This design comes from an exercise in tuning for small area on the open sky130 flow, not from production work.
Function was checked by simulation only, so behaviour that the tests miss may differ from the original.
The series may have gaps, and a smaller design here may also do less where the tests do not look.

==> run_1/clock_map.png <==
(1 px per µm)
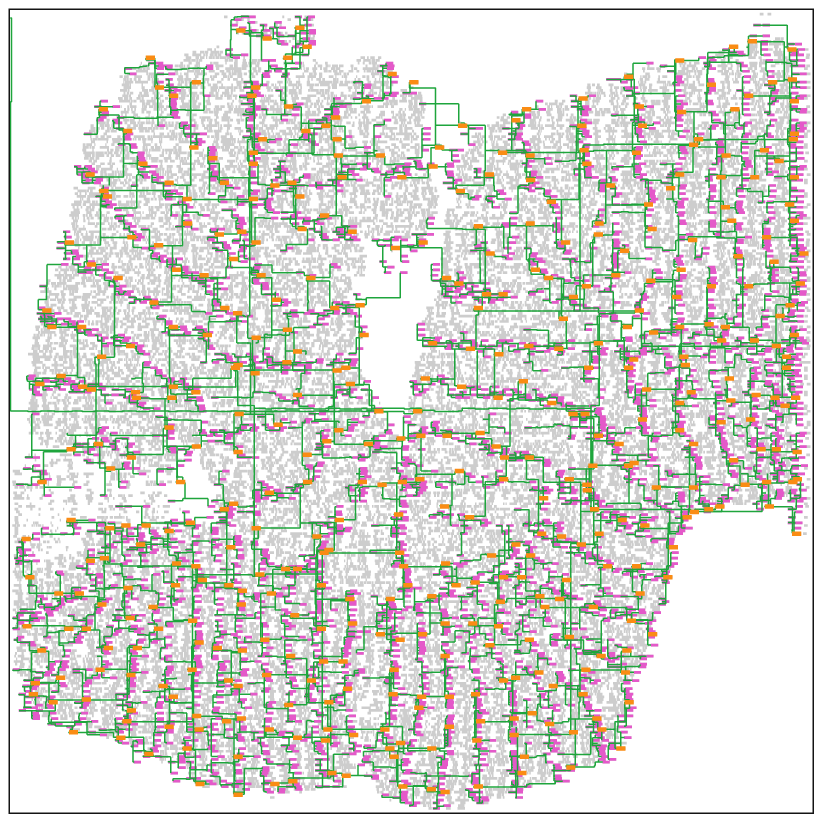
==> run_1/final_all.png <==
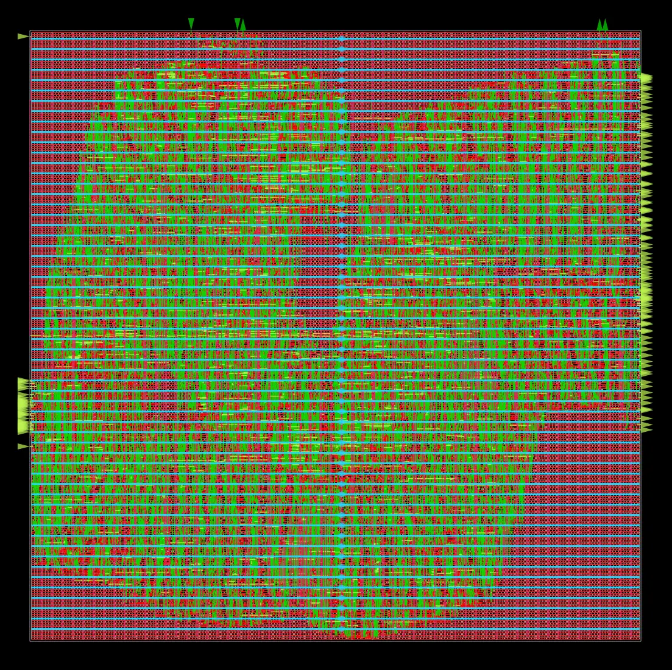
==> run_1/metal_stack.png <==
(1 px per µm) Only two layers are drawn.
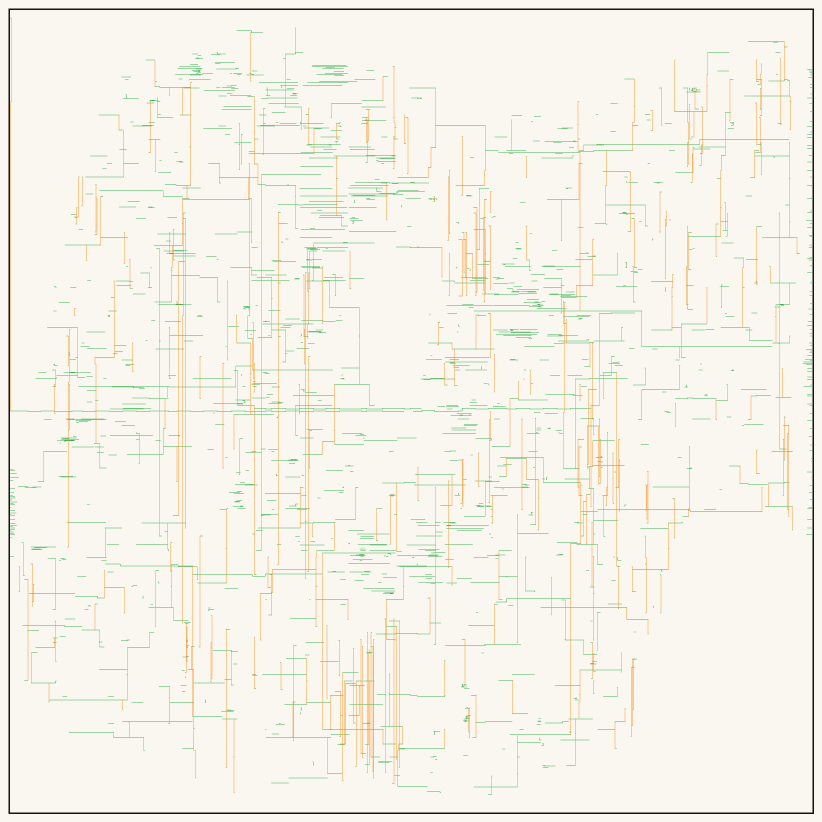
==> run_1/pdn.png <==
(0.5 px per µm) Pins as bars on the die edge.
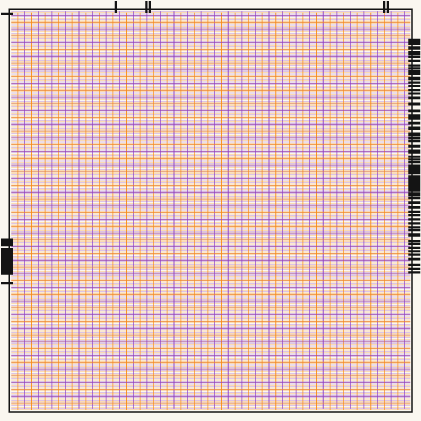
$ cat run.sh
#!/bin/bash
# synth_recipe.tcl (not shown) runs the flow's synth.tcl, then flattens the netlist and writes it again
# the make line also repeats each setting of config.mk as NAME=value (left out here)
make -C /OpenROAD-flow-scripts/flow DESIGN_CONFIG=/design/flow/config.mk WORK_HOME=/design/flow/orfs CLKGATE_MAP_FILE= SYNTH_SCRIPT=/design/flow/synth_recipe.tcl finish
$ cat config.mk
export PLATFORM = sky130hd
export DESIGN_NAME = cordic
export DESIGN_NICKNAME = cordic
export VERILOG_FILES = /design/flow/design.v
export SDC_FILE = /design/flow/constraint.sdc
export NUM_CORES = 4
export LEC_CHECK = 0
export CAP_MARGIN = 20
export CORE_MARGIN = 2
export CORE_UTILIZATION = 40
export SLEW_MARGIN = 20
$ cat constraint.sdc
create_clock -name core_clock -period 15.0 [get_ports {clk}]
set_input_delay 3.0000 -clock core_clock [delete_from_list [all_inputs] [get_ports {clk}]]
set_output_delay 3.0000 -clock core_clock [all_outputs]
set_load 0.01 [all_outputs]
$ cat design.v
module cordic_update( input wire clk,
                      input wire signed [31:0] wantedAngle,
                      input wire [4:0] iterate,
                      input wire signed [31:0] x,
                      input wire signed [31:0] y,
                      input wire signed [31:0] currentAngle,
                      input wire signed [31:0] atan,
                      output reg signed [31:0] nx,
                      output reg signed [31:0] ny,
                      output reg signed [31:0] nangle);
                always @(posedge clk)
                begin
                      nx <= x - {dir ? -(y >>> iterate) : (y >>> iterate)};
                      ny <= y + {dir ? -(x >>> iterate) : (x >>> iterate)};
                      nangle <= currentAngle - {dir ? -atan : atan};
                end
              wire  [0:0] dir;
              assign dir = (currentAngle < wantedAngle) ;
endmodule
module  cordic  (
	input clk,
	input rst,
	input in_valid,
	input signed [WIDTH-1:0] angle,
	output reg out_valid,
	output reg signed [WIDTH-1:0] cosine,
	output reg signed [WIDTH-1:0] sine,
	output reg signed [WIDTH-1:0] finalAngle
);
parameter WIDTH = 32 ;
parameter FPSHIFT = 28 ;
wire [31:0] atan[0:30] ;
assign atan[00]  = 32'b0001100100100001111110110101010 ;
assign atan[01]  = 32'b0000111011010110001100111000001 ;
assign atan[02]  = 32'b0000011111010110110111010111111 ;
assign atan[03]  = 32'b0000001111111010101101110101001 ;
assign atan[04]  = 32'b0000000111111111010101011011101 ;
assign atan[05]  = 32'b0000000011111111111010101010110 ;
assign atan[06]  = 32'b0000000001111111111111010101010 ;
assign atan[07]  = 32'b0000000000111111111111111010101 ;
assign atan[08]  = 32'b0000000000011111111111111111010 ;
assign atan[09]  = 32'b0000000000001111111111111111111 ;
assign atan[10]  = 32'b0000000000000111111111111111111 ;
assign atan[11]  = 32'b0000000000000011111111111111111 ;
assign atan[12]  = 32'b0000000000000001111111111111111 ;
assign atan[13]  = 32'b0000000000000000111111111111111 ;
assign atan[14]  = 32'b0000000000000000011111111111111 ;
assign atan[15]  = 32'b0000000000000000001111111111111 ;
assign atan[16]  = 32'b0000000000000000000111111111111 ;
assign atan[17]  = 32'b0000000000000000000011111111111 ;
assign atan[18]  = 32'b0000000000000000000001111111111 ;
assign atan[19]  = 32'b0000000000000000000000111111111 ;
assign atan[20]  = 32'b0000000000000000000000011111111 ;
assign atan[21]  = 32'b0000000000000000000000001111111 ;
assign atan[22]  = 32'b0000000000000000000000000111111 ;
assign atan[23]  = 32'b0000000000000000000000000011111 ;
assign atan[24]  = 32'b0000000000000000000000000001111 ;
assign atan[25]  = 32'b0000000000000000000000000000111 ;
assign atan[26]  = 32'b0000000000000000000000000000011 ;
assign atan[27]  = 32'b0000000000000000000000000000010 ;
assign atan[28]  = 32'b0000000000000000000000000000001 ;
assign atan[29]  = 32'b0000000000000000000000000000000 ;
assign atan[30]  = 32'b0000000000000000000000000000000 ;
localparam signed [31:0] finalGainFP = 32'sd163008219 ;
localparam signed [31:0] zeroFP = 32'sd0 ;
wire [1:0] quad ;
wire  signed [31:0] vx,vy,startingAngle ;
wire signed [31:0] startVx, startVy ;
wire  signed [31:0] startingAngles [3:0] ;
wire signed [31:0] startingVx [3:0] ;
wire signed [31:0] startingVy [3:0] ;
assign quad = (angle > 32'sd1264972284 ? 2'd3 : (angle > 32'sd843314856 ? 2'd2 : (angle > 32'sd421657428 ? 2'd1 : 2'd0))) ;
assign startingAngles[0] = 32'sd0 ;
assign startingAngles[1] = 32'sd421657428 ;
assign startingAngles[2] = 32'sd843314857 ;
assign startingAngles[3] = 32'sd1264972285 ;
assign startingVx[0] = zeroFP ;
assign startingVx[1] = finalGainFP ;
assign startingVx[2] = zeroFP;
assign startingVx[3] = -finalGainFP ;
assign startingVy[0] = finalGainFP ;
assign startingVy[1] = zeroFP ;
assign startingVy[2] = -finalGainFP;
assign startingVy[3] = zeroFP ;
assign startVx = startingVx[quad] ;
assign startVy = startingVy[quad] ;
assign startingAngle = startingAngles[quad] ;
wire signed [31:0] x1,x2,x3,x4,x5,x6,x7,x8,x9,x10,x11,x12,x13,x14,x15,x16,x17,x18,x19,x20,x21,x22,x23,x24,x25,x26,x27,x28,x29,x30,x31 ;
wire signed [31:0] y1,y2,y3,y4,y5,y6,y7,y8,y9,y10,y11,y12,y13,y14,y15,y16,y17,y18,y19,y20,y21,y22,y23,y24,y25,y26,y27,y28,y29,y30,y31 ;
wire signed [31:0] angle1,angle2,angle3,angle4,angle5,angle6,angle7,angle8,angle9,angle10,angle11,angle12,angle13,angle14,angle15,angle16,angle17,angle18,angle19,angle20,angle21,angle22,angle23,angle24,angle25,angle26,angle27,angle28,angle29,angle30,angle31 ;
cordic_update cu0 (.clk(clk), .wantedAngle(wanted[0]),.iterate(0), .x(startVx), .y(startVy), .currentAngle(startingAngle), .atan(atan[0]), .nangle(angle1), .nx(x1), .ny(y1)) ;
cordic_update cu1 (.clk(clk), .wantedAngle(wanted[1]),.iterate(1), .x(x1), .y(y1), .currentAngle(angle1), .atan(atan[1]), .nangle(angle2), .nx(x2), .ny(y2)) ;
cordic_update cu2 (.clk(clk), .wantedAngle(wanted[2]),.iterate(2), .x(x2), .y(y2), .currentAngle(angle2), .atan(atan[2]), .nangle(angle3), .nx(x3), .ny(y3)) ;
cordic_update cu3 (.clk(clk), .wantedAngle(wanted[3]),.iterate(3), .x(x3), .y(y3), .currentAngle(angle3), .atan(atan[3]), .nangle(angle4), .nx(x4), .ny(y4)) ;
cordic_update cu4 (.clk(clk), .wantedAngle(wanted[4]),.iterate(4), .x(x4), .y(y4), .currentAngle(angle4), .atan(atan[4]), .nangle(angle5), .nx(x5), .ny(y5)) ;
cordic_update cu5 (.clk(clk), .wantedAngle(wanted[5]),.iterate(5), .x(x5), .y(y5), .currentAngle(angle5), .atan(atan[5]), .nangle(angle6), .nx(x6), .ny(y6)) ;
cordic_update cu6 (.clk(clk), .wantedAngle(wanted[6]),.iterate(6), .x(x6), .y(y6), .currentAngle(angle6), .atan(atan[6]), .nangle(angle7), .nx(x7), .ny(y7)) ;
cordic_update cu7 (.clk(clk), .wantedAngle(wanted[7]),.iterate(7), .x(x7), .y(y7), .currentAngle(angle7), .atan(atan[7]), .nangle(angle8), .nx(x8), .ny(y8)) ;
cordic_update cu8 (.clk(clk), .wantedAngle(wanted[8]),.iterate(8), .x(x8), .y(y8), .currentAngle(angle8), .atan(atan[8]), .nangle(angle9), .nx(x9), .ny(y9)) ;
cordic_update cu9 (.clk(clk), .wantedAngle(wanted[9]),.iterate(9), .x(x9), .y(y9), .currentAngle(angle9), .atan(atan[9]), .nangle(angle10), .nx(x10), .ny(y10)) ;
cordic_update cu10 (.clk(clk), .wantedAngle(wanted[10]),.iterate(10), .x(x10), .y(y10), .currentAngle(angle10), .atan(atan[10]), .nangle(angle11), .nx(x11), .ny(y11)) ;
cordic_update cu11 (.clk(clk), .wantedAngle(wanted[11]),.iterate(11), .x(x11), .y(y11), .currentAngle(angle11), .atan(atan[11]), .nangle(angle12), .nx(x12), .ny(y12)) ;
cordic_update cu12 (.clk(clk), .wantedAngle(wanted[12]),.iterate(12), .x(x12), .y(y12), .currentAngle(angle12), .atan(atan[12]), .nangle(angle13), .nx(x13), .ny(y13)) ;
cordic_update cu13 (.clk(clk), .wantedAngle(wanted[13]),.iterate(13), .x(x13), .y(y13), .currentAngle(angle13), .atan(atan[13]), .nangle(angle14), .nx(x14), .ny(y14)) ;
cordic_update cu14 (.clk(clk), .wantedAngle(wanted[14]),.iterate(14), .x(x14), .y(y14), .currentAngle(angle14), .atan(atan[14]), .nangle(angle15), .nx(x15), .ny(y15)) ;
cordic_update cu15 (.clk(clk), .wantedAngle(wanted[15]),.iterate(15), .x(x15), .y(y15), .currentAngle(angle15), .atan(atan[15]), .nangle(angle16), .nx(x16), .ny(y16)) ;
cordic_update cu16 (.clk(clk), .wantedAngle(wanted[16]),.iterate(16), .x(x16), .y(y16), .currentAngle(angle16), .atan(atan[16]), .nangle(angle17), .nx(x17), .ny(y17)) ;
cordic_update cu17 (.clk(clk), .wantedAngle(wanted[17]),.iterate(17), .x(x17), .y(y17), .currentAngle(angle17), .atan(atan[17]), .nangle(angle18), .nx(x18), .ny(y18)) ;
cordic_update cu18 (.clk(clk), .wantedAngle(wanted[18]),.iterate(18), .x(x18), .y(y18), .currentAngle(angle18), .atan(atan[18]), .nangle(angle19), .nx(x19), .ny(y19)) ;
cordic_update cu19 (.clk(clk), .wantedAngle(wanted[19]),.iterate(19), .x(x19), .y(y19), .currentAngle(angle19), .atan(atan[19]), .nangle(angle20), .nx(x20), .ny(y20)) ;
cordic_update cu20 (.clk(clk), .wantedAngle(wanted[20]),.iterate(20), .x(x20), .y(y20), .currentAngle(angle20), .atan(atan[20]), .nangle(angle21), .nx(x21), .ny(y21)) ;
cordic_update cu21 (.clk(clk), .wantedAngle(wanted[21]),.iterate(21), .x(x21), .y(y21), .currentAngle(angle21), .atan(atan[21]), .nangle(angle22), .nx(x22), .ny(y22)) ;
cordic_update cu22 (.clk(clk), .wantedAngle(wanted[22]),.iterate(22), .x(x22), .y(y22), .currentAngle(angle22), .atan(atan[22]), .nangle(angle23), .nx(x23), .ny(y23)) ;
cordic_update cu23 (.clk(clk), .wantedAngle(wanted[23]),.iterate(23), .x(x23), .y(y23), .currentAngle(angle23), .atan(atan[23]), .nangle(angle24), .nx(x24), .ny(y24)) ;
cordic_update cu24 (.clk(clk), .wantedAngle(wanted[24]),.iterate(24), .x(x24), .y(y24), .currentAngle(angle24), .atan(atan[24]), .nangle(angle25), .nx(x25), .ny(y25)) ;
cordic_update cu25 (.clk(clk), .wantedAngle(wanted[25]),.iterate(25), .x(x25), .y(y25), .currentAngle(angle25), .atan(atan[25]), .nangle(angle26), .nx(x26), .ny(y26)) ;
cordic_update cu26 (.clk(clk), .wantedAngle(wanted[26]),.iterate(26), .x(x26), .y(y26), .currentAngle(angle26), .atan(atan[26]), .nangle(angle27), .nx(x27), .ny(y27)) ;
cordic_update cu27 (.clk(clk), .wantedAngle(wanted[27]),.iterate(27), .x(x27), .y(y27), .currentAngle(angle27), .atan(atan[27]), .nangle(angle28), .nx(x28), .ny(y28)) ;
cordic_update cu28 (.clk(clk), .wantedAngle(wanted[28]),.iterate(28), .x(x28), .y(y28), .currentAngle(angle28), .atan(atan[28]), .nangle(angle29), .nx(x29), .ny(y29)) ;
cordic_update cu29 (.clk(clk), .wantedAngle(wanted[29]),.iterate(29), .x(x29), .y(y29), .currentAngle(angle29), .atan(atan[29]), .nangle(angle30), .nx(x30), .ny(y30)) ;
cordic_update cu30 (.clk(clk), .wantedAngle(wanted[30]),.iterate(30), .x(x30), .y(y30), .currentAngle(angle30), .atan(atan[30]), .nangle(angle31), .nx(x31), .ny(y31)) ;
wire signed [31:0] wanted [0:30] ;
assign wanted[0] = angle ;
genvar gi ;
generate
	for (gi = 1; gi <= 30; gi = gi + 1) begin : wpipe
		reg signed [31:0] w ;
		always @(posedge clk) w <= wanted[gi-1] ;
		assign wanted[gi] = w ;
	end
endgenerate
reg [30:0] vpipe ;
always @(posedge clk)
begin
	if (rst) begin
		vpipe <= 31'd0 ;
		out_valid <= 1'b0 ;
	end else begin
		vpipe <= {vpipe[29:0], in_valid} ;
		out_valid <= vpipe[30] ;
	end
end
always @(posedge clk)
begin
	sine <= x31 ;
	cosine <= y31 ;
	finalAngle <= angle31  ;
end
endmodule
==> out/results.tsv, run 1 <==
stage	metric	value	unit
worst_hold_path	holdPathStages	0	
cells_and_area	stdcell_area	283000	µm²
worst_setup_path	end_kind	flip-flop	
sta	tightest_slew	1.06	ns
cells_and_area	syn2layout_area_growth	10.9	%
clock_tree	cts_resized	0	
global_routing	grt_overflow	0	
route	antenna_left	0	
sta	holdWs	0.270	ns
job	maxCapViolCount	0	
cells_and_area	stdcell_count	37700	
worst_setup_path	reg2regPathDepth	22	
placement	io_buffer_count	131	
cells_and_area	drive_above_1_share	4.16	%
yosys	syn_nets	32500	
sta	grt_setup_unrepaired	no	
yosys	synth_edf_count	0	
outcome	status	timing/DRC/antenna clean	
worst_setup_path	reg2reg_setup_slack	7.54	ns
global_routing	grt_pass1_vias	197000	
placement	placedInstanceArea	267000	µm²
worst_setup_path	cp_data_arrival_time	10.46	ns
floorplan	core	636000	µm²
clock_tree	clock_latency	1.05	ns
floorplan	rows	293	
sta	skew	0.0857	ns
sta	setup_viol	0	
yosys	seq_area_frac_synth	31.6	%
route	drc	0	
clock_tree	clk_pin_slew	0.06	ns
cells_and_area	final_cell_mix	4,030 x dfxtp_1, 3,874 x ha_1, 2,589 x a21oi_1	
global_routing	antenna_found_initial	5	
floorplan	initial_utilization	40.1	%
route	drtIter0Drc	10800	
clock_tree	post_cts_buffers	0	
sta	min_period	9.53	ns
worst_setup_path	crit_fanout	25	
yosys	synth.avg_cell_area	8.96	µm²
global_routing	grt_pass1_wl	1030000	µm
clock_tree	cts.hold.buffers_added	0	
cells_and_area	final-seq-area	80700	µm²
clock_tree	cts_tree	done	
clock_tree	cts_sinks	4031	
yosys	synth_cell_types	100	
clock_tree	htree_levels	5	
clock_tree	clockRootBuffer	clkbuf_16	
floorplan	dieArea	644000	µm²
yosys	ys.flop_type	dfxtp_1	
worst_setup_path	start_kind	input port	
cells_and_area	final_util	44.4	%
yosys	async_reset_ff_share	0	%
cells_and_area	layout_commonest_cell	dfxtp_1	
sta	hold_viol_final	0	
worst_setup_path	path_class	input port to flip-flop	
## Picture notes: clock_map.png
[cells driving clock nets] orange | count: 456
[clock wires] green | length: 53.8 mm
[flip-flops] magenta | count: 4,031
flops lie	widely spread

## Picture notes: final_all.png
width of the chip: 802 µm
I/O pin count: 132

## Picture notes: metal_stack.png
layer	colour	wire length
met4	orange	22.0 mm
met3	green	19,500 µm
GRT Overall Usage: 19.2%
Routed WL: 644,000 µm
routed len/inst: 17.1 µm
Vias: 201,000

## Picture notes: pdn.png
net	colour
VSS	orange
VDD	purple
met4 straps	58
met1 rails	294
met5 straps	58
signal pins	132
rows	293

==> run 1: cell type report <==
| class | count | area share, % |
|---|---|---|
| Clock buffer | 595 | 4.52 |
| Timing Repair Buffer | 215 | 0.685 |
| Sequential cell | 4031 | 28.5 |
| Inverter | 1882 | 2.50 |
| Clock inverter | 247 | 1.10 |
| Antenna cell | 3 | 0.00266 |
| Multi-Input combinational cell | 22300 | 58.9 |
| Tap cell | 8407 | 3.72 |
==> run 1: path summary, 6_finish.rpt <==
| path | from | end |
|---|---|---|
| worst max-delay path | angle[31] | cu0.nangle[16]$_DFF_P_ |
| worst min-delay path | cu30.nangle[29]$_DFF_P_ | finalAngle[29]$_DFF_P_ |
| worst max register to register | cu6.nangle[1]$_DFF_P_ | cu7.ny[30]$_DFF_P_ |
| worst min register to register | cu30.nangle[29]$_DFF_P_ | finalAngle[29]$_DFF_P_ |
==> run 1: cell families after synthesis <==
| family | after synthesis | synth area share [%] |
|---|---|---|
| buffers and inverters | 2137 | 3.15 |
| XOR/XNOR | 3301 | 11.3 |
| AND/OR/NAND/NOR | 6648 | 12.8 |
| multiplexers | 212 | 0.872 |
| adder cells (fa/ha/maj) | 3964 | 19.7 |
| AO/OA/AOI/OAI | 8163 | 20.5 |
| flip-flops | 4031 | 31.6 |
==> run 1: layer usage <==
layer  GRT usage, %  wire, µm  vias up
li1               -         -   103000
met2           35.3    316000     3184
met4           6.07     22000        0
met1           23.7    286000    93400
met3           1.65     19500      995
met5              0         0        -
==> run 1: critical path: stages <==
cell and delay (ns):
clkdlybuf4s50_1 0.60, nor3b_1 0.42, nand4_1 0.13, o21ai_0 0.41, o21ai_0 0.23, or2_2 0.44, o2111ai_1 0.32, nand2_1 0.27
inv_1 0.24, ha_1 0.50, ha_1 0.34, a21o_1 0.16, a21o_1 0.19, o2bb2ai_1 0.13, a211oi_1 0.25, o221ai_1 0.13
a21oi_1 0.25, o41ai_4 0.12, buf_4 0.26, inv_1 0.38, ha_1 0.41, nor2b_1 0.12, a21boi_0 0.37, nor2_1 0.10
o21ai_0 0.21, nand2b_1 0.12, o21ai_0 0.28, inv_1 0.06
==> run 1: Yosys cell counts, types with 102 or more instances <==
| cell | instances | area, µm² |
|---|---|---|
| a211oi_1 | 290 | 2180 |
| a21o_1 | 1353 | 10200 |
| a21oi_1 | 2592 | 13000 |
| a31oi_1 | 196 | 1230 |
| and3_1 | 185 | 1160 |
| clkbuf_1 | 209 | 785 |
| dfxtp_1 | 4031 | 80700 |
| ha_1 | 3874 | 48500 |
| inv_1 | 1873 | 7030 |
| mux2i_1 | 130 | 1300 |
| nand2_1 | 1492 | 5600 |
| nand2b_1 | 507 | 3170 |
| nand3_1 | 475 | 2380 |
| nand4_1 | 253 | 1580 |
| nor2_1 | 1900 | 7130 |
| nor2b_1 | 431 | 2700 |
| nor3_1 | 517 | 2590 |
| nor4_1 | 110 | 688 |
| o211ai_1 | 144 | 1080 |
| o21a_1 | 496 | 3720 |
| o21ai_0 | 1474 | 7380 |
| o21bai_1 | 316 | 2370 |
| o31ai_1 | 272 | 2040 |
| o41ai_1 | 106 | 928 |
| or2_2 | 102 | 638 |
| or3_1 | 227 | 1420 |
| xnor2_1 | 2279 | 20000 |
| xor2_1 | 1020 | 8930 |
==> run 1: per-stage QoR <==
stage	setup WS [ns]
floorplan	6.21
global placement	4.01
detailed placement	4.25
CTS	5.40
global route	4.87
finish	5.47
## Run 2: files that changed since run 1, shown whole
==> design.v <==
module cordic_cia #(parameter N = 30, parameter B = 8) (
	input [N-1:0] a,
	input [N-1:0] b,
	input cin,
	output [N-1:0] s
);
localparam NB = (N + B - 1) / B;
wire [NB:0] bc;           
assign bc[0] = cin;
genvar k, m;
generate
	for (m = 0; m < NB; m = m + 1) begin : blk
		localparam LO = B * m;
		localparam HI = (B * m + B - 1 < N) ? B * m + B - 1 : N - 1;
		localparam W = HI - LO + 1;
		wire [W:0] c;
		wire [W-1:0] s0;
		assign c[0] = (m == 0) ? cin : 1'b0;
		for (k = 0; k < W; k = k + 1) begin : fab
			assign s0[k] = a[LO+k] ^ b[LO+k] ^ c[k];
			assign c[k+1] = (a[LO+k] & b[LO+k]) | (a[LO+k] & c[k]) | (b[LO+k] & c[k]);
		end
		if (m == 0) begin : first
			assign s[HI:LO] = s0;
			assign bc[1] = c[W];
		end else begin : inc
			wire [W:0] p;         
			assign p[0] = 1'b1;
			for (k = 0; k < W; k = k + 1) begin : pa
				assign p[k+1] = p[k] & s0[k];
			end
			for (k = 0; k < W; k = k + 1) begin : sx
				assign s[LO+k] = s0[k] ^ (bc[m] & p[k]);
			end
			assign bc[m+1] = c[W] | (bc[m] & p[W]);
		end
	end
endgenerate
endmodule
module cordic (
	input clk,
	input rst,
	input in_valid,
	input signed [31:0] angle,
	output reg out_valid,
	output signed [31:0] cosine,
	output signed [31:0] sine,
	output signed [31:0] finalAngle
);
wire [30:0] a = angle[30:0];
wire [1:0] q = (a > 31'd1264972284) ? 2'd3 : (a > 31'd843314856) ? 2'd2 : (a > 31'd421657428) ? 2'd1 : 2'd0;
reg [31:0] c0;
always @* begin
	case (q)
	2'd0: c0 = 32'hffffffff;
	2'd1: c0 = 32'he6de04ab;
	2'd2: c0 = 32'hcdbc0956;
	2'd3: c0 = 32'hb49a0e02;
	endcase
end
wire [31:0] w0f = {1'b0, a} + c0;
wire [29:0] w0 = w0f[29:0];
wire [0:0] d0 = ~w0_s1[29];
wire [28:0] w1;
cordic_cia #(29, 8) ua0 (.a({w0_s1[28], w0_s1[27], w0_s1[26], w0_s1[25], w0_s1[24], w0_s1[23], w0_s1[22], w0_s1[21], w0_s1[20], w0_s1[19], w0_s1[18], w0_s1[17], w0_s1[16], w0_s1[15], w0_s1[14], w0_s1[13], w0_s1[12], w0_s1[11], w0_s1[10], w0_s1[9], w0_s1[8], w0_s1[7], w0_s1[6], w0_s1[5], w0_s1[4], w0_s1[3], w0_s1[2], w0_s1[1], w0_s1[0]}), .b({d0, ~d0, ~d0, d0, d0, ~d0, d0, d0, ~d0, d0, d0, d0, d0, ~d0, ~d0, ~d0, ~d0, ~d0, ~d0, d0, ~d0, ~d0, d0, ~d0, d0, ~d0, d0, ~d0, d0}), .cin(d0), .s(w1));
wire [0:0] d1 = ~w1[28];
wire [27:0] w2;
cordic_cia #(28, 8) ua1 (.a({w1[27], w1[26], w1[25], w1[24], w1[23], w1[22], w1[21], w1[20], w1[19], w1[18], w1[17], w1[16], w1[15], w1[14], w1[13], w1[12], w1[11], w1[10], w1[9], w1[8], w1[7], w1[6], w1[5], w1[4], w1[3], w1[2], w1[1], w1[0]}), .b({d1, ~d1, ~d1, ~d1, d1, ~d1, ~d1, d1, ~d1, d1, ~d1, ~d1, d1, d1, d1, ~d1, ~d1, d1, d1, ~d1, ~d1, ~d1, d1, d1, d1, d1, d1, ~d1}), .cin(d1), .s(w2));
wire [0:0] d2 = ~w2_s2[27];
wire [26:0] w3;
cordic_cia #(27, 8) ua2 (.a({w2_s2[26], w2_s2[25], w2_s2[24], w2_s2[23], w2_s2[22], w2_s2[21], w2_s2[20], w2_s2[19], w2_s2[18], w2_s2[17], w2_s2[16], w2_s2[15], w2_s2[14], w2_s2[13], w2_s2[12], w2_s2[11], w2_s2[10], w2_s2[9], w2_s2[8], w2_s2[7], w2_s2[6], w2_s2[5], w2_s2[4], w2_s2[3], w2_s2[2], w2_s2[1], w2_s2[0]}), .b({d2, ~d2, ~d2, ~d2, ~d2, ~d2, d2, ~d2, d2, ~d2, ~d2, d2, ~d2, ~d2, d2, ~d2, ~d2, ~d2, d2, ~d2, d2, ~d2, ~d2, ~d2, ~d2, ~d2, ~d2}), .cin(d2), .s(w3));
wire [0:0] d3 = ~w3[26];
wire [25:0] w4;
cordic_cia #(26, 8) ua3 (.a({w3[25], w3[24], w3[23], w3[22], w3[21], w3[20], w3[19], w3[18], w3[17], w3[16], w3[15], w3[14], w3[13], w3[12], w3[11], w3[10], w3[9], w3[8], w3[7], w3[6], w3[5], w3[4], w3[3], w3[2], w3[1], w3[0]}), .b({d3, ~d3, ~d3, ~d3, ~d3, ~d3, ~d3, ~d3, d3, ~d3, d3, ~d3, d3, ~d3, ~d3, d3, ~d3, ~d3, ~d3, d3, ~d3, d3, ~d3, d3, d3, ~d3}), .cin(d3), .s(w4));
wire [0:0] d4 = ~w4_s3[25];
wire [24:0] w5;
cordic_cia #(25, 8) ua4 (.a({w4_s3[24], w4_s3[23], w4_s3[22], w4_s3[21], w4_s3[20], w4_s3[19], w4_s3[18], w4_s3[17], w4_s3[16], w4_s3[15], w4_s3[14], w4_s3[13], w4_s3[12], w4_s3[11], w4_s3[10], w4_s3[9], w4_s3[8], w4_s3[7], w4_s3[6], w4_s3[5], w4_s3[4], w4_s3[3], w4_s3[2], w4_s3[1], w4_s3[0]}), .b({d4, ~d4, ~d4, ~d4, ~d4, ~d4, ~d4, ~d4, ~d4, ~d4, d4, ~d4, d4, ~d4, d4, ~d4, d4, ~d4, ~d4, d4, ~d4, ~d4, ~d4, d4, ~d4}), .cin(d4), .s(w5));
wire [0:0] d5 = ~w5[24];
wire [23:0] w6;
cordic_cia #(24, 8) ua5 (.a({w5[23], w5[22], w5[21], w5[20], w5[19], w5[18], w5[17], w5[16], w5[15], w5[14], w5[13], w5[12], w5[11], w5[10], w5[9], w5[8], w5[7], w5[6], w5[5], w5[4], w5[3], w5[2], w5[1], w5[0]}), .b({d5, ~d5, ~d5, ~d5, ~d5, ~d5, ~d5, ~d5, ~d5, ~d5, ~d5, ~d5, d5, ~d5, d5, ~d5, d5, ~d5, d5, ~d5, d5, ~d5, ~d5, d5}), .cin(d5), .s(w6));
wire [0:0] d6 = ~w6_s4[23];
wire [22:0] w7;
cordic_cia #(23, 8) ua6 (.a({w6_s4[22], w6_s4[21], w6_s4[20], w6_s4[19], w6_s4[18], w6_s4[17], w6_s4[16], w6_s4[15], w6_s4[14], w6_s4[13], w6_s4[12], w6_s4[11], w6_s4[10], w6_s4[9], w6_s4[8], w6_s4[7], w6_s4[6], w6_s4[5], w6_s4[4], w6_s4[3], w6_s4[2], w6_s4[1], w6_s4[0]}), .b({d6, ~d6, ~d6, ~d6, ~d6, ~d6, ~d6, ~d6, ~d6, ~d6, ~d6, ~d6, ~d6, ~d6, d6, ~d6, d6, ~d6, d6, ~d6, d6, ~d6, d6}), .cin(d6), .s(w7));
wire [0:0] d7 = ~w7[22];
wire [21:0] w8;
cordic_cia #(22, 8) ua7 (.a({w7[21], w7[20], w7[19], w7[18], w7[17], w7[16], w7[15], w7[14], w7[13], w7[12], w7[11], w7[10], w7[9], w7[8], w7[7], w7[6], w7[5], w7[4], w7[3], w7[2], w7[1], w7[0]}), .b({d7, ~d7, ~d7, ~d7, ~d7, ~d7, ~d7, ~d7, ~d7, ~d7, ~d7, ~d7, ~d7, ~d7, ~d7, ~d7, d7, ~d7, d7, ~d7, d7, ~d7}), .cin(d7), .s(w8));
wire [0:0] d8 = ~w8_s5[21];
wire [20:0] w9;
cordic_cia #(21, 8) ua8 (.a({w8_s5[20], w8_s5[19], w8_s5[18], w8_s5[17], w8_s5[16], w8_s5[15], w8_s5[14], w8_s5[13], w8_s5[12], w8_s5[11], w8_s5[10], w8_s5[9], w8_s5[8], w8_s5[7], w8_s5[6], w8_s5[5], w8_s5[4], w8_s5[3], w8_s5[2], w8_s5[1], w8_s5[0]}), .b({d8, ~d8, ~d8, ~d8, ~d8, ~d8, ~d8, ~d8, ~d8, ~d8, ~d8, ~d8, ~d8, ~d8, ~d8, ~d8, ~d8, ~d8, d8, ~d8, d8}), .cin(d8), .s(w9));
wire [0:0] d9 = ~w9[20];
wire [19:0] w10;
cordic_cia #(20, 8) ua9 (.a({w9[19], w9[18], w9[17], w9[16], w9[15], w9[14], w9[13], w9[12], w9[11], w9[10], w9[9], w9[8], w9[7], w9[6], w9[5], w9[4], w9[3], w9[2], w9[1], w9[0]}), .b({d9, ~d9, ~d9, ~d9, ~d9, ~d9, ~d9, ~d9, ~d9, ~d9, ~d9, ~d9, ~d9, ~d9, ~d9, ~d9, ~d9, ~d9, ~d9, ~d9}), .cin(d9), .s(w10));
wire [0:0] d10 = ~w10[19];
wire [18:0] w11;
cordic_cia #(19, 8) ua10 (.a({w10[18], w10[17], w10[16], w10[15], w10[14], w10[13], w10[12], w10[11], w10[10], w10[9], w10[8], w10[7], w10[6], w10[5], w10[4], w10[3], w10[2], w10[1], w10[0]}), .b({d10, ~d10, ~d10, ~d10, ~d10, ~d10, ~d10, ~d10, ~d10, ~d10, ~d10, ~d10, ~d10, ~d10, ~d10, ~d10, ~d10, ~d10, ~d10}), .cin(d10), .s(w11));
wire [0:0] d11 = ~w11_s6[18];
wire [18:0] w12;
cordic_cia #(19, 8) ua11 (.a({w11_s6[18], w11_s6[17], w11_s6[16], w11_s6[15], w11_s6[14], w11_s6[13], w11_s6[12], w11_s6[11], w11_s6[10], w11_s6[9], w11_s6[8], w11_s6[7], w11_s6[6], w11_s6[5], w11_s6[4], w11_s6[3], w11_s6[2], w11_s6[1], w11_s6[0]}), .b({d11, d11, ~d11, ~d11, ~d11, ~d11, ~d11, ~d11, ~d11, ~d11, ~d11, ~d11, ~d11, ~d11, ~d11, ~d11, ~d11, ~d11, ~d11}), .cin(d11), .s(w12));
wire [0:0] d12 = ~w12[18];
wire [17:0] w13;
cordic_cia #(18, 8) ua12 (.a({w12[17], w12[16], w12[15], w12[14], w12[13], w12[12], w12[11], w12[10], w12[9], w12[8], w12[7], w12[6], w12[5], w12[4], w12[3], w12[2], w12[1], w12[0]}), .b({d12, d12, ~d12, ~d12, ~d12, ~d12, ~d12, ~d12, ~d12, ~d12, ~d12, ~d12, ~d12, ~d12, ~d12, ~d12, ~d12, ~d12}), .cin(d12), .s(w13));
wire [0:0] d13 = ~w13[17];
wire [16:0] w14;
cordic_cia #(17, 8) ua13 (.a({w13[16], w13[15], w13[14], w13[13], w13[12], w13[11], w13[10], w13[9], w13[8], w13[7], w13[6], w13[5], w13[4], w13[3], w13[2], w13[1], w13[0]}), .b({d13, d13, ~d13, ~d13, ~d13, ~d13, ~d13, ~d13, ~d13, ~d13, ~d13, ~d13, ~d13, ~d13, ~d13, ~d13, ~d13}), .cin(d13), .s(w14));
wire [0:0] d14 = ~w14_s7[16];
wire [15:0] w15;
cordic_cia #(16, 8) ua14 (.a({w14_s7[15], w14_s7[14], w14_s7[13], w14_s7[12], w14_s7[11], w14_s7[10], w14_s7[9], w14_s7[8], w14_s7[7], w14_s7[6], w14_s7[5], w14_s7[4], w14_s7[3], w14_s7[2], w14_s7[1], w14_s7[0]}), .b({d14, d14, ~d14, ~d14, ~d14, ~d14, ~d14, ~d14, ~d14, ~d14, ~d14, ~d14, ~d14, ~d14, ~d14, ~d14}), .cin(d14), .s(w15));
wire [0:0] d15 = ~w15[15];
wire [14:0] w16;
cordic_cia #(15, 8) ua15 (.a({w15[14], w15[13], w15[12], w15[11], w15[10], w15[9], w15[8], w15[7], w15[6], w15[5], w15[4], w15[3], w15[2], w15[1], w15[0]}), .b({d15, d15, ~d15, ~d15, ~d15, ~d15, ~d15, ~d15, ~d15, ~d15, ~d15, ~d15, ~d15, ~d15, ~d15}), .cin(d15), .s(w16));
wire [0:0] d16 = ~w16[14];
wire [13:0] w17;
cordic_cia #(14, 8) ua16 (.a({w16[13], w16[12], w16[11], w16[10], w16[9], w16[8], w16[7], w16[6], w16[5], w16[4], w16[3], w16[2], w16[1], w16[0]}), .b({d16, d16, ~d16, ~d16, ~d16, ~d16, ~d16, ~d16, ~d16, ~d16, ~d16, ~d16, ~d16, ~d16}), .cin(d16), .s(w17));
wire [0:0] d17 = ~w17_s8[13];
wire [12:0] w18;
cordic_cia #(13, 8) ua17 (.a({w17_s8[12], w17_s8[11], w17_s8[10], w17_s8[9], w17_s8[8], w17_s8[7], w17_s8[6], w17_s8[5], w17_s8[4], w17_s8[3], w17_s8[2], w17_s8[1], w17_s8[0]}), .b({d17, d17, ~d17, ~d17, ~d17, ~d17, ~d17, ~d17, ~d17, ~d17, ~d17, ~d17, ~d17}), .cin(d17), .s(w18));
wire [0:0] d18 = ~w18[12];
wire [11:0] w19;
cordic_cia #(12, 8) ua18 (.a({w18[11], w18[10], w18[9], w18[8], w18[7], w18[6], w18[5], w18[4], w18[3], w18[2], w18[1], w18[0]}), .b({d18, d18, ~d18, ~d18, ~d18, ~d18, ~d18, ~d18, ~d18, ~d18, ~d18, ~d18}), .cin(d18), .s(w19));
wire [0:0] d19 = ~w19[11];
wire [10:0] w20;
cordic_cia #(11, 8) ua19 (.a({w19[10], w19[9], w19[8], w19[7], w19[6], w19[5], w19[4], w19[3], w19[2], w19[1], w19[0]}), .b({d19, d19, ~d19, ~d19, ~d19, ~d19, ~d19, ~d19, ~d19, ~d19, ~d19}), .cin(d19), .s(w20));
wire [0:0] d20 = ~w20_s9[10];
wire [9:0] w21;
cordic_cia #(10, 8) ua20 (.a({w20_s9[9], w20_s9[8], w20_s9[7], w20_s9[6], w20_s9[5], w20_s9[4], w20_s9[3], w20_s9[2], w20_s9[1], w20_s9[0]}), .b({d20, d20, ~d20, ~d20, ~d20, ~d20, ~d20, ~d20, ~d20, ~d20}), .cin(d20), .s(w21));
wire [0:0] d21 = ~w21[9];
wire [8:0] w22;
cordic_cia #(9, 8) ua21 (.a({w21[8], w21[7], w21[6], w21[5], w21[4], w21[3], w21[2], w21[1], w21[0]}), .b({d21, d21, ~d21, ~d21, ~d21, ~d21, ~d21, ~d21, ~d21}), .cin(d21), .s(w22));
wire [0:0] d22 = ~w22[8];
wire [7:0] w23;
cordic_cia #(8, 8) ua22 (.a({w22[7], w22[6], w22[5], w22[4], w22[3], w22[2], w22[1], w22[0]}), .b({d22, d22, ~d22, ~d22, ~d22, ~d22, ~d22, ~d22}), .cin(d22), .s(w23));
wire [0:0] d23 = ~w23[7];
wire [6:0] w24;
cordic_cia #(7, 8) ua23 (.a({w23[6], w23[5], w23[4], w23[3], w23[2], w23[1], w23[0]}), .b({d23, d23, ~d23, ~d23, ~d23, ~d23, ~d23}), .cin(d23), .s(w24));
wire [0:0] d24 = ~w24_s10[6];
wire [5:0] w25;
cordic_cia #(6, 8) ua24 (.a({w24_s10[5], w24_s10[4], w24_s10[3], w24_s10[2], w24_s10[1], w24_s10[0]}), .b({d24, d24, ~d24, ~d24, ~d24, ~d24}), .cin(d24), .s(w25));
wire [0:0] d25 = ~w25[5];
wire [5:0] w26;
cordic_cia #(6, 8) ua25 (.a({w25[5], w25[4], w25[3], w25[2], w25[1], w25[0]}), .b({d25, d25, d25, ~d25, ~d25, ~d25}), .cin(d25), .s(w26));
wire [0:0] d26 = ~w26[5];
wire [5:0] w27;
cordic_cia #(6, 8) ua26 (.a({w26[5], w26[4], w26[3], w26[2], w26[1], w26[0]}), .b({d26, d26, d26, d26, ~d26, ~d26}), .cin(d26), .s(w27));
wire [0:0] d27 = ~w27[5];
wire [5:0] w28;
cordic_cia #(6, 8) ua27 (.a({w27[5], w27[4], w27[3], w27[2], w27[1], w27[0]}), .b({d27, d27, d27, d27, ~d27, d27}), .cin(d27), .s(w28));
wire [0:0] d28 = ~w28[5];
wire [5:0] w29;
cordic_cia #(6, 8) ua28 (.a({w28[5], w28[4], w28[3], w28[2], w28[1], w28[0]}), .b({d28, d28, d28, d28, d28, ~d28}), .cin(d28), .s(w29));
wire [0:0] d29 = ~w29[5];
wire [5:0] w30 = w29;
wire [0:0] d30 = ~w30[5];
wire [5:0] w31 = w30;
wire [5:0] nw31 = ~w31;
wire [30:0] fin = a_s10 + {{25{nw31[5]}}, nw31};
reg [29:0] xF, yF;
always @* begin
	case ({q_s3, d0_s3, d1_s3, d2_s3})
	0: begin xF = 30'h30361fdd; yF = 30'h0136e9db; end
	1: begin xF = 30'h32a3f393; yF = 30'h088064ff; end
	2: begin xF = 30'h377f9b00; yF = 30'h0d5c0c6d; end
	3: begin xF = 30'h3ec91624; yF = 30'h0fc9e025; end
	4: begin xF = 30'h0136e9dc; yF = 30'h0fc9e023; end
	5: begin xF = 30'h08806500; yF = 30'h0d5c0c6d; end
	6: begin xF = 30'h0d5c0c6d; yF = 30'h08806500; end
	7: begin xF = 30'h0fc9e023; yF = 30'h0136e9dc; end
	8: begin xF = 30'h0136e9dc; yF = 30'h0fc9e023; end
	9: begin xF = 30'h08806500; yF = 30'h0d5c0c6d; end
	10: begin xF = 30'h0d5c0c6d; yF = 30'h08806500; end
	11: begin xF = 30'h0fc9e023; yF = 30'h0136e9dc; end
	12: begin xF = 30'h0fc9e025; yF = 30'h3ec91624; end
	13: begin xF = 30'h0d5c0c6d; yF = 30'h377f9b00; end
	14: begin xF = 30'h088064ff; yF = 30'h32a3f393; end
	15: begin xF = 30'h0136e9db; yF = 30'h30361fdd; end
	16: begin xF = 30'h0fc9e025; yF = 30'h3ec91624; end
	17: begin xF = 30'h0d5c0c6d; yF = 30'h377f9b00; end
	18: begin xF = 30'h088064ff; yF = 30'h32a3f393; end
	19: begin xF = 30'h0136e9db; yF = 30'h30361fdd; end
	20: begin xF = 30'h3ec91626; yF = 30'h30361fdb; end
	21: begin xF = 30'h377f9b00; yF = 30'h32a3f393; end
	22: begin xF = 30'h32a3f393; yF = 30'h377f9b00; end
	23: begin xF = 30'h30361fdb; yF = 30'h3ec91626; end
	24: begin xF = 30'h3ec91626; yF = 30'h30361fdb; end
	25: begin xF = 30'h377f9b00; yF = 30'h32a3f393; end
	26: begin xF = 30'h32a3f393; yF = 30'h377f9b00; end
	27: begin xF = 30'h30361fdb; yF = 30'h3ec91626; end
	28: begin xF = 30'h30361fdd; yF = 30'h0136e9db; end
	29: begin xF = 30'h32a3f393; yF = 30'h088064ff; end
	30: begin xF = 30'h377f9b00; yF = 30'h0d5c0c6d; end
	31: begin xF = 30'h3ec91624; yF = 30'h0fc9e025; end
	default: begin xF = 30'h0; yF = 30'h0; end
	endcase
end
wire [0:0] nd3 = ~d3_s3;
wire [29:0] x4;
wire [29:0] y4;
cordic_cia #(30, 8) ux3 (.a(xF), .b({{3{yF[29]}}, yF[29:3]} ^ {30{nd3}}), .cin(nd3), .s(x4));
cordic_cia #(30, 8) uy3 (.a(yF), .b({{3{xF[29]}}, xF[29:3]} ^ {30{d3_s3}}), .cin(d3_s3), .s(y4));
wire [0:0] nd4 = ~d4_s4;
wire [29:0] x5;
wire [29:0] y5;
cordic_cia #(30, 8) ux4 (.a(x4_s4), .b({{4{y4_s4[29]}}, y4_s4[29:4]} ^ {30{nd4}}), .cin(nd4), .s(x5));
cordic_cia #(30, 8) uy4 (.a(y4_s4), .b({{4{x4_s4[29]}}, x4_s4[29:4]} ^ {30{d4_s4}}), .cin(d4_s4), .s(y5));
wire [0:0] nd5 = ~d5_s4;
wire [29:0] x6;
wire [29:0] y6;
cordic_cia #(30, 8) ux5 (.a(x5), .b({{5{y5[29]}}, y5[29:5]} ^ {30{nd5}}), .cin(nd5), .s(x6));
cordic_cia #(30, 8) uy5 (.a(y5), .b({{5{x5[29]}}, x5[29:5]} ^ {30{d5_s4}}), .cin(d5_s4), .s(y6));
wire [0:0] nd6 = ~d6_s5;
wire [29:0] x7;
wire [29:0] y7;
cordic_cia #(30, 8) ux6 (.a(x6_s5), .b({{6{y6_s5[29]}}, y6_s5[29:6]} ^ {30{nd6}}), .cin(nd6), .s(x7));
cordic_cia #(30, 8) uy6 (.a(y6_s5), .b({{6{x6_s5[29]}}, x6_s5[29:6]} ^ {30{d6_s5}}), .cin(d6_s5), .s(y7));
wire [0:0] nd7 = ~d7_s5;
wire [29:0] x8;
wire [29:0] y8;
cordic_cia #(30, 8) ux7 (.a(x7), .b({{7{y7[29]}}, y7[29:7]} ^ {30{nd7}}), .cin(nd7), .s(x8));
cordic_cia #(30, 8) uy7 (.a(y7), .b({{7{x7[29]}}, x7[29:7]} ^ {30{d7_s5}}), .cin(d7_s5), .s(y8));
wire [0:0] nd8 = ~d8_s6;
wire [29:0] x9;
wire [29:0] y9;
cordic_cia #(30, 8) ux8 (.a(x8_s6), .b({{8{y8_s6[29]}}, y8_s6[29:8]} ^ {30{nd8}}), .cin(nd8), .s(x9));
cordic_cia #(30, 8) uy8 (.a(y8_s6), .b({{8{x8_s6[29]}}, x8_s6[29:8]} ^ {30{d8_s6}}), .cin(d8_s6), .s(y9));
wire [0:0] nd9 = ~d9_s6;
wire [29:0] x10;
wire [29:0] y10;
cordic_cia #(30, 8) ux9 (.a(x9), .b({{9{y9[29]}}, y9[29:9]} ^ {30{nd9}}), .cin(nd9), .s(x10));
cordic_cia #(30, 8) uy9 (.a(y9), .b({{9{x9[29]}}, x9[29:9]} ^ {30{d9_s6}}), .cin(d9_s6), .s(y10));
wire [0:0] nd10 = ~d10_s6;
wire [29:0] x11;
wire [29:0] y11;
cordic_cia #(30, 8) ux10 (.a(x10), .b({{10{y10[29]}}, y10[29:10]} ^ {30{nd10}}), .cin(nd10), .s(x11));
cordic_cia #(30, 8) uy10 (.a(y10), .b({{10{x10[29]}}, x10[29:10]} ^ {30{d10_s6}}), .cin(d10_s6), .s(y11));
wire [0:0] nd11 = ~d11_s7;
wire [29:0] x12;
wire [29:0] y12;
cordic_cia #(30, 8) ux11 (.a(x11_s7), .b({{11{y11_s7[29]}}, y11_s7[29:11]} ^ {30{nd11}}), .cin(nd11), .s(x12));
cordic_cia #(30, 8) uy11 (.a(y11_s7), .b({{11{x11_s7[29]}}, x11_s7[29:11]} ^ {30{d11_s7}}), .cin(d11_s7), .s(y12));
wire [0:0] nd12 = ~d12_s7;
wire [29:0] x13;
wire [29:0] y13;
cordic_cia #(30, 8) ux12 (.a(x12), .b({{12{y12[29]}}, y12[29:12]} ^ {30{nd12}}), .cin(nd12), .s(x13));
cordic_cia #(30, 8) uy12 (.a(y12), .b({{12{x12[29]}}, x12[29:12]} ^ {30{d12_s7}}), .cin(d12_s7), .s(y13));
wire [0:0] nd13 = ~d13_s8;
wire [29:0] x14;
wire [29:0] y14;
cordic_cia #(30, 8) ux13 (.a(x13_s8), .b({{13{y13_s8[29]}}, y13_s8[29:13]} ^ {30{nd13}}), .cin(nd13), .s(x14));
cordic_cia #(30, 8) uy13 (.a(y13_s8), .b({{13{x13_s8[29]}}, x13_s8[29:13]} ^ {30{d13_s8}}), .cin(d13_s8), .s(y14));
wire [0:0] nd14 = ~d14_s8;
wire [29:0] x15;
wire [29:0] y15;
cordic_cia #(30, 8) ux14 (.a(x14), .b({{14{y14[29]}}, y14[29:14]} ^ {30{nd14}}), .cin(nd14), .s(x15));
cordic_cia #(30, 8) uy14 (.a(y14), .b({{14{x14[29]}}, x14[29:14]} ^ {30{d14_s8}}), .cin(d14_s8), .s(y15));
wire [0:0] nd15 = ~d15_s9;
wire [29:0] x16;
wire [29:0] y16;
cordic_cia #(30, 8) ux15 (.a(x15_s9), .b({{15{y15_s9[29]}}, y15_s9[29:15]} ^ {30{nd15}}), .cin(nd15), .s(x16));
cordic_cia #(30, 8) uy15 (.a(y15_s9), .b({{15{x15_s9[29]}}, x15_s9[29:15]} ^ {30{d15_s9}}), .cin(d15_s9), .s(y16));
wire [0:0] nd16 = ~d16_s9;
wire [29:0] x17;
wire [29:0] y17;
cordic_cia #(30, 8) ux16 (.a(x16), .b({{16{y16[29]}}, y16[29:16]} ^ {30{nd16}}), .cin(nd16), .s(x17));
cordic_cia #(30, 8) uy16 (.a(y16), .b({{16{x16[29]}}, x16[29:16]} ^ {30{d16_s9}}), .cin(d16_s9), .s(y17));
wire [0:0] nd17 = ~d17_s10;
wire [29:0] x18;
wire [29:0] y18;
cordic_cia #(30, 8) ux17 (.a(x17_s10), .b({{17{y17_s10[29]}}, y17_s10[29:17]} ^ {30{nd17}}), .cin(nd17), .s(x18));
cordic_cia #(30, 8) uy17 (.a(y17_s10), .b({{17{x17_s10[29]}}, x17_s10[29:17]} ^ {30{d17_s10}}), .cin(d17_s10), .s(y18));
wire [0:0] nd18 = ~d18_s10;
wire [29:0] x19;
wire [29:0] y19;
cordic_cia #(30, 8) ux18 (.a(x18), .b({{18{y18[29]}}, y18[29:18]} ^ {30{nd18}}), .cin(nd18), .s(x19));
cordic_cia #(30, 8) uy18 (.a(y18), .b({{18{x18[29]}}, x18[29:18]} ^ {30{d18_s10}}), .cin(d18_s10), .s(y19));
wire [0:0] nd19 = ~d19_s11;
wire [29:0] x20;
wire [29:0] y20;
cordic_cia #(30, 8) ux19 (.a(x19_s11), .b({{19{y19_s11[29]}}, y19_s11[29:19]} ^ {30{nd19}}), .cin(nd19), .s(x20));
cordic_cia #(30, 8) uy19 (.a(y19_s11), .b({{19{x19_s11[29]}}, x19_s11[29:19]} ^ {30{d19_s11}}), .cin(d19_s11), .s(y20));
wire [0:0] nd20 = ~d20_s11;
wire [29:0] x21;
wire [29:0] y21;
cordic_cia #(30, 8) ux20 (.a(x20), .b({{20{y20[29]}}, y20[29:20]} ^ {30{nd20}}), .cin(nd20), .s(x21));
cordic_cia #(30, 8) uy20 (.a(y20), .b({{20{x20[29]}}, x20[29:20]} ^ {30{d20_s11}}), .cin(d20_s11), .s(y21));
wire [0:0] nd21 = ~d21_s12;
wire [29:0] x22;
wire [29:0] y22;
cordic_cia #(30, 8) ux21 (.a(x21_s12), .b({{21{y21_s12[29]}}, y21_s12[29:21]} ^ {30{nd21}}), .cin(nd21), .s(x22));
cordic_cia #(30, 8) uy21 (.a(y21_s12), .b({{21{x21_s12[29]}}, x21_s12[29:21]} ^ {30{d21_s12}}), .cin(d21_s12), .s(y22));
wire [0:0] nd22 = ~d22_s12;
wire [29:0] x23;
wire [29:0] y23;
cordic_cia #(30, 8) ux22 (.a(x22), .b({{22{y22[29]}}, y22[29:22]} ^ {30{nd22}}), .cin(nd22), .s(x23));
cordic_cia #(30, 8) uy22 (.a(y22), .b({{22{x22[29]}}, x22[29:22]} ^ {30{d22_s12}}), .cin(d22_s12), .s(y23));
wire [0:0] nd23 = ~d23_s13;
wire [29:0] x24;
wire [29:0] y24;
cordic_cia #(30, 8) ux23 (.a(x23_s13), .b({{23{y23_s13[29]}}, y23_s13[29:23]} ^ {30{nd23}}), .cin(nd23), .s(x24));
cordic_cia #(30, 8) uy23 (.a(y23_s13), .b({{23{x23_s13[29]}}, x23_s13[29:23]} ^ {30{d23_s13}}), .cin(d23_s13), .s(y24));
wire [0:0] nd24 = ~d24_s13;
wire [29:0] x25;
wire [29:0] y25;
cordic_cia #(30, 8) ux24 (.a(x24), .b({{24{y24[29]}}, y24[29:24]} ^ {30{nd24}}), .cin(nd24), .s(x25));
cordic_cia #(30, 8) uy24 (.a(y24), .b({{24{x24[29]}}, x24[29:24]} ^ {30{d24_s13}}), .cin(d24_s13), .s(y25));
wire [0:0] nd25 = ~d25_s14;
wire [29:0] x26;
wire [29:0] y26;
cordic_cia #(30, 8) ux25 (.a(x25_s14), .b({{25{y25_s14[29]}}, y25_s14[29:25]} ^ {30{nd25}}), .cin(nd25), .s(x26));
cordic_cia #(30, 8) uy25 (.a(y25_s14), .b({{25{x25_s14[29]}}, x25_s14[29:25]} ^ {30{d25_s14}}), .cin(d25_s14), .s(y26));
wire [0:0] nd26 = ~d26_s14;
wire [29:0] x27;
wire [29:0] y27;
cordic_cia #(30, 8) ux26 (.a(x26), .b({{26{y26[29]}}, y26[29:26]} ^ {30{nd26}}), .cin(nd26), .s(x27));
cordic_cia #(30, 8) uy26 (.a(y26), .b({{26{x26[29]}}, x26[29:26]} ^ {30{d26_s14}}), .cin(d26_s14), .s(y27));
wire [0:0] nd27 = ~d27_s15;
wire [29:0] x28;
wire [29:0] y28;
cordic_cia #(30, 8) ux27 (.a(x27_s15), .b({{27{y27_s15[29]}}, y27_s15[29:27]} ^ {30{nd27}}), .cin(nd27), .s(x28));
cordic_cia #(30, 8) uy27 (.a(y27_s15), .b({{27{x27_s15[29]}}, x27_s15[29:27]} ^ {30{d27_s15}}), .cin(d27_s15), .s(y28));
wire [0:0] nd28 = ~d28_s15;
wire [29:0] x29;
wire [29:0] y29;
cordic_cia #(30, 8) ux28 (.a(x28), .b({{28{y28[29]}}, y28[29:28]} ^ {30{nd28}}), .cin(nd28), .s(x29));
cordic_cia #(30, 8) uy28 (.a(y28), .b({{28{x28[29]}}, x28[29:28]} ^ {30{d28_s15}}), .cin(d28_s15), .s(y29));
wire [0:0] nd29 = ~d29_s16;
wire [29:0] x30;
wire [29:0] y30;
cordic_cia #(30, 8) ux29 (.a(x29_s16), .b({30{y29_s16[29]}} ^ {30{nd29}}), .cin(nd29), .s(x30));
cordic_cia #(30, 8) uy29 (.a(y29_s16), .b({30{x29_s16[29]}} ^ {30{d29_s16}}), .cin(d29_s16), .s(y30));
wire [0:0] nd30 = ~d30_s16;
wire [29:0] x31;
wire [29:0] y31;
cordic_cia #(30, 8) ux30 (.a(x30), .b({30{y30[29]}} ^ {30{nd30}}), .cin(nd30), .s(x31));
cordic_cia #(30, 8) uy30 (.a(y30), .b({30{x30[29]}} ^ {30{d30_s16}}), .cin(d30_s16), .s(y31));
assign sine = {{2{x31_s17[29]}}, x31_s17};
assign cosine = {{2{y31_s17[29]}}, y31_s17};
assign finalAngle = {1'b0, fin_s17};
reg [15:0] vpipe;
always @(posedge clk) begin
	if (rst) begin
		vpipe <= 16'd0;
		out_valid <= 1'b0;
	end else begin
		vpipe <= {vpipe[14:0], in_valid};
		out_valid <= vpipe[15];
	end
end
reg [29:0] w0_s1;
always @(posedge clk) w0_s1 <= w0;
reg [27:0] w2_s2;
always @(posedge clk) w2_s2 <= w2;
reg [25:0] w4_s3;
always @(posedge clk) w4_s3 <= w4;
reg [23:0] w6_s4;
always @(posedge clk) w6_s4 <= w6;
reg [21:0] w8_s5;
always @(posedge clk) w8_s5 <= w8;
reg [18:0] w11_s6;
always @(posedge clk) w11_s6 <= w11;
reg [16:0] w14_s7;
always @(posedge clk) w14_s7 <= w14;
reg [13:0] w17_s8;
always @(posedge clk) w17_s8 <= w17;
reg [10:0] w20_s9;
always @(posedge clk) w20_s9 <= w20;
reg [6:0] w24_s10;
always @(posedge clk) w24_s10 <= w24;
reg [30:0] a_s1;
always @(posedge clk) a_s1 <= a;
reg [30:0] a_s2;
always @(posedge clk) a_s2 <= a_s1;
reg [30:0] a_s3;
always @(posedge clk) a_s3 <= a_s2;
reg [30:0] a_s4;
always @(posedge clk) a_s4 <= a_s3;
reg [30:0] a_s5;
always @(posedge clk) a_s5 <= a_s4;
reg [30:0] a_s6;
always @(posedge clk) a_s6 <= a_s5;
reg [30:0] a_s7;
always @(posedge clk) a_s7 <= a_s6;
reg [30:0] a_s8;
always @(posedge clk) a_s8 <= a_s7;
reg [30:0] a_s9;
always @(posedge clk) a_s9 <= a_s8;
reg [30:0] a_s10;
always @(posedge clk) a_s10 <= a_s9;
reg [1:0] q_s1;
always @(posedge clk) q_s1 <= q;
reg [1:0] q_s2;
always @(posedge clk) q_s2 <= q_s1;
reg [1:0] q_s3;
always @(posedge clk) q_s3 <= q_s2;
reg [0:0] d0_s2;
always @(posedge clk) d0_s2 <= d0;
reg [0:0] d0_s3;
always @(posedge clk) d0_s3 <= d0_s2;
reg [0:0] d1_s2;
always @(posedge clk) d1_s2 <= d1;
reg [0:0] d1_s3;
always @(posedge clk) d1_s3 <= d1_s2;
reg [0:0] d2_s3;
always @(posedge clk) d2_s3 <= d2;
reg [0:0] d3_s3;
always @(posedge clk) d3_s3 <= d3;
reg [29:0] x4_s4;
always @(posedge clk) x4_s4 <= x4;
reg [29:0] y4_s4;
always @(posedge clk) y4_s4 <= y4;
reg [0:0] d4_s4;
always @(posedge clk) d4_s4 <= d4;
reg [0:0] d5_s4;
always @(posedge clk) d5_s4 <= d5;
reg [29:0] x6_s5;
always @(posedge clk) x6_s5 <= x6;
reg [29:0] y6_s5;
always @(posedge clk) y6_s5 <= y6;
reg [0:0] d6_s5;
always @(posedge clk) d6_s5 <= d6;
reg [0:0] d7_s5;
always @(posedge clk) d7_s5 <= d7;
reg [29:0] x8_s6;
always @(posedge clk) x8_s6 <= x8;
reg [29:0] y8_s6;
always @(posedge clk) y8_s6 <= y8;
reg [0:0] d8_s6;
always @(posedge clk) d8_s6 <= d8;
reg [0:0] d9_s6;
always @(posedge clk) d9_s6 <= d9;
reg [0:0] d10_s6;
always @(posedge clk) d10_s6 <= d10;
reg [29:0] x11_s7;
always @(posedge clk) x11_s7 <= x11;
reg [29:0] y11_s7;
always @(posedge clk) y11_s7 <= y11;
reg [0:0] d11_s7;
always @(posedge clk) d11_s7 <= d11;
reg [0:0] d12_s7;
always @(posedge clk) d12_s7 <= d12;
reg [29:0] x13_s8;
always @(posedge clk) x13_s8 <= x13;
reg [29:0] y13_s8;
always @(posedge clk) y13_s8 <= y13;
reg [0:0] d13_s7;
always @(posedge clk) d13_s7 <= d13;
reg [0:0] d13_s8;
always @(posedge clk) d13_s8 <= d13_s7;
reg [0:0] d14_s8;
always @(posedge clk) d14_s8 <= d14;
reg [29:0] x15_s9;
always @(posedge clk) x15_s9 <= x15;
reg [29:0] y15_s9;
always @(posedge clk) y15_s9 <= y15;
reg [0:0] d15_s8;
always @(posedge clk) d15_s8 <= d15;
reg [0:0] d15_s9;
always @(posedge clk) d15_s9 <= d15_s8;
reg [0:0] d16_s8;
always @(posedge clk) d16_s8 <= d16;
reg [0:0] d16_s9;
always @(posedge clk) d16_s9 <= d16_s8;
reg [29:0] x17_s10;
always @(posedge clk) x17_s10 <= x17;
reg [29:0] y17_s10;
always @(posedge clk) y17_s10 <= y17;
reg [0:0] d17_s9;
always @(posedge clk) d17_s9 <= d17;
reg [0:0] d17_s10;
always @(posedge clk) d17_s10 <= d17_s9;
reg [0:0] d18_s9;
always @(posedge clk) d18_s9 <= d18;
reg [0:0] d18_s10;
always @(posedge clk) d18_s10 <= d18_s9;
reg [29:0] x19_s11;
always @(posedge clk) x19_s11 <= x19;
reg [29:0] y19_s11;
always @(posedge clk) y19_s11 <= y19;
reg [0:0] d19_s9;
always @(posedge clk) d19_s9 <= d19;
reg [0:0] d19_s10;
always @(posedge clk) d19_s10 <= d19_s9;
reg [0:0] d19_s11;
always @(posedge clk) d19_s11 <= d19_s10;
reg [0:0] d20_s10;
always @(posedge clk) d20_s10 <= d20;
reg [0:0] d20_s11;
always @(posedge clk) d20_s11 <= d20_s10;
reg [29:0] x21_s12;
always @(posedge clk) x21_s12 <= x21;
reg [29:0] y21_s12;
always @(posedge clk) y21_s12 <= y21;
reg [0:0] d21_s10;
always @(posedge clk) d21_s10 <= d21;
reg [0:0] d21_s11;
always @(posedge clk) d21_s11 <= d21_s10;
reg [0:0] d21_s12;
always @(posedge clk) d21_s12 <= d21_s11;
reg [0:0] d22_s10;
always @(posedge clk) d22_s10 <= d22;
reg [0:0] d22_s11;
always @(posedge clk) d22_s11 <= d22_s10;
reg [0:0] d22_s12;
always @(posedge clk) d22_s12 <= d22_s11;
reg [29:0] x23_s13;
always @(posedge clk) x23_s13 <= x23;
reg [29:0] y23_s13;
always @(posedge clk) y23_s13 <= y23;
reg [0:0] d23_s10;
always @(posedge clk) d23_s10 <= d23;
reg [0:0] d23_s11;
always @(posedge clk) d23_s11 <= d23_s10;
reg [0:0] d23_s12;
always @(posedge clk) d23_s12 <= d23_s11;
reg [0:0] d23_s13;
always @(posedge clk) d23_s13 <= d23_s12;
reg [0:0] d24_s11;
always @(posedge clk) d24_s11 <= d24;
reg [0:0] d24_s12;
always @(posedge clk) d24_s12 <= d24_s11;
reg [0:0] d24_s13;
always @(posedge clk) d24_s13 <= d24_s12;
reg [29:0] x25_s14;
always @(posedge clk) x25_s14 <= x25;
reg [29:0] y25_s14;
always @(posedge clk) y25_s14 <= y25;
reg [0:0] d25_s11;
always @(posedge clk) d25_s11 <= d25;
reg [0:0] d25_s12;
always @(posedge clk) d25_s12 <= d25_s11;
reg [0:0] d25_s13;
always @(posedge clk) d25_s13 <= d25_s12;
reg [0:0] d25_s14;
always @(posedge clk) d25_s14 <= d25_s13;
reg [0:0] d26_s11;
always @(posedge clk) d26_s11 <= d26;
reg [0:0] d26_s12;
always @(posedge clk) d26_s12 <= d26_s11;
reg [0:0] d26_s13;
always @(posedge clk) d26_s13 <= d26_s12;
reg [0:0] d26_s14;
always @(posedge clk) d26_s14 <= d26_s13;
reg [29:0] x27_s15;
always @(posedge clk) x27_s15 <= x27;
reg [29:0] y27_s15;
always @(posedge clk) y27_s15 <= y27;
reg [0:0] d27_s11;
always @(posedge clk) d27_s11 <= d27;
reg [0:0] d27_s12;
always @(posedge clk) d27_s12 <= d27_s11;
reg [0:0] d27_s13;
always @(posedge clk) d27_s13 <= d27_s12;
reg [0:0] d27_s14;
always @(posedge clk) d27_s14 <= d27_s13;
reg [0:0] d27_s15;
always @(posedge clk) d27_s15 <= d27_s14;
reg [0:0] d28_s11;
always @(posedge clk) d28_s11 <= d28;
reg [0:0] d28_s12;
always @(posedge clk) d28_s12 <= d28_s11;
reg [0:0] d28_s13;
always @(posedge clk) d28_s13 <= d28_s12;
reg [0:0] d28_s14;
always @(posedge clk) d28_s14 <= d28_s13;
reg [0:0] d28_s15;
always @(posedge clk) d28_s15 <= d28_s14;
reg [29:0] x29_s16;
always @(posedge clk) x29_s16 <= x29;
reg [29:0] y29_s16;
always @(posedge clk) y29_s16 <= y29;
reg [0:0] d29_s11;
always @(posedge clk) d29_s11 <= d29;
reg [0:0] d29_s12;
always @(posedge clk) d29_s12 <= d29_s11;
reg [0:0] d29_s13;
always @(posedge clk) d29_s13 <= d29_s12;
reg [0:0] d29_s14;
always @(posedge clk) d29_s14 <= d29_s13;
reg [0:0] d29_s15;
always @(posedge clk) d29_s15 <= d29_s14;
reg [0:0] d29_s16;
always @(posedge clk) d29_s16 <= d29_s15;
reg [0:0] d30_s11;
always @(posedge clk) d30_s11 <= d30;
reg [0:0] d30_s12;
always @(posedge clk) d30_s12 <= d30_s11;
reg [0:0] d30_s13;
always @(posedge clk) d30_s13 <= d30_s12;
reg [0:0] d30_s14;
always @(posedge clk) d30_s14 <= d30_s13;
reg [0:0] d30_s15;
always @(posedge clk) d30_s15 <= d30_s14;
reg [0:0] d30_s16;
always @(posedge clk) d30_s16 <= d30_s15;
reg [29:0] x31_s17;
always @(posedge clk) x31_s17 <= x31;
reg [29:0] y31_s17;
always @(posedge clk) y31_s17 <= y31;
reg [30:0] fin_s11;
always @(posedge clk) fin_s11 <= fin;
reg [30:0] fin_s12;
always @(posedge clk) fin_s12 <= fin_s11;
reg [30:0] fin_s13;
always @(posedge clk) fin_s13 <= fin_s12;
reg [30:0] fin_s14;
always @(posedge clk) fin_s14 <= fin_s13;
reg [30:0] fin_s15;
always @(posedge clk) fin_s15 <= fin_s14;
reg [30:0] fin_s16;
always @(posedge clk) fin_s16 <= fin_s15;
reg [30:0] fin_s17;
always @(posedge clk) fin_s17 <= fin_s16;
endmodule
==> run_2/clock_map.png <==
(1 px per µm)
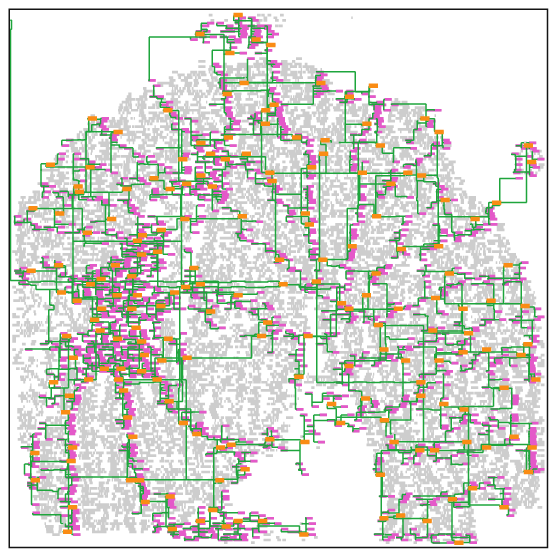
[flip-flops] magenta | count: 1,687
[cells driving clock nets] orange | count: 192
[clock wires] green | length: 22.7 mm
flops lie	widely spread
worst skew pair latency: 0.85 ns
clock skew: 0.0362 ns

==> run 2 against run 1 <==
Compared with the run above:
- still clean on timing, DRC and antenna
- synthesized cell count is 65% lower
- register-to-register slack worse by 6.7 ns
- worst setup slack got worse by 4.6 ns
- final cell count is 63% lower
- critical path depth is 11 higher
- worst hold slack better by 0.031 ns
- sequential share of layout area down 1.9 points
- critical path type is now flip-flop to flip-flop
- critical endpoint is now w24_s10[6]$_DFF_P_
- largest cell class unchanged
==> out/results.tsv, run 2 <==
stage	metric	value	unit	change
outcome	status	timing/DRC/antenna clean		
sta	hold_viol_final	0		unchanged
route	wl_met2	118000	µm	-63%
worst_setup_path	reg2regPathDepth	39		+77%
worst_setup_path	cp_data_arrival_time	14.85	ns	+4.39 ns
clock_tree	cts_tree	done		
floorplan	die_w	537	µm	-33%
clock_tree	post_cts_buffers	0		unchanged
yosys	synth.avg_cell_area	11.5	µm²	+28%
worst_setup_path	path_class	flip-flop to flip-flop		
cells_and_area	drive_above_1_share	6.60	%	+2.4 points
sta	tightest_slew	1.00	ns	-0.0601 ns
route	m1WireLength	89600	µm	-69%
yosys	synthAdderAreaFrac	35.9	%	+16 points
yosys	ys.flop_type	dfxtp_1		
yosys	synth_xor_area_share	17.1	%	+5.8 points
route	drc	0		unchanged
floorplan	initial_utilization	40.2	%	+0.13 points
sta	min_period	14.17	ns	+4.64 ns
clock_tree	clk_pin_slew	0.06	ns	about the same
sta	setup_viol	0		unchanged
yosys	synth_top_family_by_area	adder cells		
floorplan	dieArea	288000	µm²	-55%
worst_hold_path	holdPathStages	0		unchanged
yosys	synth-simple-area-share	9.11	%	-3.6 points
yosys	syn_nets	12200		-62%
cells_and_area	layout_commonest_cell	dfxtp_1		
route	route.top_layer_used	met4		
clock_tree	cts_sinks	1687		-58%
yosys	synth_common_cells	1,687 x dfxtp_1, 1,617 x fa_1, 1,167 x xnor2_1		
cells_and_area	final_util	44.9	%	+0.42 points
yosys	yosys.area.top_type	dfxtp_1		
clock_tree	htree_levels	4		-1
floorplan	core	282000	µm²	-56%
placement	io_buffer_count	129		-1.5%
route	dr_wl_met3	5630	µm	-71%
yosys	synth_compound_area_share	3.79	%	-17 points
cells_and_area	syn2layout_area_growth	11.5	%	
worst_setup_path	end_kind	flip-flop		
yosys	async_reset_ff_share	0	%	unchanged
sta	grt_setup_unrepaired	yes		
worst_setup_path	cpMostUsedCell	fa_1		
==> run_2/metal_stack.png <==
(1 px per µm) Only two layers are drawn.
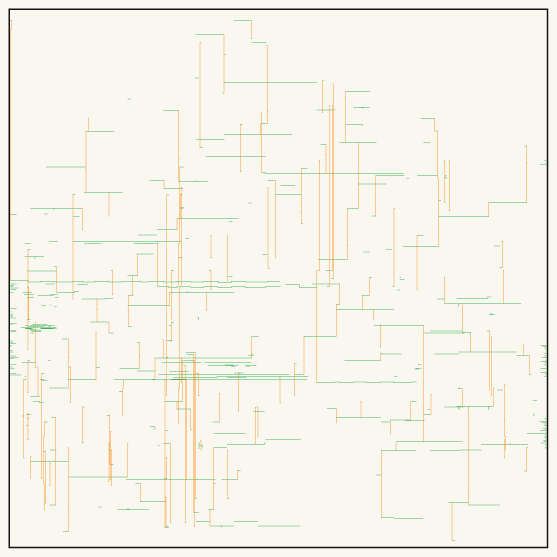
layer	colour	wire length
met3	green	5,630 µm
met4	orange	7,350 µm
GRT Overall Usage: 15.7%
Routed WL: 220,000 µm
Vias: 65,700
routed len/inst: 15.6 µm

-- run 2: kinds of logic after synthesis --
family	count (synthesis)
AO/OA/AOI/OAI	606
multiplexers	50
flip-flops	1687
other	1
AND/OR/NAND/NOR	1886
buffers and inverters	1151
XOR/XNOR	2212
adder cells (fa/ha/maj)	2288
-- run 2: area by class of cell --
cell class	instances	area, µm²
Fill cell	25900	156000
Multi-Input combinational cell	7043	75600
Sequential cell	1687	33800
Clock buffer	253	5440
Tap cell	3743	4680
Inverter	1023	3840
Timing Repair Buffer	227	2030
Clock inverter	99	1230
Antenna cell	4	10.0
-- run 2: per-layer routing --
metal	global-route usage, %	vias up
li1	-	32300
met1	18.0	32500
met2	30.1	667
met3	1.80	340
met4	5.09	0
met5	0	-
-- run 2: worst max-delay path: cells and delay by family, from the launching register on --
family / cells / cell delay [ns]
buf+inv: 6 / 1.23
flops: 1 / 0.49
fa+ha+maj: 25 / 10.13
xor+xnor: 8 / 2.12
-- run 2: final timing paths --
kind / from / to / slack [ns]
worst max register to register: w20_s9[10]$_DFF_P_ / w24_s10[6]$_DFF_P_ / 0.83
worst min register to register: fin_s13[17]$_DFF_P_ / fin_s14[17]$_DFF_P_ / 0.30
worst min-delay path: fin_s13[17]$_DFF_P_ / fin_s14[17]$_DFF_P_ / 0.30
worst max-delay path: w20_s9[10]$_DFF_P_ / w24_s10[6]$_DFF_P_ / 0.83
-- run 2: timing repair --
item	in CTS	in global routing
endpoints found under the setup margin	0	5
gates resized for setup	0	3
hold endpoints to repair	0	0
-- run 2: stage by stage --
step	instance area (µm²)	hold slack (ns)	setup slack (ns)
floorplan	114000	0.310	0.870
global placement	120000	0.310	0.704
detailed placement	120000	0.312	0.555
CTS	127000	0.293	0.555
global route	127000	0.304	-0.0447
finish	127000	0.301	0.831
==> run_2/pdn.png <==
Pins as bars on the die edge.
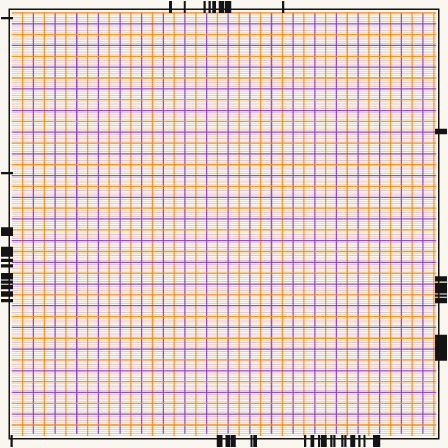

--- run 3: outline of the changes from run 2 ---
design.v: 611 -> 920 lines; modules unchanged: 1
  cordic: edited, 572 -> 881 lines
--- a/config.mk
+++ b/config.mk
@@ -8,4 +8,5 @@
 export CAP_MARGIN = 20
 export CORE_MARGIN = 2
-export CORE_UTILIZATION = 40
+export CORE_UTILIZATION = 65
+export PLACE_DENSITY = 0.75
 export SLEW_MARGIN = 20
==> run_3/pdn.png <==
(1 px per µm) Pins as bars on the die edge.
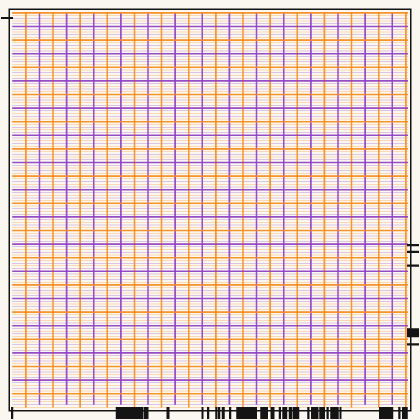
net	colour
VSS	orange
VDD	purple
rows	145
met4 straps	29
met1 rails	146
signal pins	132
met5 straps	29

==> run 3 against run 2 <==
Compared with the run above:
- first-iteration DRC count up 41%
- final area down 12%
- sequential share of layout area down 0.098 points
- via count down 3.8%
- non-clock buffer count down 25
- worst hold slack worse by 0.030 ns
- global-route usage up 9.5 points
- critical path type unchanged
- largest cell class unchanged
==> out/results.tsv, run 3 <==
stage	metric	value	unit	change
floorplan	dieArea	160000	µm²	-44%
cells_and_area	layout_commonest_cell	dfxtp_1		
worst_hold_path	hold_end	fin_s15[17]$_DFF_P_		
yosys	yosys.area.top_type	dfxtp_1		
outcome	status	timing/DRC/antenna clean		
floorplan	core	156000	µm²	-45%
yosys	synth_common_cells	1,478 x dfxtp_1, 1,341 x fa_1, 1,078 x xnor2_1		
floorplan	die_w	400	µm	-25%
worst_setup_path	end_kind	flip-flop		
worst_hold_path	hp-start	fin_s14[17]$_DFF_P_		
placement	io_buffer_count	129		unchanged
worst_setup_path	reg2reg_setup_slack	0.82	ns	about the same
worst_setup_path	cpMostUsedCell	fa_1		
clock_tree	clk_pin_slew	0.06	ns	about the same
worst_setup_path	critPathBufInv	5		-1
clock_tree	htree_levels	4		unchanged
yosys	syn_nets	11300		-7.2%
cells_and_area	final_util	71.4	%	+27 points
floorplan	initial_utilization	65.3	%	+25 points
yosys	synth.avg_cell_area	10.8	µm²	-5.6%
clock_tree	clockRootBuffer	clkbuf_16		
sta	hold_viol_final	0		unchanged
clock_tree	cts_tree	done		
cells_and_area	drive_above_1_share	5.40	%	-1.2 points
route	drc	0		unchanged
sta	grt_setup_unrepaired	no		
worst_setup_path	cp_top_family	adder cells		
cells_and_area	fin_nets	11500		
cells_and_area	syn2layout_area_growth	9.23	%	
sta	min_period	14.18	ns	+0.00918 ns
sta	setup_viol	0		unchanged
clock_tree	clock_latency	0.81	ns	-0.04 ns
floorplan	die_h	400	µm	
worst_setup_path	cp_data_arrival_time	14.77	ns	-0.08 ns
worst_setup_path	reg2reg_from	d27_s14$_DFF_P_		
sta	tightest_slew	1.06	ns	+0.0588 ns
sta	skew	0.0681	ns	+0.0320 ns
route	drtPass1Iterations	5		
worst_setup_path	path_class	flip-flop to flip-flop		
worst_setup_path	rr_endpoint	x30_s15[27]$_DFF_P_		
==> run_3/metal_stack.png <==
(1 px per µm) Only two layers are drawn.
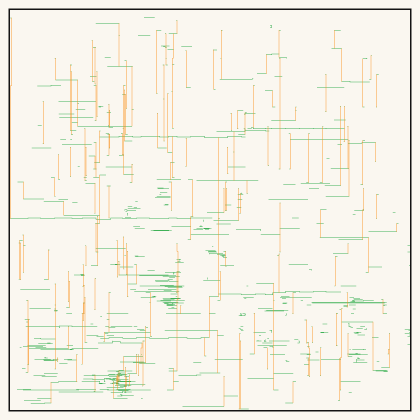
layer	colour	wire length
met4	orange	6,100 µm
met3	green	6,090 µm
routed len/inst: 16.7 µm
GRT Overall Usage: 25.3%
Vias: 63,200
Routed WL: 196,000 µm

-- run 3: stage by stage --
step	setup slack (ns)	cell area, µm²	hold WS (ns)	cells
2_1_floorplan	1.03	102000	0.310	9398
3_3_place_gp	1.13	106000	0.310	11500
3_5_place_dp	0.714	106000	0.312	11500
4_1_cts	0.645	111000	0.265	11700
5_1_grt	0.0722	111000	0.264	11700
6_report	0.822	111000	0.271	11700
-- run 3: what timing repair did --
action	4_1_cts	5_1_grt
endpoints found under the hold margin	0	0
setup endpoints to repair	0	4
buffers inserted	0	0
gates resized for setup	0	1
-- run 3: how the worst max path moves through the flow --
stage | from | to | slack [ns] | cells after the start
after floorplan | d27_s14$_DFF_P_ | x30_s15[27]$_DFF_P_ | 1.03 | 55
after global placement | d27_s14$_DFF_P_ | x30_s15[27]$_DFF_P_ | 1.13 | 49
after detailed placement | d27_s14$_DFF_P_ | x30_s15[27]$_DFF_P_ | 0.71 | 49
after CTS | d27_s14$_DFF_P_ | x30_s15[27]$_DFF_P_ | 0.64 | 49
after global routing | d27_s14$_DFF_P_ | x30_s15[27]$_DFF_P_ | 0.07 | 49
final | d27_s14$_DFF_P_ | x30_s15[27]$_DFF_P_ | 0.82 | 49
-- run 3: cell type report --
class,instances,area (µm²)
Antenna cell,1,2.50
Clock buffer,190,4130
Inverter,857,3220
Fill cell,11300,44700
Tap cell,2058,2570
Timing Repair Buffer,202,1850
Clock inverter,88,1430
Sequential cell,1478,29600
Multi-Input combinational cell,6863,68600
-- run 3: per-layer routing --
metal	vias to the layer above	part of all wire (%)	global-route usage (%)
met1	31000	40	29.7
met4	2	3.1	8.40
met5	-	0.0066	0
li1	30800	-	-
met2	1089	54	47.4
met3	394	3.1	3.10
-- run 3: cells by family (layout without fill, tap and decap cells) --
| logic type | after synthesis | count (layout) | share of synthesized area [%] |
|---|---|---|---|
| XOR/XNOR | 2054 | 2054 | 17.7 |
| AND/OR/NAND/NOR | 1899 | 1900 | 9.41 |
| adder cells (fa/ha/maj) | 1907 | 1907 | 33.3 |
| AO/OA/AOI/OAI | 922 | 922 | 5.86 |
| flip-flops | 1478 | 1478 | 29.0 |
| other | 1 | 2 | 0.00368 |
| buffers and inverters | 1058 | 1337 | 3.93 |
| multiplexers | 79 | 79 | 0.811 |
==> run_3/final_all.png <==
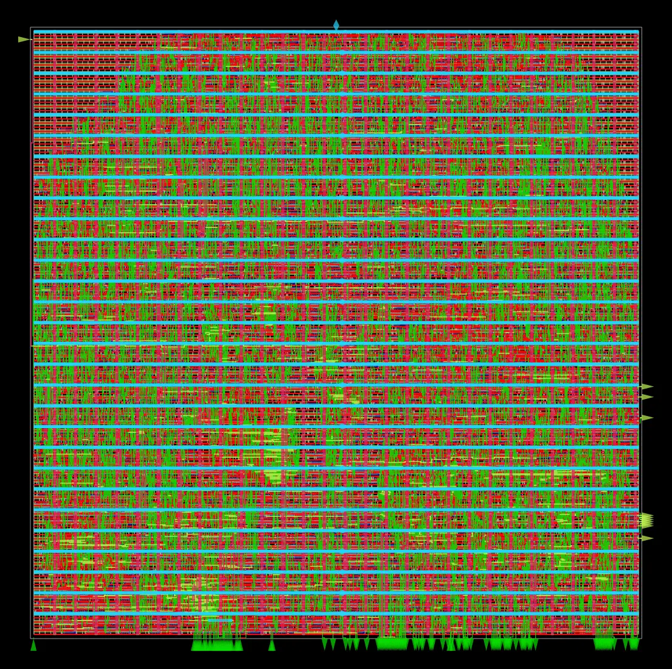

==> run 3 -> run 4 <==
--- a/config.mk
+++ b/config.mk
@@ -7,6 +7,5 @@
 export LEC_CHECK = 0
 export CAP_MARGIN = 20
 export CORE_MARGIN = 2
-export CORE_UTILIZATION = 65
-export PLACE_DENSITY = 0.75
+export CORE_UTILIZATION = 40
 export SLEW_MARGIN = 20
==> run_4/final_all.png <==
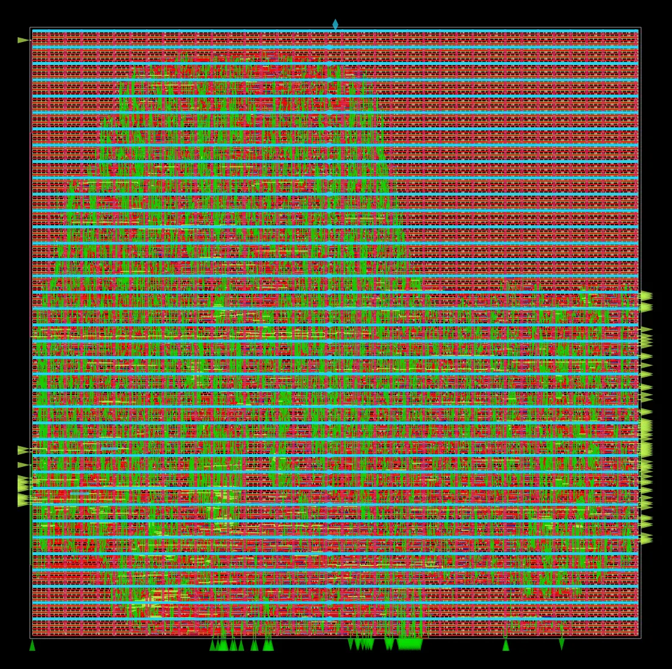
width of the chip: 509 µm
Routed WL: 198,000 µm
Die Height: 509 µm
# rows: 185

==> run 4 against run 3 <==
Compared with the run above:
- worst hold slack better by 0.050 ns
- die area grew 62%
- critical path depth shrank 4
- critical endpoint is now y9_s5[29]$_DFF_P_
==> out/results.tsv, run 4 <==
stage	metric	value	unit	change
yosys	synth.avg_cell_area	10.8	µm²	unchanged
outcome	status	timing/DRC/antenna clean		
clock_tree	clockRootBuffer	clkbuf_16		
yosys	yosys.area.top_type	dfxtp_1		
cells_and_area	stdcell_count	13100		+11%
floorplan	initial_utilization	40.2	%	-25 points
cells_and_area	multi_input_area	68500	µm²	about the same
worst_setup_path	end_kind	flip-flop		
worst_setup_path	critPathBufInv	7		+2
sta	grt_setup_unrepaired	no		
sta	min_period	13.92	ns	-0.263 ns
worst_setup_path	cpMostUsedCell	fa_1		
sta	tightest_slew	1.14	ns	+0.0783 ns
sta	setup_viol	0		unchanged
cells_and_area	fin_nets	11500		+0.12%
cells_and_area	final-seq-area	29600	µm²	about the same
clock_tree	clk_pin_slew	0.06	ns	about the same
worst_setup_path	path_class	flip-flop to flip-flop		
floorplan	core	254000	µm²	+63%
route	drtPass1Iterations	6		+1
worst_setup_path	cp_data_arrival_time	14.58	ns	-0.19 ns
route	wire_per_inst	15.2	µm	-9.1%
clock_tree	cts_tree	done		
cells_and_area	drive_above_1_share	5.64	%	+0.24 points
global_routing	grt_use_total	15.7	%	-9.6 points
cells_and_area	fillers	23700		+110%
placement	io_buffer_count	129		unchanged
==> run_4/clock_map.png <==
(1.5 px per µm)
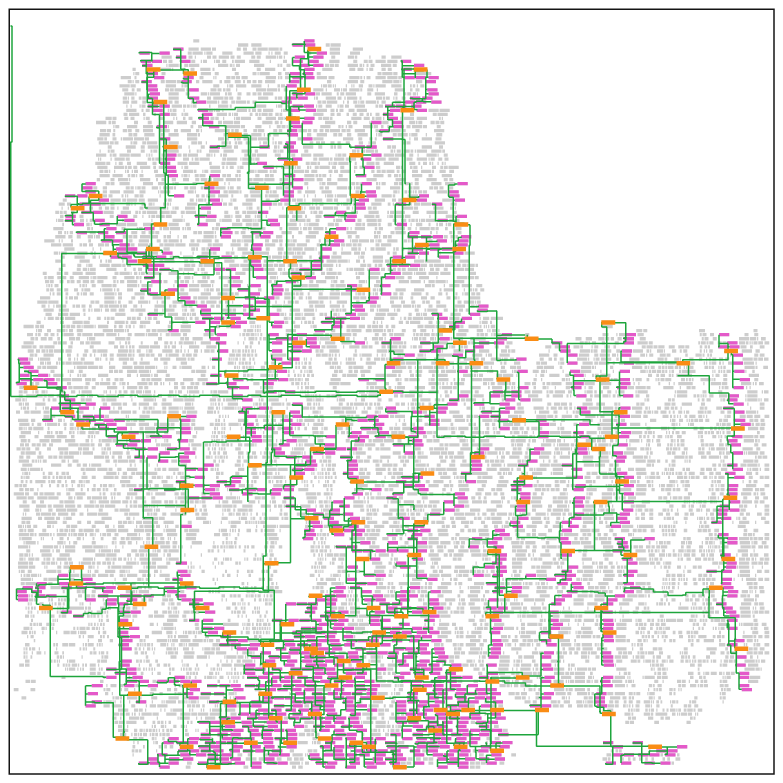
[clock wires] green | length: 18,400 µm
[cells driving clock nets] orange | count: 162
[flip-flops] magenta | count: 1,478
routed clock nets	163
worst skew pair latency: 0.82 ns

[run 4: final cells by class]
class | count | share of cell area [%]
inverter | 857 | 2.84
tap | 3366 | 3.72
timing repair buffer | 206 | 1.65
sequential | 1478 | 26.1
multi-input combinational | 6862 | 60.5
clock inverter | 91 | 1.17
antenna | 5 | 0.0110
clock buffer | 206 | 3.96
[run 4: final timing paths]
| path | depth (start not counted) | startpoint | to | slack (ns) |
|---|---|---|---|---|
| hold / removal | 0 | a_s7[24]$_DFF_P_ | a_s8[24]$_DFF_P_ | 0.32 |
| setup / recovery | 45 | d6_s4$_DFF_P_ | y9_s5[29]$_DFF_P_ | 1.08 |
| setup reg to reg | 45 | d6_s4$_DFF_P_ | y9_s5[29]$_DFF_P_ | 1.08 |
| hold reg to reg | 0 | a_s7[24]$_DFF_P_ | a_s8[24]$_DFF_P_ | 0.32 |
[run 4: through the flow]
step,utilization (%),area (µm²)
after floorplan,-,102000
after global placement,42.3,107000
after detailed placement,42.3,107000
after CTS,44.6,113000
after global routing,44.6,113000
final,44.6,113000
[run 4: cell families (layout without fill, tap and decap cells)]
family,count (synthesis),after routing,synth area share [%]
xor gates and xnor gates,2054,2054,17.7
adders and majority gates,1907,1907,33.3
and+or+nand+nor,1899,1899,9.41
DFF,1478,1478,29.0
buffers and inverters,1058,1360,3.93
AOI/OAI and AO/OA,922,922,5.86
muxes,79,79,0.811
other,1,6,0.00368
[run 4: per-layer routing]
metal	wire (µm)	share of wire, %	global-route usage [%]	up-vias
met5	25	0.013	0	-
met4	4340	2.2	4.03	4
met3	5560	2.8	2.09	270
met2	107000	54	30.3	799
met1	81200	41	17.9	30400
li1	-	-	-	30800
==> run_4/metal_stack.png <==
(1 px per µm) Only two layers are drawn.
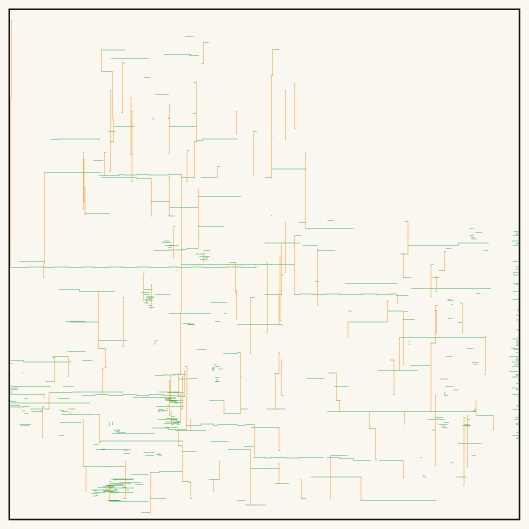

==> run 4 -> run 5 <==
--- a/config.mk
+++ b/config.mk
@@ -8,4 +8,7 @@
 export CAP_MARGIN = 20
 export CORE_MARGIN = 2
 export CORE_UTILIZATION = 40
+export CTS_BUF_LIST = sky130_fd_sc_hd__clkbuf_16
+export CTS_CLUSTER_DIAMETER = 150
+export CTS_CLUSTER_SIZE = 30
 export SLEW_MARGIN = 20
==> run_5/metal_stack.png <==
(1 px per µm) Only two layers are drawn.
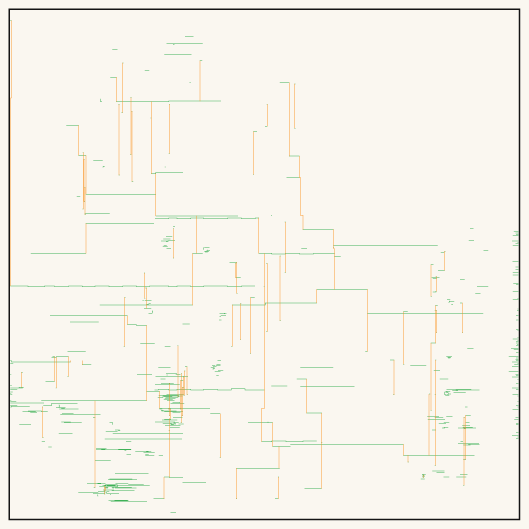
layer	colour	wire length
met4	orange	3,700 µm
met3	green	4,930 µm

==> run_5/pdn.png <==
Pins as bars on the die edge.
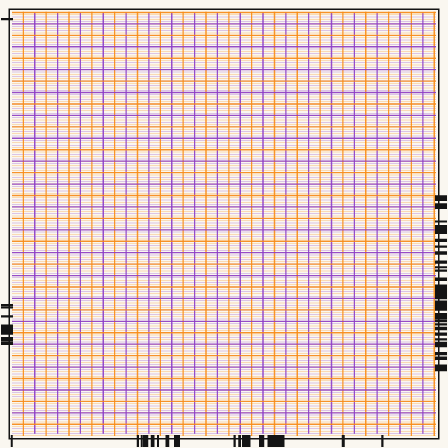
net	colour
VDD	purple
VSS	orange
met1 rails	186
rows	185
Placeable Area: 254,000 µm²

==> run 5 against run 4 <==
Compared with the run above:
- still clean on timing, DRC and antenna
- clock skew increased by 0.014 ns
- first-iteration DRC count rose by 1.5%
- die area stayed put
- via count decreased by 1.4%
- fmax increased by 0.34%
- routed wire length shrank 1.3%
- global-route usage shrank 0.29 points
- clock-buffer cell count fell by 145
- critical path depth unchanged
- sequential share of layout area is 0.97 points higher
- critical path type unchanged
==> out/results.tsv, run 5 <==
stage	metric	value	unit	change
outcome	status	timing/DRC/antenna clean		
floorplan	die_w	509	µm	unchanged
worst_setup_path	end_kind	flip-flop		
clock_tree	post_cts_buffers	0		
cells_and_area	fillers	24100		+1.4%
clock_tree	clock_latency	0.78	ns	-0.04 ns
cells_and_area	stdcell_area	109000	µm²	-3.6%
worst_setup_path	cpMostUsedCell	fa_1		
global_routing	grt_overflow	0		
floorplan	rows	185		unchanged
worst_setup_path	path_class	flip-flop to flip-flop		
sta	grt_setup_unrepaired	no		
placement	placedInstanceArea	107000	µm²	unchanged
route	drtPass1Iterations	8		+2
cells_and_area	drive_above_1_share	3.61	%	-2.0 points
worst_setup_path	cp_data_arrival_time	14.58	ns	about the same
sta	tightest_slew	1.11	ns	-0.0254 ns
sta	fmax	72.1	MHz	
global_routing	grt_pass1_vias	65200		
clock_tree	cts_tree	done		
sta	setup_viol	0		unchanged
floorplan	initial_utilization	40.2	%	unchanged
yosys	async_reset_ff_share	0	%	
clock_tree	clockRootBuffer	clkbuf_16		
route	drtIter0Drc	2664		
route	finalWirelength	196000	µm	-1.3%
placement	io_buffer_count	129		unchanged
sta	post-route-period-util	92.4	%	
sta	min_period	13.87	ns	-0.0476 ns
route	wire_per_inst	15.2	µm	+0.37%
sta	drv_slew	0		
yosys	yosys.area.top_type	dfxtp_1		
global_routing	grt_use_total	15.4	%	-0.29 points
clock_tree	clk_pin_slew	0.11	ns	+0.05 ns
yosys	synth.avg_cell_area	10.8	µm²	unchanged
placement	place.gp.congestion	0.837		
floorplan	die_h	509	µm	unchanged
sta	holdWs	0.322	ns	
cells_and_area	fin_nets	11400		-0.90%
placement	hpwl	166000	µm	
[run 5: cell count changes in the layout (fill, tap and decap cells not counted), moves of 6 or more]
cell | previous run | this run
clkinvlp_4 | 16 | 1
bufinv_16 | 20 | 1
clkbuf_1 | 19 | 0
inv_6 | 10 | 0
clkbuf_8 | 24 | 0
clkinv_16 | 7 | 0
clkbuf_16 | 163 | 61
clkinv_4 | 7 | 1
clkinv_2 | 24 | 1
[run 5: path summary, 6_finish.rpt]
check                         from           endpoint  slack (ns)  cells past startpoint
hold / removal    a_s4[30]$_DFF_P_   a_s5[30]$_DFF_P_        0.32                      0
setup / recovery     d6_s4$_DFF_P_  y9_s5[29]$_DFF_P_        1.13                     45
setup reg to reg     d6_s4$_DFF_P_  y9_s5[29]$_DFF_P_        1.13                     45
hold reg to reg   a_s4[30]$_DFF_P_   a_s5[30]$_DFF_P_        0.32                      0
[run 5: per-layer routing]
layer  GRT usage [%]  vias to the layer above  routed length [µm]
met5               0                        -                  11
met4            3.20                        2                3700
met3            1.50                      191                4930
met2            30.1                      713              106000
met1            17.8                    30100               80700
li1                -                    30500                   -
[run 5: cell type report]
class | count | area, µm² | share of cell area (%)
sequential | 1478 | 29600 | 27.1
clock inverter | 15 | 218 | 0.199
tap | 3366 | 4210 | 3.86
clock buffer | 61 | 1530 | 1.40
multi-input combinational | 6862 | 68500 | 62.8
inverter | 857 | 3220 | 2.95
timing repair buffer | 206 | 1870 | 1.71
antenna | 5 | 12.5 | 0.0115
[run 5: critical path: cells and delay by family (launching register included)]
family	cells	cell delay [ns]
fa+ha+maj	21	7.52
simple gates	7	2.36
xor+xnor	6	1.30
compound gates	4	1.04
buf+inv	7	0.88
flops	1	0.69
[run 5: cell families after synthesis]
kind of cell | count (synthesis) | share of synthesized area (%)
muxes | 79 | 0.811
and+or+nand+nor | 1899 | 9.41
other | 1 | 0.00368
buffers and inverters | 1058 | 3.93
xor gates and xnor gates | 2054 | 17.7
DFF | 1478 | 29.0
AOI/OAI and AO/OA | 922 | 5.86
adders and majority gates | 1907 | 33.3
[run 5: stage by stage]
stage / utilization, % / worst slack (ns) / instances
floorplan: - / 1.03 / 9398
global placement: 42.3 / 1.11 / 12800
detailed placement: 42.3 / 1.07 / 12800
CTS: 43.0 / 1.06 / 12800
global route: 43.0 / 0.00610 / 12800
finish: 43.0 / 1.13 / 12900
==> run_5/clock_map.png <==
(1.5 px per µm)
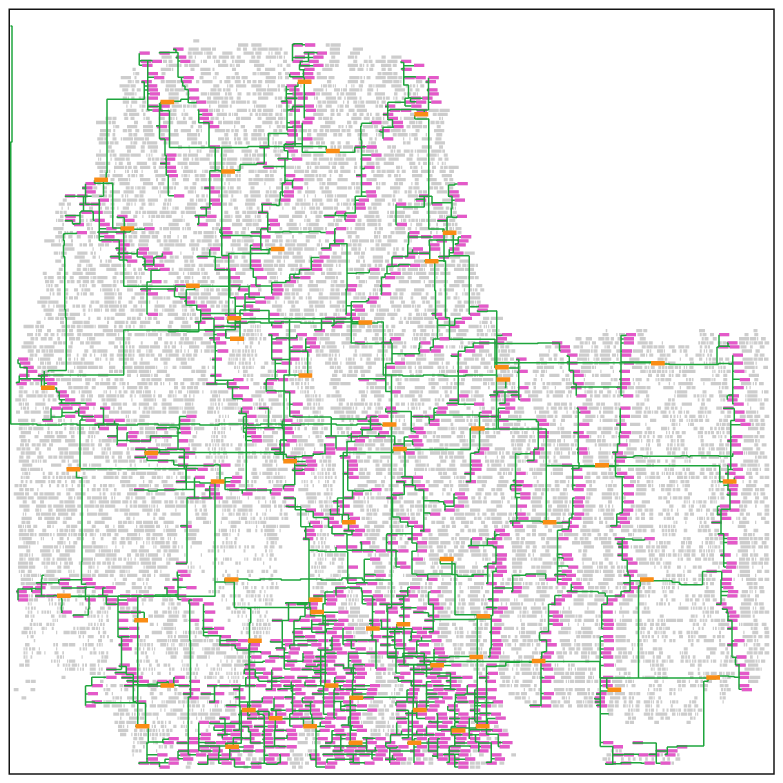

==> run 5 -> run 6 <==
--- a/config.mk
+++ b/config.mk
@@ -8,7 +8,7 @@
 export CAP_MARGIN = 20
 export CORE_MARGIN = 2
 export CORE_UTILIZATION = 40
-export CTS_BUF_LIST = sky130_fd_sc_hd__clkbuf_16
-export CTS_CLUSTER_DIAMETER = 150
-export CTS_CLUSTER_SIZE = 30
+export CTS_BUF_LIST = sky130_fd_sc_hd__clkbuf_8
+export CTS_CLUSTER_DIAMETER = 100
+export CTS_CLUSTER_SIZE = 18
 export SLEW_MARGIN = 20
==> run_6/clock_map.png <==
(1.5 px per µm)
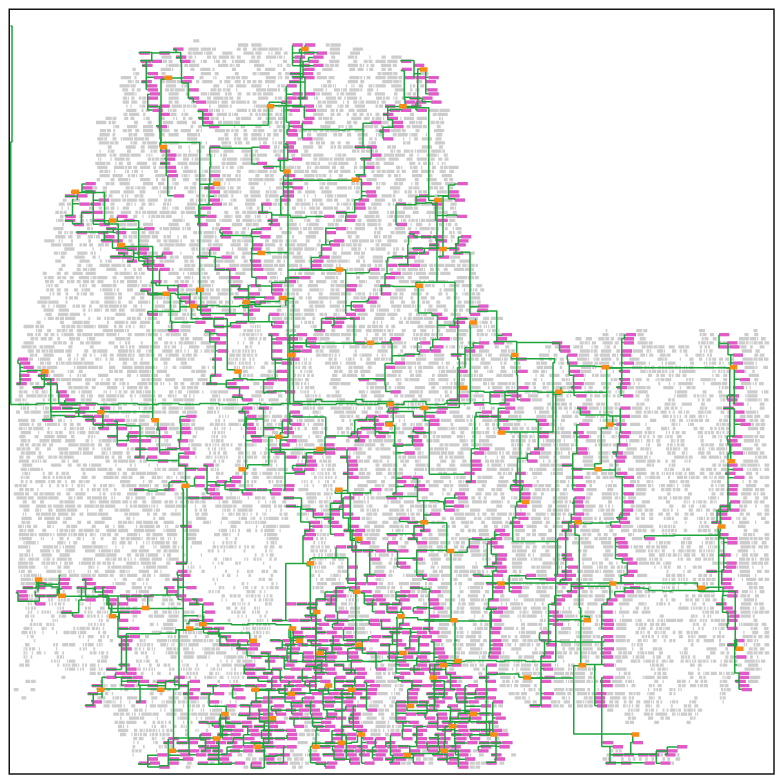
[cells driving clock nets] orange | count: 100
[clock wires] green | length: 16,900 µm
[flip-flops] magenta | count: 1,478
routed clock nets	101
worst skew pair latency: 0.92 ns
clock skew: 0.0825 ns

==> run_6/metal_stack.png <==
(1 px per µm) Only two layers are drawn.
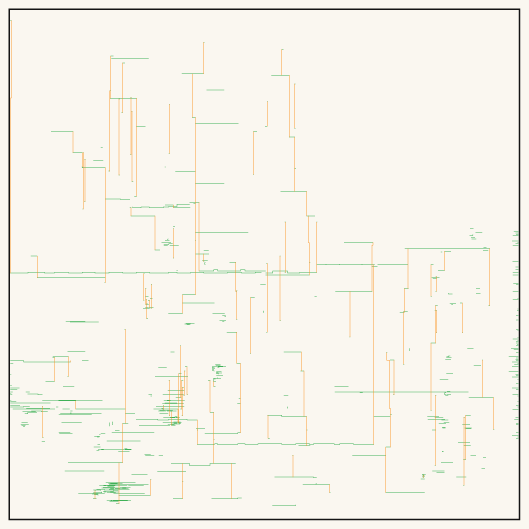
layer	colour	wire length
met3	green	4,860 µm
met4	orange	4,340 µm
Vias: 61,600
routed len/inst: 15.2 µm
Routed WL: 196,000 µm

==> run 6 against run 5 <==
Compared with the run above:
- still clean on timing, DRC and antenna
- first-iteration DRC count shrank 7.7%
- via count grew 0.35%
- worst hold slack lost 0.018 ns
- synthesized cell count is the same
- area after synthesis is the same
- die area is the same
- sequential share of layout area is essentially flat
- critical path type unchanged
==> out/results.tsv, run 6 <==
stage	metric	value	unit	change
outcome	status	timing/DRC/antenna clean		
yosys	yosys_register_bits	1478		
clock_tree	clk_pin_slew	0.12	ns	about the same
route	drtPass1Iterations	8		unchanged
worst_setup_path	crit_fanout	29		
yosys	async_reset_ff_share	0	%	unchanged
cells_and_area	fin_nets	11400		+0.36%
worst_setup_path	cp_data_arrival_time	14.76	ns	+0.18 ns
cells_and_area	drive_above_1_share	4.15	%	+0.55 points
worst_hold_path	hp-start	fin_s14[9]$_DFF_P_		
clock_tree	cts_tree	done		
global_routing	grt_use_total	15.4	%	+0.068 points
sta	grt_setup_unrepaired	no		
worst_setup_path	cpMostUsedCell	fa_1		
global_routing	grt_pass1_vias	65500		+0.43%
floorplan	rows	185		unchanged
sta	drv_slew	0		unchanged
floorplan	initial_utilization	40.2	%	unchanged
floorplan	die_w	509	µm	unchanged
worst_setup_path	reg2reg_setup_slack	1.10	ns	-0.03 ns
clock_tree	clockRootBuffer	clkbuf_8		
worst_setup_path	end_kind	flip-flop		
global_routing	grt_overflow	0		unchanged
worst_setup_path	reg2reg_from	d6_s4$_DFF_P_		
sta	setup_viol	0		unchanged
sta	holdWs	0.305	ns	-0.0177 ns
placement	io_buffer_count	129		unchanged
yosys	synth.avg_cell_area	10.8	µm²	unchanged
sta	post-route-period-util	92.7	%	+0.23 points
worst_hold_path	hold_end	fin_s15[9]$_DFF_P_		
yosys	syn_area	102000	µm²	
route	via_per_inst	4.78		
worst_hold_path	holdPathStages	0		unchanged
sta	min_period	13.90	ns	+0.0348 ns
worst_setup_path	reg2regPathDepth	45		unchanged
worst_setup_path	path_class	flip-flop to flip-flop		
worst_setup_path	rr_endpoint	y9_s5[29]$_DFF_P_		
clock_tree	post_cts_buffers	0		unchanged
yosys	yosys.area.top_type	dfxtp_1		
## run 6: changes by cell type in the layout (fill, tap and decap cells not counted), sizes merged
cell	change
clkbuf	+40
bufinv	-1
diode	+1
clkinv	+7
clkinvlp	+1
inv	+6
## run 6: how the worst max path moves through the flow
stage | to | start
3_3_place_gp | y9_s5[29]$_DFF_P_ | d6_s4$_DFF_P_
5_1_grt | y9_s5[29]$_DFF_P_ | d6_s4$_DFF_P_
4_1_cts | y30_s15[24]$_DFF_P_ | d27_s14$_DFF_P_
3_5_place_dp | y30_s15[25]$_DFF_P_ | d27_s14$_DFF_P_
6_report | y9_s5[29]$_DFF_P_ | d6_s4$_DFF_P_
2_1_floorplan | x30_s15[27]$_DFF_P_ | d27_s14$_DFF_P_
## run 6: cell families (layout without fill, tap and decap cells)
logic type                 count (synthesis)  after routing  share of synthesized area, %
AOI/OAI and AO/OA                        922            922                          5.86
muxes                                     79             79                         0.811
and+or+nand+nor                         1899           1899                          9.41
xor gates and xnor gates                2054           2054                          17.7
other                                      1              7                       0.00368
adders and majority gates               1907           1907                          33.3
buffers and inverters                   1058           1192                          3.93
DFF                                     1478           1478                          29.0
## run 6: cell type report
cell class / instances / area (µm²)
antenna: 6 / 15.0
clock buffer: 101 / 1390
multi-input combinational: 6862 / 68500
sequential: 1478 / 29600
fill: 24200 / 145000
clock inverter: 28 / 325
tap: 3366 / 4210
inverter: 857 / 3220
timing repair buffer: 206 / 1870
## run 6: per-stage QoR
step	setup slack [ns]	instance area (µm²)	utilization, %	cells
2_1_floorplan	1.03	102000	-	9398
3_5_place_dp	1.07	107000	42.3	12800
5_1_grt	0.0556	109000	43.0	12900
3_3_place_gp	1.11	107000	42.3	12800
4_1_cts	1.00	109000	43.0	12900
6_report	1.10	109000	43.0	12900
## run 6: critical path: cells and delay by family, from the launching register on
family | cells | cell delay, ns
buffers and inverters | 7 | 0.89
AND/OR/NAND/NOR | 7 | 2.42
XOR/XNOR | 6 | 1.28
AO/OA/AOI/OAI | 4 | 1.05
flip-flops | 1 | 0.70
adder cells (fa/ha/maj) | 21 | 7.51
## run 6: what timing repair did
action	CTS	global route
resized for setup	0	1
hold buffers	0	0
setup endpoints to repair	0	2
## run 6: per-layer routing
metal / GRT usage [%] / vias to the layer above / share of wire (%)
met5: 0 / - / 0.0056
met1: 17.8 / 30100 / 41
li1: - / 30500 / -
met2: 30.0 / 769 / 54
met3: 1.62 / 234 / 2.5
met4: 3.78 / 2 / 2.2
==> run_6/final_all.png <==
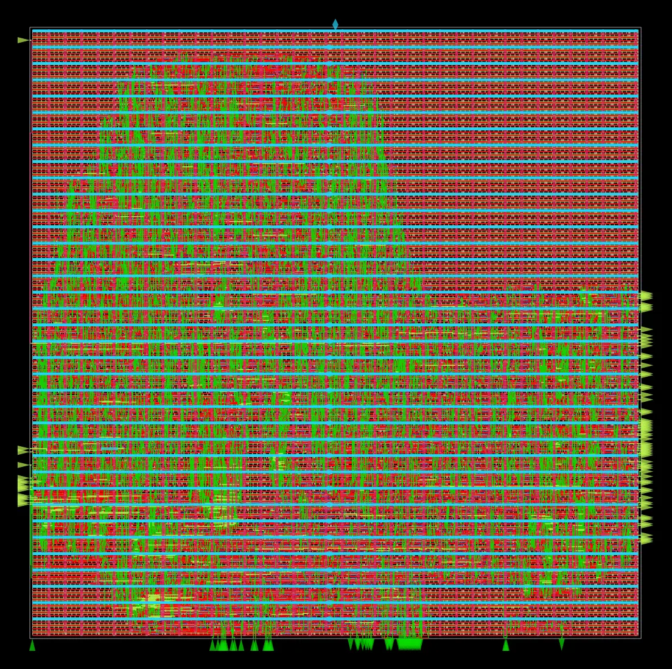

==> run 7: too many edits to list; what changed since run 6 <==
design.v: 920 -> 962 lines; modules unchanged: 1
  cordic_sx: new, 32 lines
  cordic: edited, 881 -> 891 lines
==> module cordic_sx as of run 7 <==
module cordic_sx #(parameter N = 30, parameter LO = 10, parameter B = 8) (
	input [N-1:0] a,
	input [LO:0] b,           
	input sgn,
	input cin,
	output [N-1:0] s
);
wire cl;
genvar k;
generate
	if (LO > 0) begin : lo
		wire [LO-1:0] sl;
		cordic_cia #(LO + 1, B) ulo (.a({1'b0, a[LO-1:0]}), .b({1'b0, b[LO-1:0]}), .cin(cin), .s({cl, sl}));
		assign s[LO-1:0] = sl;
	end else begin : nolo
		assign cl = cin;
	end
endgenerate
wire inc = cl & ~sgn;
wire dec = ~cl & sgn;
wire [N-LO:0] p1;        
wire [N-LO:0] p0;        
assign p1[0] = 1'b1;
assign p0[0] = 1'b1;
generate
	for (k = 0; k < N - LO; k = k + 1) begin : hi
		assign p1[k+1] = p1[k] & a[LO+k];
		assign p0[k+1] = p0[k] & ~a[LO+k];
		assign s[LO+k] = a[LO+k] ^ ((inc & p1[k]) | (dec & p0[k]));
	end
endgenerate
endmodule
--- a/config.mk
+++ b/config.mk
@@ -9,6 +9,6 @@
 export CORE_MARGIN = 2
 export CORE_UTILIZATION = 40
-export CTS_BUF_LIST = sky130_fd_sc_hd__clkbuf_8
-export CTS_CLUSTER_DIAMETER = 100
-export CTS_CLUSTER_SIZE = 18
+export CTS_BUF_LIST = sky130_fd_sc_hd__clkbuf_16
+export CTS_CLUSTER_DIAMETER = 150
+export CTS_CLUSTER_SIZE = 25
 export SLEW_MARGIN = 20
==> run_7/final_all.png <==
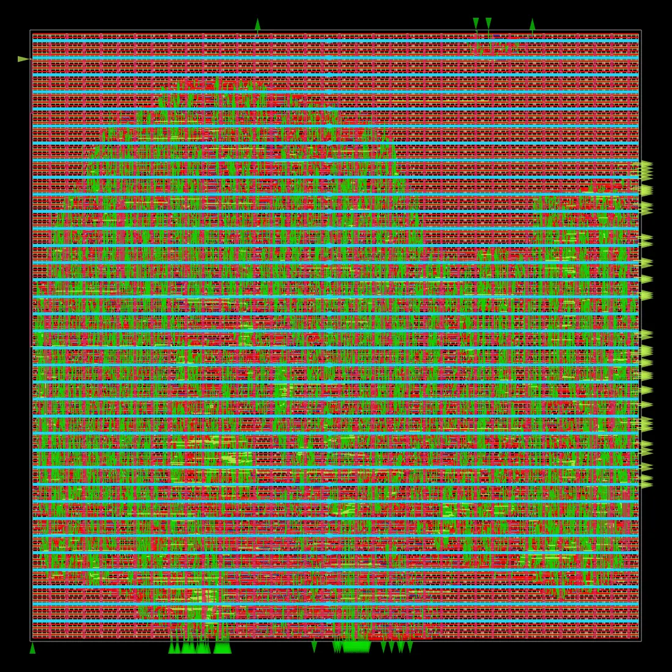
# rows: 177
non-filler instance count after layout: 12,900
Die Height: 487 µm

==> run 7 against run 6 <==
Compared with the run above:
- still clean on timing, DRC and antenna
- first-iteration DRC count increased by 34%
- clock-buffer cell count decreased by 33
- core utilization decreased by 0.15 points
- worst setup slack got worse by 0.32 ns
- final area decreased by 8.7%
- routed wire length increased by 6.5%
- fmax decreased by 2.2%
==> out/results.tsv, run 7 <==
stage	metric	value	unit	change
sta	setup_viol	0		unchanged
outcome	status	timing/DRC/antenna clean		
route	drtPass1Iterations	5		-3
worst_setup_path	cp_top_family	adder cells		
yosys	netlist_instances	9909		
cells_and_area	fillers	22400		-7.1%
global_routing	grt_overflow	0		unchanged
route	drtIter0Drc	3287		
yosys	synth_top_area_share	29.9	%	
route	wire_per_inst	16.2	µm	+6.7%
global_routing	grtUsageMet3	1.41	%	-0.21 points
route	finalWirelength	209000	µm	+6.5%
yosys	async_reset_ff_share	0	%	unchanged
placement	io_buffer_count	129		unchanged
placement	post-place-ws	0.434	ns	-0.637 ns
global_routing	gr-usage-met1	19.6	%	+1.8 points
yosys	yosys_register_bits	1394		-5.7%
cells_and_area	drive_above_1_share	3.98	%	-0.18 points
worst_setup_path	reg2reg_setup_slack	0.78	ns	-0.32 ns
yosys	seq_area_frac_synth	29.9	%	
sta	timing.final.ws_setup	0.781	ns	-0.317 ns
yosys	synth_cell_types	129		
sta	min_period	14.22	ns	+0.317 ns
sta	skew	0.0585	ns	-0.0239 ns
worst_setup_path	cpMostUsedCell	fa_1		
worst_setup_path	cp_data_arrival_time	14.80	ns	+0.04 ns
global_routing	use_met2	34.1	%	+4.1 points
clock_tree	clk_pin_slew	0.10	ns	-0.02 ns
worst_setup_path	path_class	flip-flop to flip-flop		
worst_hold_path	min_path_type	flip-flop to flip-flop		
clock_tree	clock_latency	0.74	ns	-0.18 ns
worst_setup_path	crit_fanout	15		-48%
global_routing	grt_pass1_vias	66400		+1.4%
worst_setup_path	end_kind	flip-flop		
yosys	ys.flop_type	dfxtp_1		
clock_tree	cts_tree	done		
floorplan	initial_utilization	40.2	%	about the same
sta	holdWs	0.277	ns	-0.0275 ns
sta	drv_slew	0		unchanged
yosys	syn_area	93400	µm²	-8.4%
clock_tree	cts.hold.buffers_added	0		unchanged
worst_setup_path	critPathBufInv	2		-5
global_routing	grt_use_total	17.4	%	+1.9 points
sta	grt_setup_unrepaired	no		
clock_tree	clockRootBuffer	clkbuf_16		
global_routing	top_usage_layer	met2		
placement	placedCellCount	12800		+0.23%
yosys	yosys.area.top_type	dfxtp_1		
route	via_per_inst	5.13		+7.5%
floorplan	die_w	487	µm	-4.2%
sta	post-route-period-util	94.8	%	+2.1 points
route	vias	66100		+7.3%
cells_and_area	final_util	42.9	%	-0.15 points
yosys	synth.avg_cell_area	9.43	µm²	-13%
cells_and_area	fin_nets	10900		-5.0%
==> run_7/pdn.png <==
Pins as bars on the die edge.
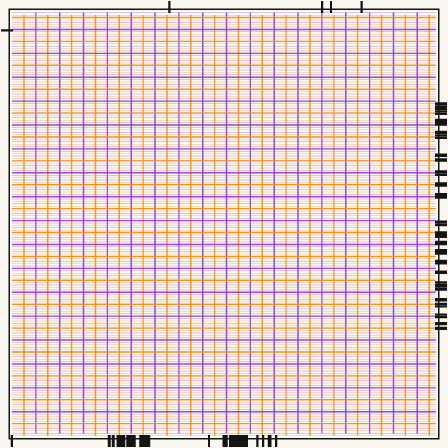
net	colour
VSS	orange
VDD	purple
met1 rails	178
rows	177
met5 straps	35
met4 straps	35

run 7: cell count changes in the layout (fill, tap and decap cells not counted), sizes merged, moves of 98 or more:
cell | previous run | this run
inv | 866 | 746
ha | 557 | 262
nor3 | 149 | 254
nor2 | 438 | 637
mux2i | 53 | 151
xor2 | 972 | 779
nand2 | 399 | 650
fa | 1341 | 750
run 7: final cells by class:
cell class                 instances  area [µm²]  share of cell area (%)
multi-input combinational       7412       61400                    61.6
inverter                         745        2800                    2.81
timing repair buffer             205        1860                    1.87
sequential                      1394       27900                    28.0
antenna                            3        7.51                 0.00754
clock buffer                      68        1700                    1.71
tap                             3043        3810                    3.82
clock inverter                     8         150                   0.151
run 7: kinds of logic after synthesis:
family                     share of synthesized area (%)
and+or+nand+nor                                     16.4
xor gates and xnor gates                            18.2
DFF                                                 29.9
AOI/OAI and AO/OA                                   9.36
buffers and inverters                               4.53
adders and majority gates                           19.6
muxes                                               2.01
other                                            0.00401
run 7: metrics by stage:
stage	cell area, µm²
6_report	99600
5_1_grt	99600
4_1_cts	99500
3_5_place_dp	97700
3_3_place_gp	97700
2_1_floorplan	93400
run 7: worst register-to-register path: cells and delay by family (launching register included):
| family | cells | cell delay [ns] |
|---|---|---|
| and+or+nand+nor | 15 | 3.10 |
| AOI/OAI and AO/OA | 2 | 0.37 |
| xor gates and xnor gates | 5 | 0.93 |
| DFF | 1 | 0.52 |
| buffers and inverters | 2 | 0.12 |
| adders and majority gates | 24 | 9.05 |
run 7: layer usage:
metal  vias up  part of all wire, %  wire, µm
met3       301                  2.6      5420
met5         -                    0         0
met4         0                  3.0      6220
met1     31800                   40     83700
li1      33000                    -         -
met2      1074                   54    113000
run 7: final timing paths:
path,startpoint,to,cells past startpoint
worst max-delay path,d14_s8$_DFF_P_,y16_s9[29]$_DFF_P_,48
worst min register to register,fin_s11[27]$_DFF_P_,fin_s12[27]$_DFF_P_,0
worst min-delay path,fin_s11[27]$_DFF_P_,fin_s12[27]$_DFF_P_,0
worst max register to register,d14_s8$_DFF_P_,y16_s9[29]$_DFF_P_,48
run 7: what timing repair did:
item	CTS	global route
endpoints found under the setup margin	0	22
gates resized for setup	0	19
buffers inserted	0	0
==> run_7/metal_stack.png <==
(1 px per µm) Only two layers are drawn.
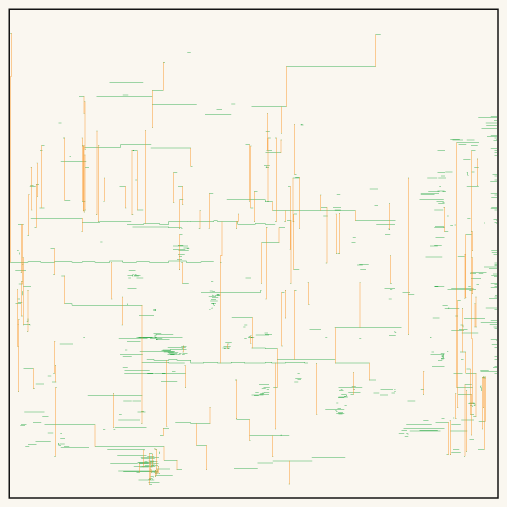

--- run 8: outline of the changes from run 7 ---
design.v: 962 -> 914 lines; modules unchanged: 2
  cordic: edited, 891 -> 843 lines
==> run_8/metal_stack.png <==
(1 px per µm) Only two layers are drawn.
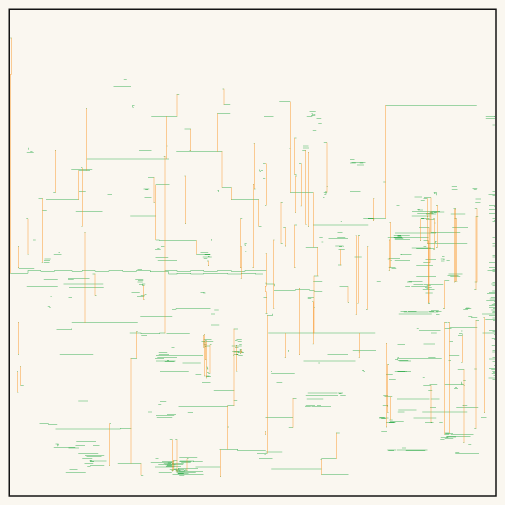
layer	colour	wire length
met4	orange	5,180 µm
met3	green	5,650 µm

==> run 8 against run 7 <==
Compared with the run above:
- final area down 1.2%
- routed wire length up 0.86%
- worst hold slack worse by 0.0021 ns
- via count up 1.5%
- die area down 0.84%
- critical path depth down 20
- synthesized cell count up 1.9%
- still clean on timing, DRC and antenna
- clock-buffer cell count down 11
==> out/results.tsv, run 8 <==
stage	metric	value	unit	change
outcome	status	timing/DRC/antenna clean		
yosys	syn_area	92600	µm²	-0.85%
clock_tree	cts.hold.buffers_added	0		unchanged
sta	grt_setup_unrepaired	no		
placement	post-place-ws	0.375	ns	-0.0591 ns
route	finalWirelength	210000	µm	+0.86%
floorplan	die_w	485	µm	-0.42%
floorplan	die_h	485	µm	-0.42%
clock_tree	clockRootBuffer	clkbuf_16		
route	via_per_inst	5.15		+0.38%
worst_setup_path	path_class	flip-flop to output port		
route	vias	67100		+1.5%
sta	post-route-period-util	94.9	%	+0.13 points
worst_setup_path	cp_top_family	simple AND/OR/NAND/NOR gates		
worst_setup_path	cp-startpoint	y27_s13[27]$_DFF_P_		
placement	placedInstanceArea	96800	µm²	-0.92%
yosys	ys.flop_type	dfxtp_1		
cells_and_area	final-seq-area	25700	µm²	-8.1%
yosys	synth_top_area_share	27.7	%	-2.2 points
sta	setup_viol	0		unchanged
yosys	synth_cell_types	124		-3.9%
worst_setup_path	end_kind	output port		
sta	skew	0.0734	ns	+0.0149 ns
placement	io_buffer_count	129		unchanged
worst_setup_path	endpoint	cosine[31]		
worst_hold_path	min_path_type	flip-flop to flip-flop		
yosys	async_reset_ff_share	0	%	unchanged
worst_hold_path	holdPathStages	0		unchanged
floorplan	initial_utilization	40.3	%	about the same
yosys	synth.avg_cell_area	9.18	µm²	-2.7%
floorplan	rows	176		-0.56%
worst_setup_path	cp.depth	28		-42%
yosys	yosys.area.top_type	dfxtp_1		
cells_and_area	fin_nets	11000		+1.4%
worst_setup_path	reg2regPathDepth	43		-10%
route	wire_per_inst	16.2	µm	-0.20%
yosys	yosys_register_bits	1281		-8.1%
worst_hold_path	hold_end	d19_s9$_DFF_P_		
clock_tree	post_cts_buffers	0		unchanged
worst_setup_path	crit_fanout	24		+9
worst_setup_path	critPathBufInv	3		+1
clock_tree	clk_pin_slew	0.09	ns	about the same
sta	drv_slew	0		unchanged
==> run_8/drive_strength.png <==
(1.5 px per µm)
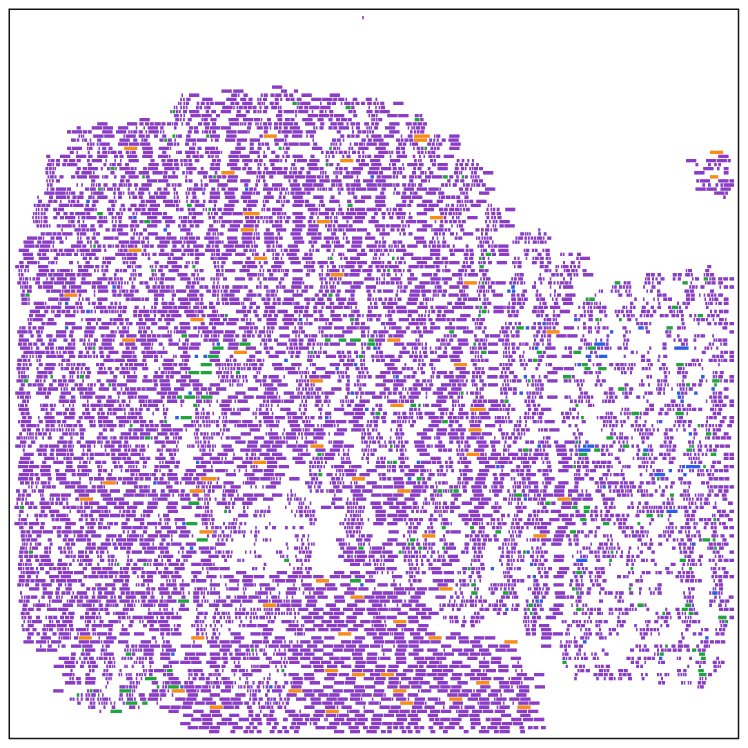
size	colour	cells
drive 1 or less	purple	9,627
drive 6 and up	orange	62
drive 2	green	213
drive 3 to 4	blue	84
Non-CTS buffers: 200
worst setup margin: 0.761 ns
area grow syn2layout: 6.26%
design area: 98,400 µm²

-- run 8: logic make-up (layout without fill, tap and decap cells) --
family,after synthesis,in the layout,synth area share (%)
adders and majority gates,1005,1005,19.4
and+or+nand+nor,3026,3026,17.1
DFF,1281,1281,27.7
buffers and inverters,1224,1117,5.06
xor gates and xnor gates,1969,1969,18.7
muxes,207,207,2.35
other,1,4,0.00405
AOI/OAI and AO/OA,1380,1380,9.75
-- run 8: layer usage --
layer / wire [µm] / GRT usage, % / up-vias
li1: - / - / 33600
met1: 90900 / 21.6 / 32200
met2: 109000 / 33.1 / 1092
met3: 5650 / 1.27 / 239
met4: 5180 / 4.56 / 0
met5: 0 / 0 / -
-- run 8: cell type report --
cell class              instances  area share [%]
clock buffers                  57            1.45
inverters                     854            3.26
diodes                          3         0.00763
clock inverters                 6           0.144
multi-input cells            7588            63.4
flip-flops and latches       1281            26.1
well taps                    3026            3.85
repair buffers                200            1.85
-- run 8: worst register-to-register path: cells and delay by family, from the launching register on --
family,cells,cell delay (ns)
AOI/OAI and AO/OA,2,0.27
muxes,1,0.21
buffers and inverters,4,0.66
xor gates and xnor gates,3,0.97
DFF,1,0.49
adders and majority gates,20,7.72
and+or+nand+nor,13,3.71
-- run 8: per-stage QoR --
stage / hold WS [ns] / util (%) / instances
floorplan: 0.310 / - / 10100
detailed placement: 0.312 / 42.1 / 12900
finish: 0.275 / 42.8 / 13000
global route: 0.283 / 42.8 / 13000
global placement: 0.310 / 42.1 / 12900
CTS: 0.272 / 42.7 / 13000
-- run 8: repair_timing --
item / CTS / global route
resized for setup: 0 / 12
setup endpoints to repair: 0 / 24
hold endpoints to repair: 0 / 0

==> notes/layouts.md <==
Pictures saved along the way, in no particular order.

The whole layout, all layers.
image #1
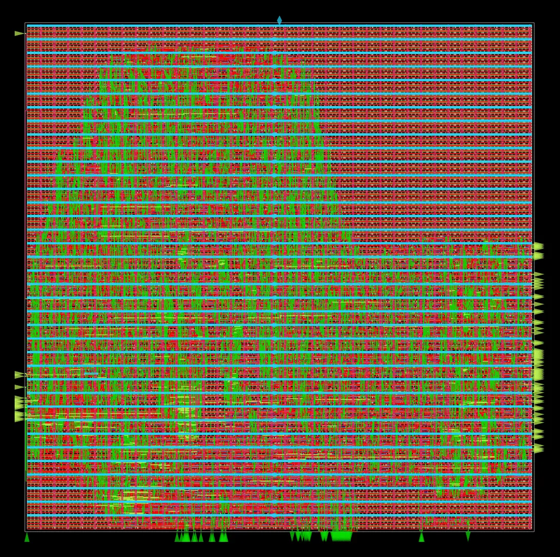
image #2
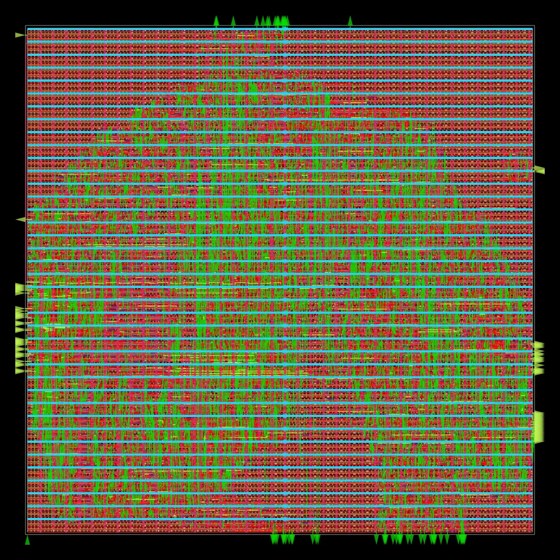
run 2: image #2
run 5: image #1

## port drivers added, routing unchanged
How much do the figures lean on ideal ports? The routed layouts below were timed once more, with nothing changed but the port constraints.
Step 1 sets driving cells, clkbuf_16 on the clock port and buf_2 on the other inputs (assumed; they add their load-dependent delay and slew).
Step 2 adds t to the input delays and takes it off the output delays; t is the mean of the earliest and latest rising clock arrival at the registers after step 1. Input paths then give back, and output paths get back, about the clock's delay inside the block.
a / b / c = ideal / step 1 / step 2; a / b = the first two.
run	shift t [ns]	slack for setup (ns)	worst setup path after step 2	clock arrival spread, ns	cell pins on the clock port's net
run 1	1.135	5.471 / 5.579 / 4.443	input to register	0.097 / 0.097	1
run 2	0.928	0.831 / 0.831 / 0.831	register to register	0.038 / 0.038	1
run 3	0.857	0.822 / 0.822 / 0.822	register to register	0.079 / 0.079	1
run 4	0.882	1.085 / 1.085 / 1.085	register to register	0.055 / 0.054	1
run 5	0.839	1.133 / 1.133 / 1.133	register to register	0.070 / 0.070	1
run 6	0.968	1.098 / 1.098 / 1.098	register to register	0.095 / 0.095	1
run 7	0.785	0.781 / 0.777 / 0.781	register to register	0.070 / 0.070	1
run 8	0.826	0.761 / 0.673 / 0.853	register to register	0.079 / 0.079	1
After both steps setup and hold are still met in every run listed. For run 1, which loses most, drivers alone change the setup slack by +0.108 ns; drivers and shift together by -1.028 ns.
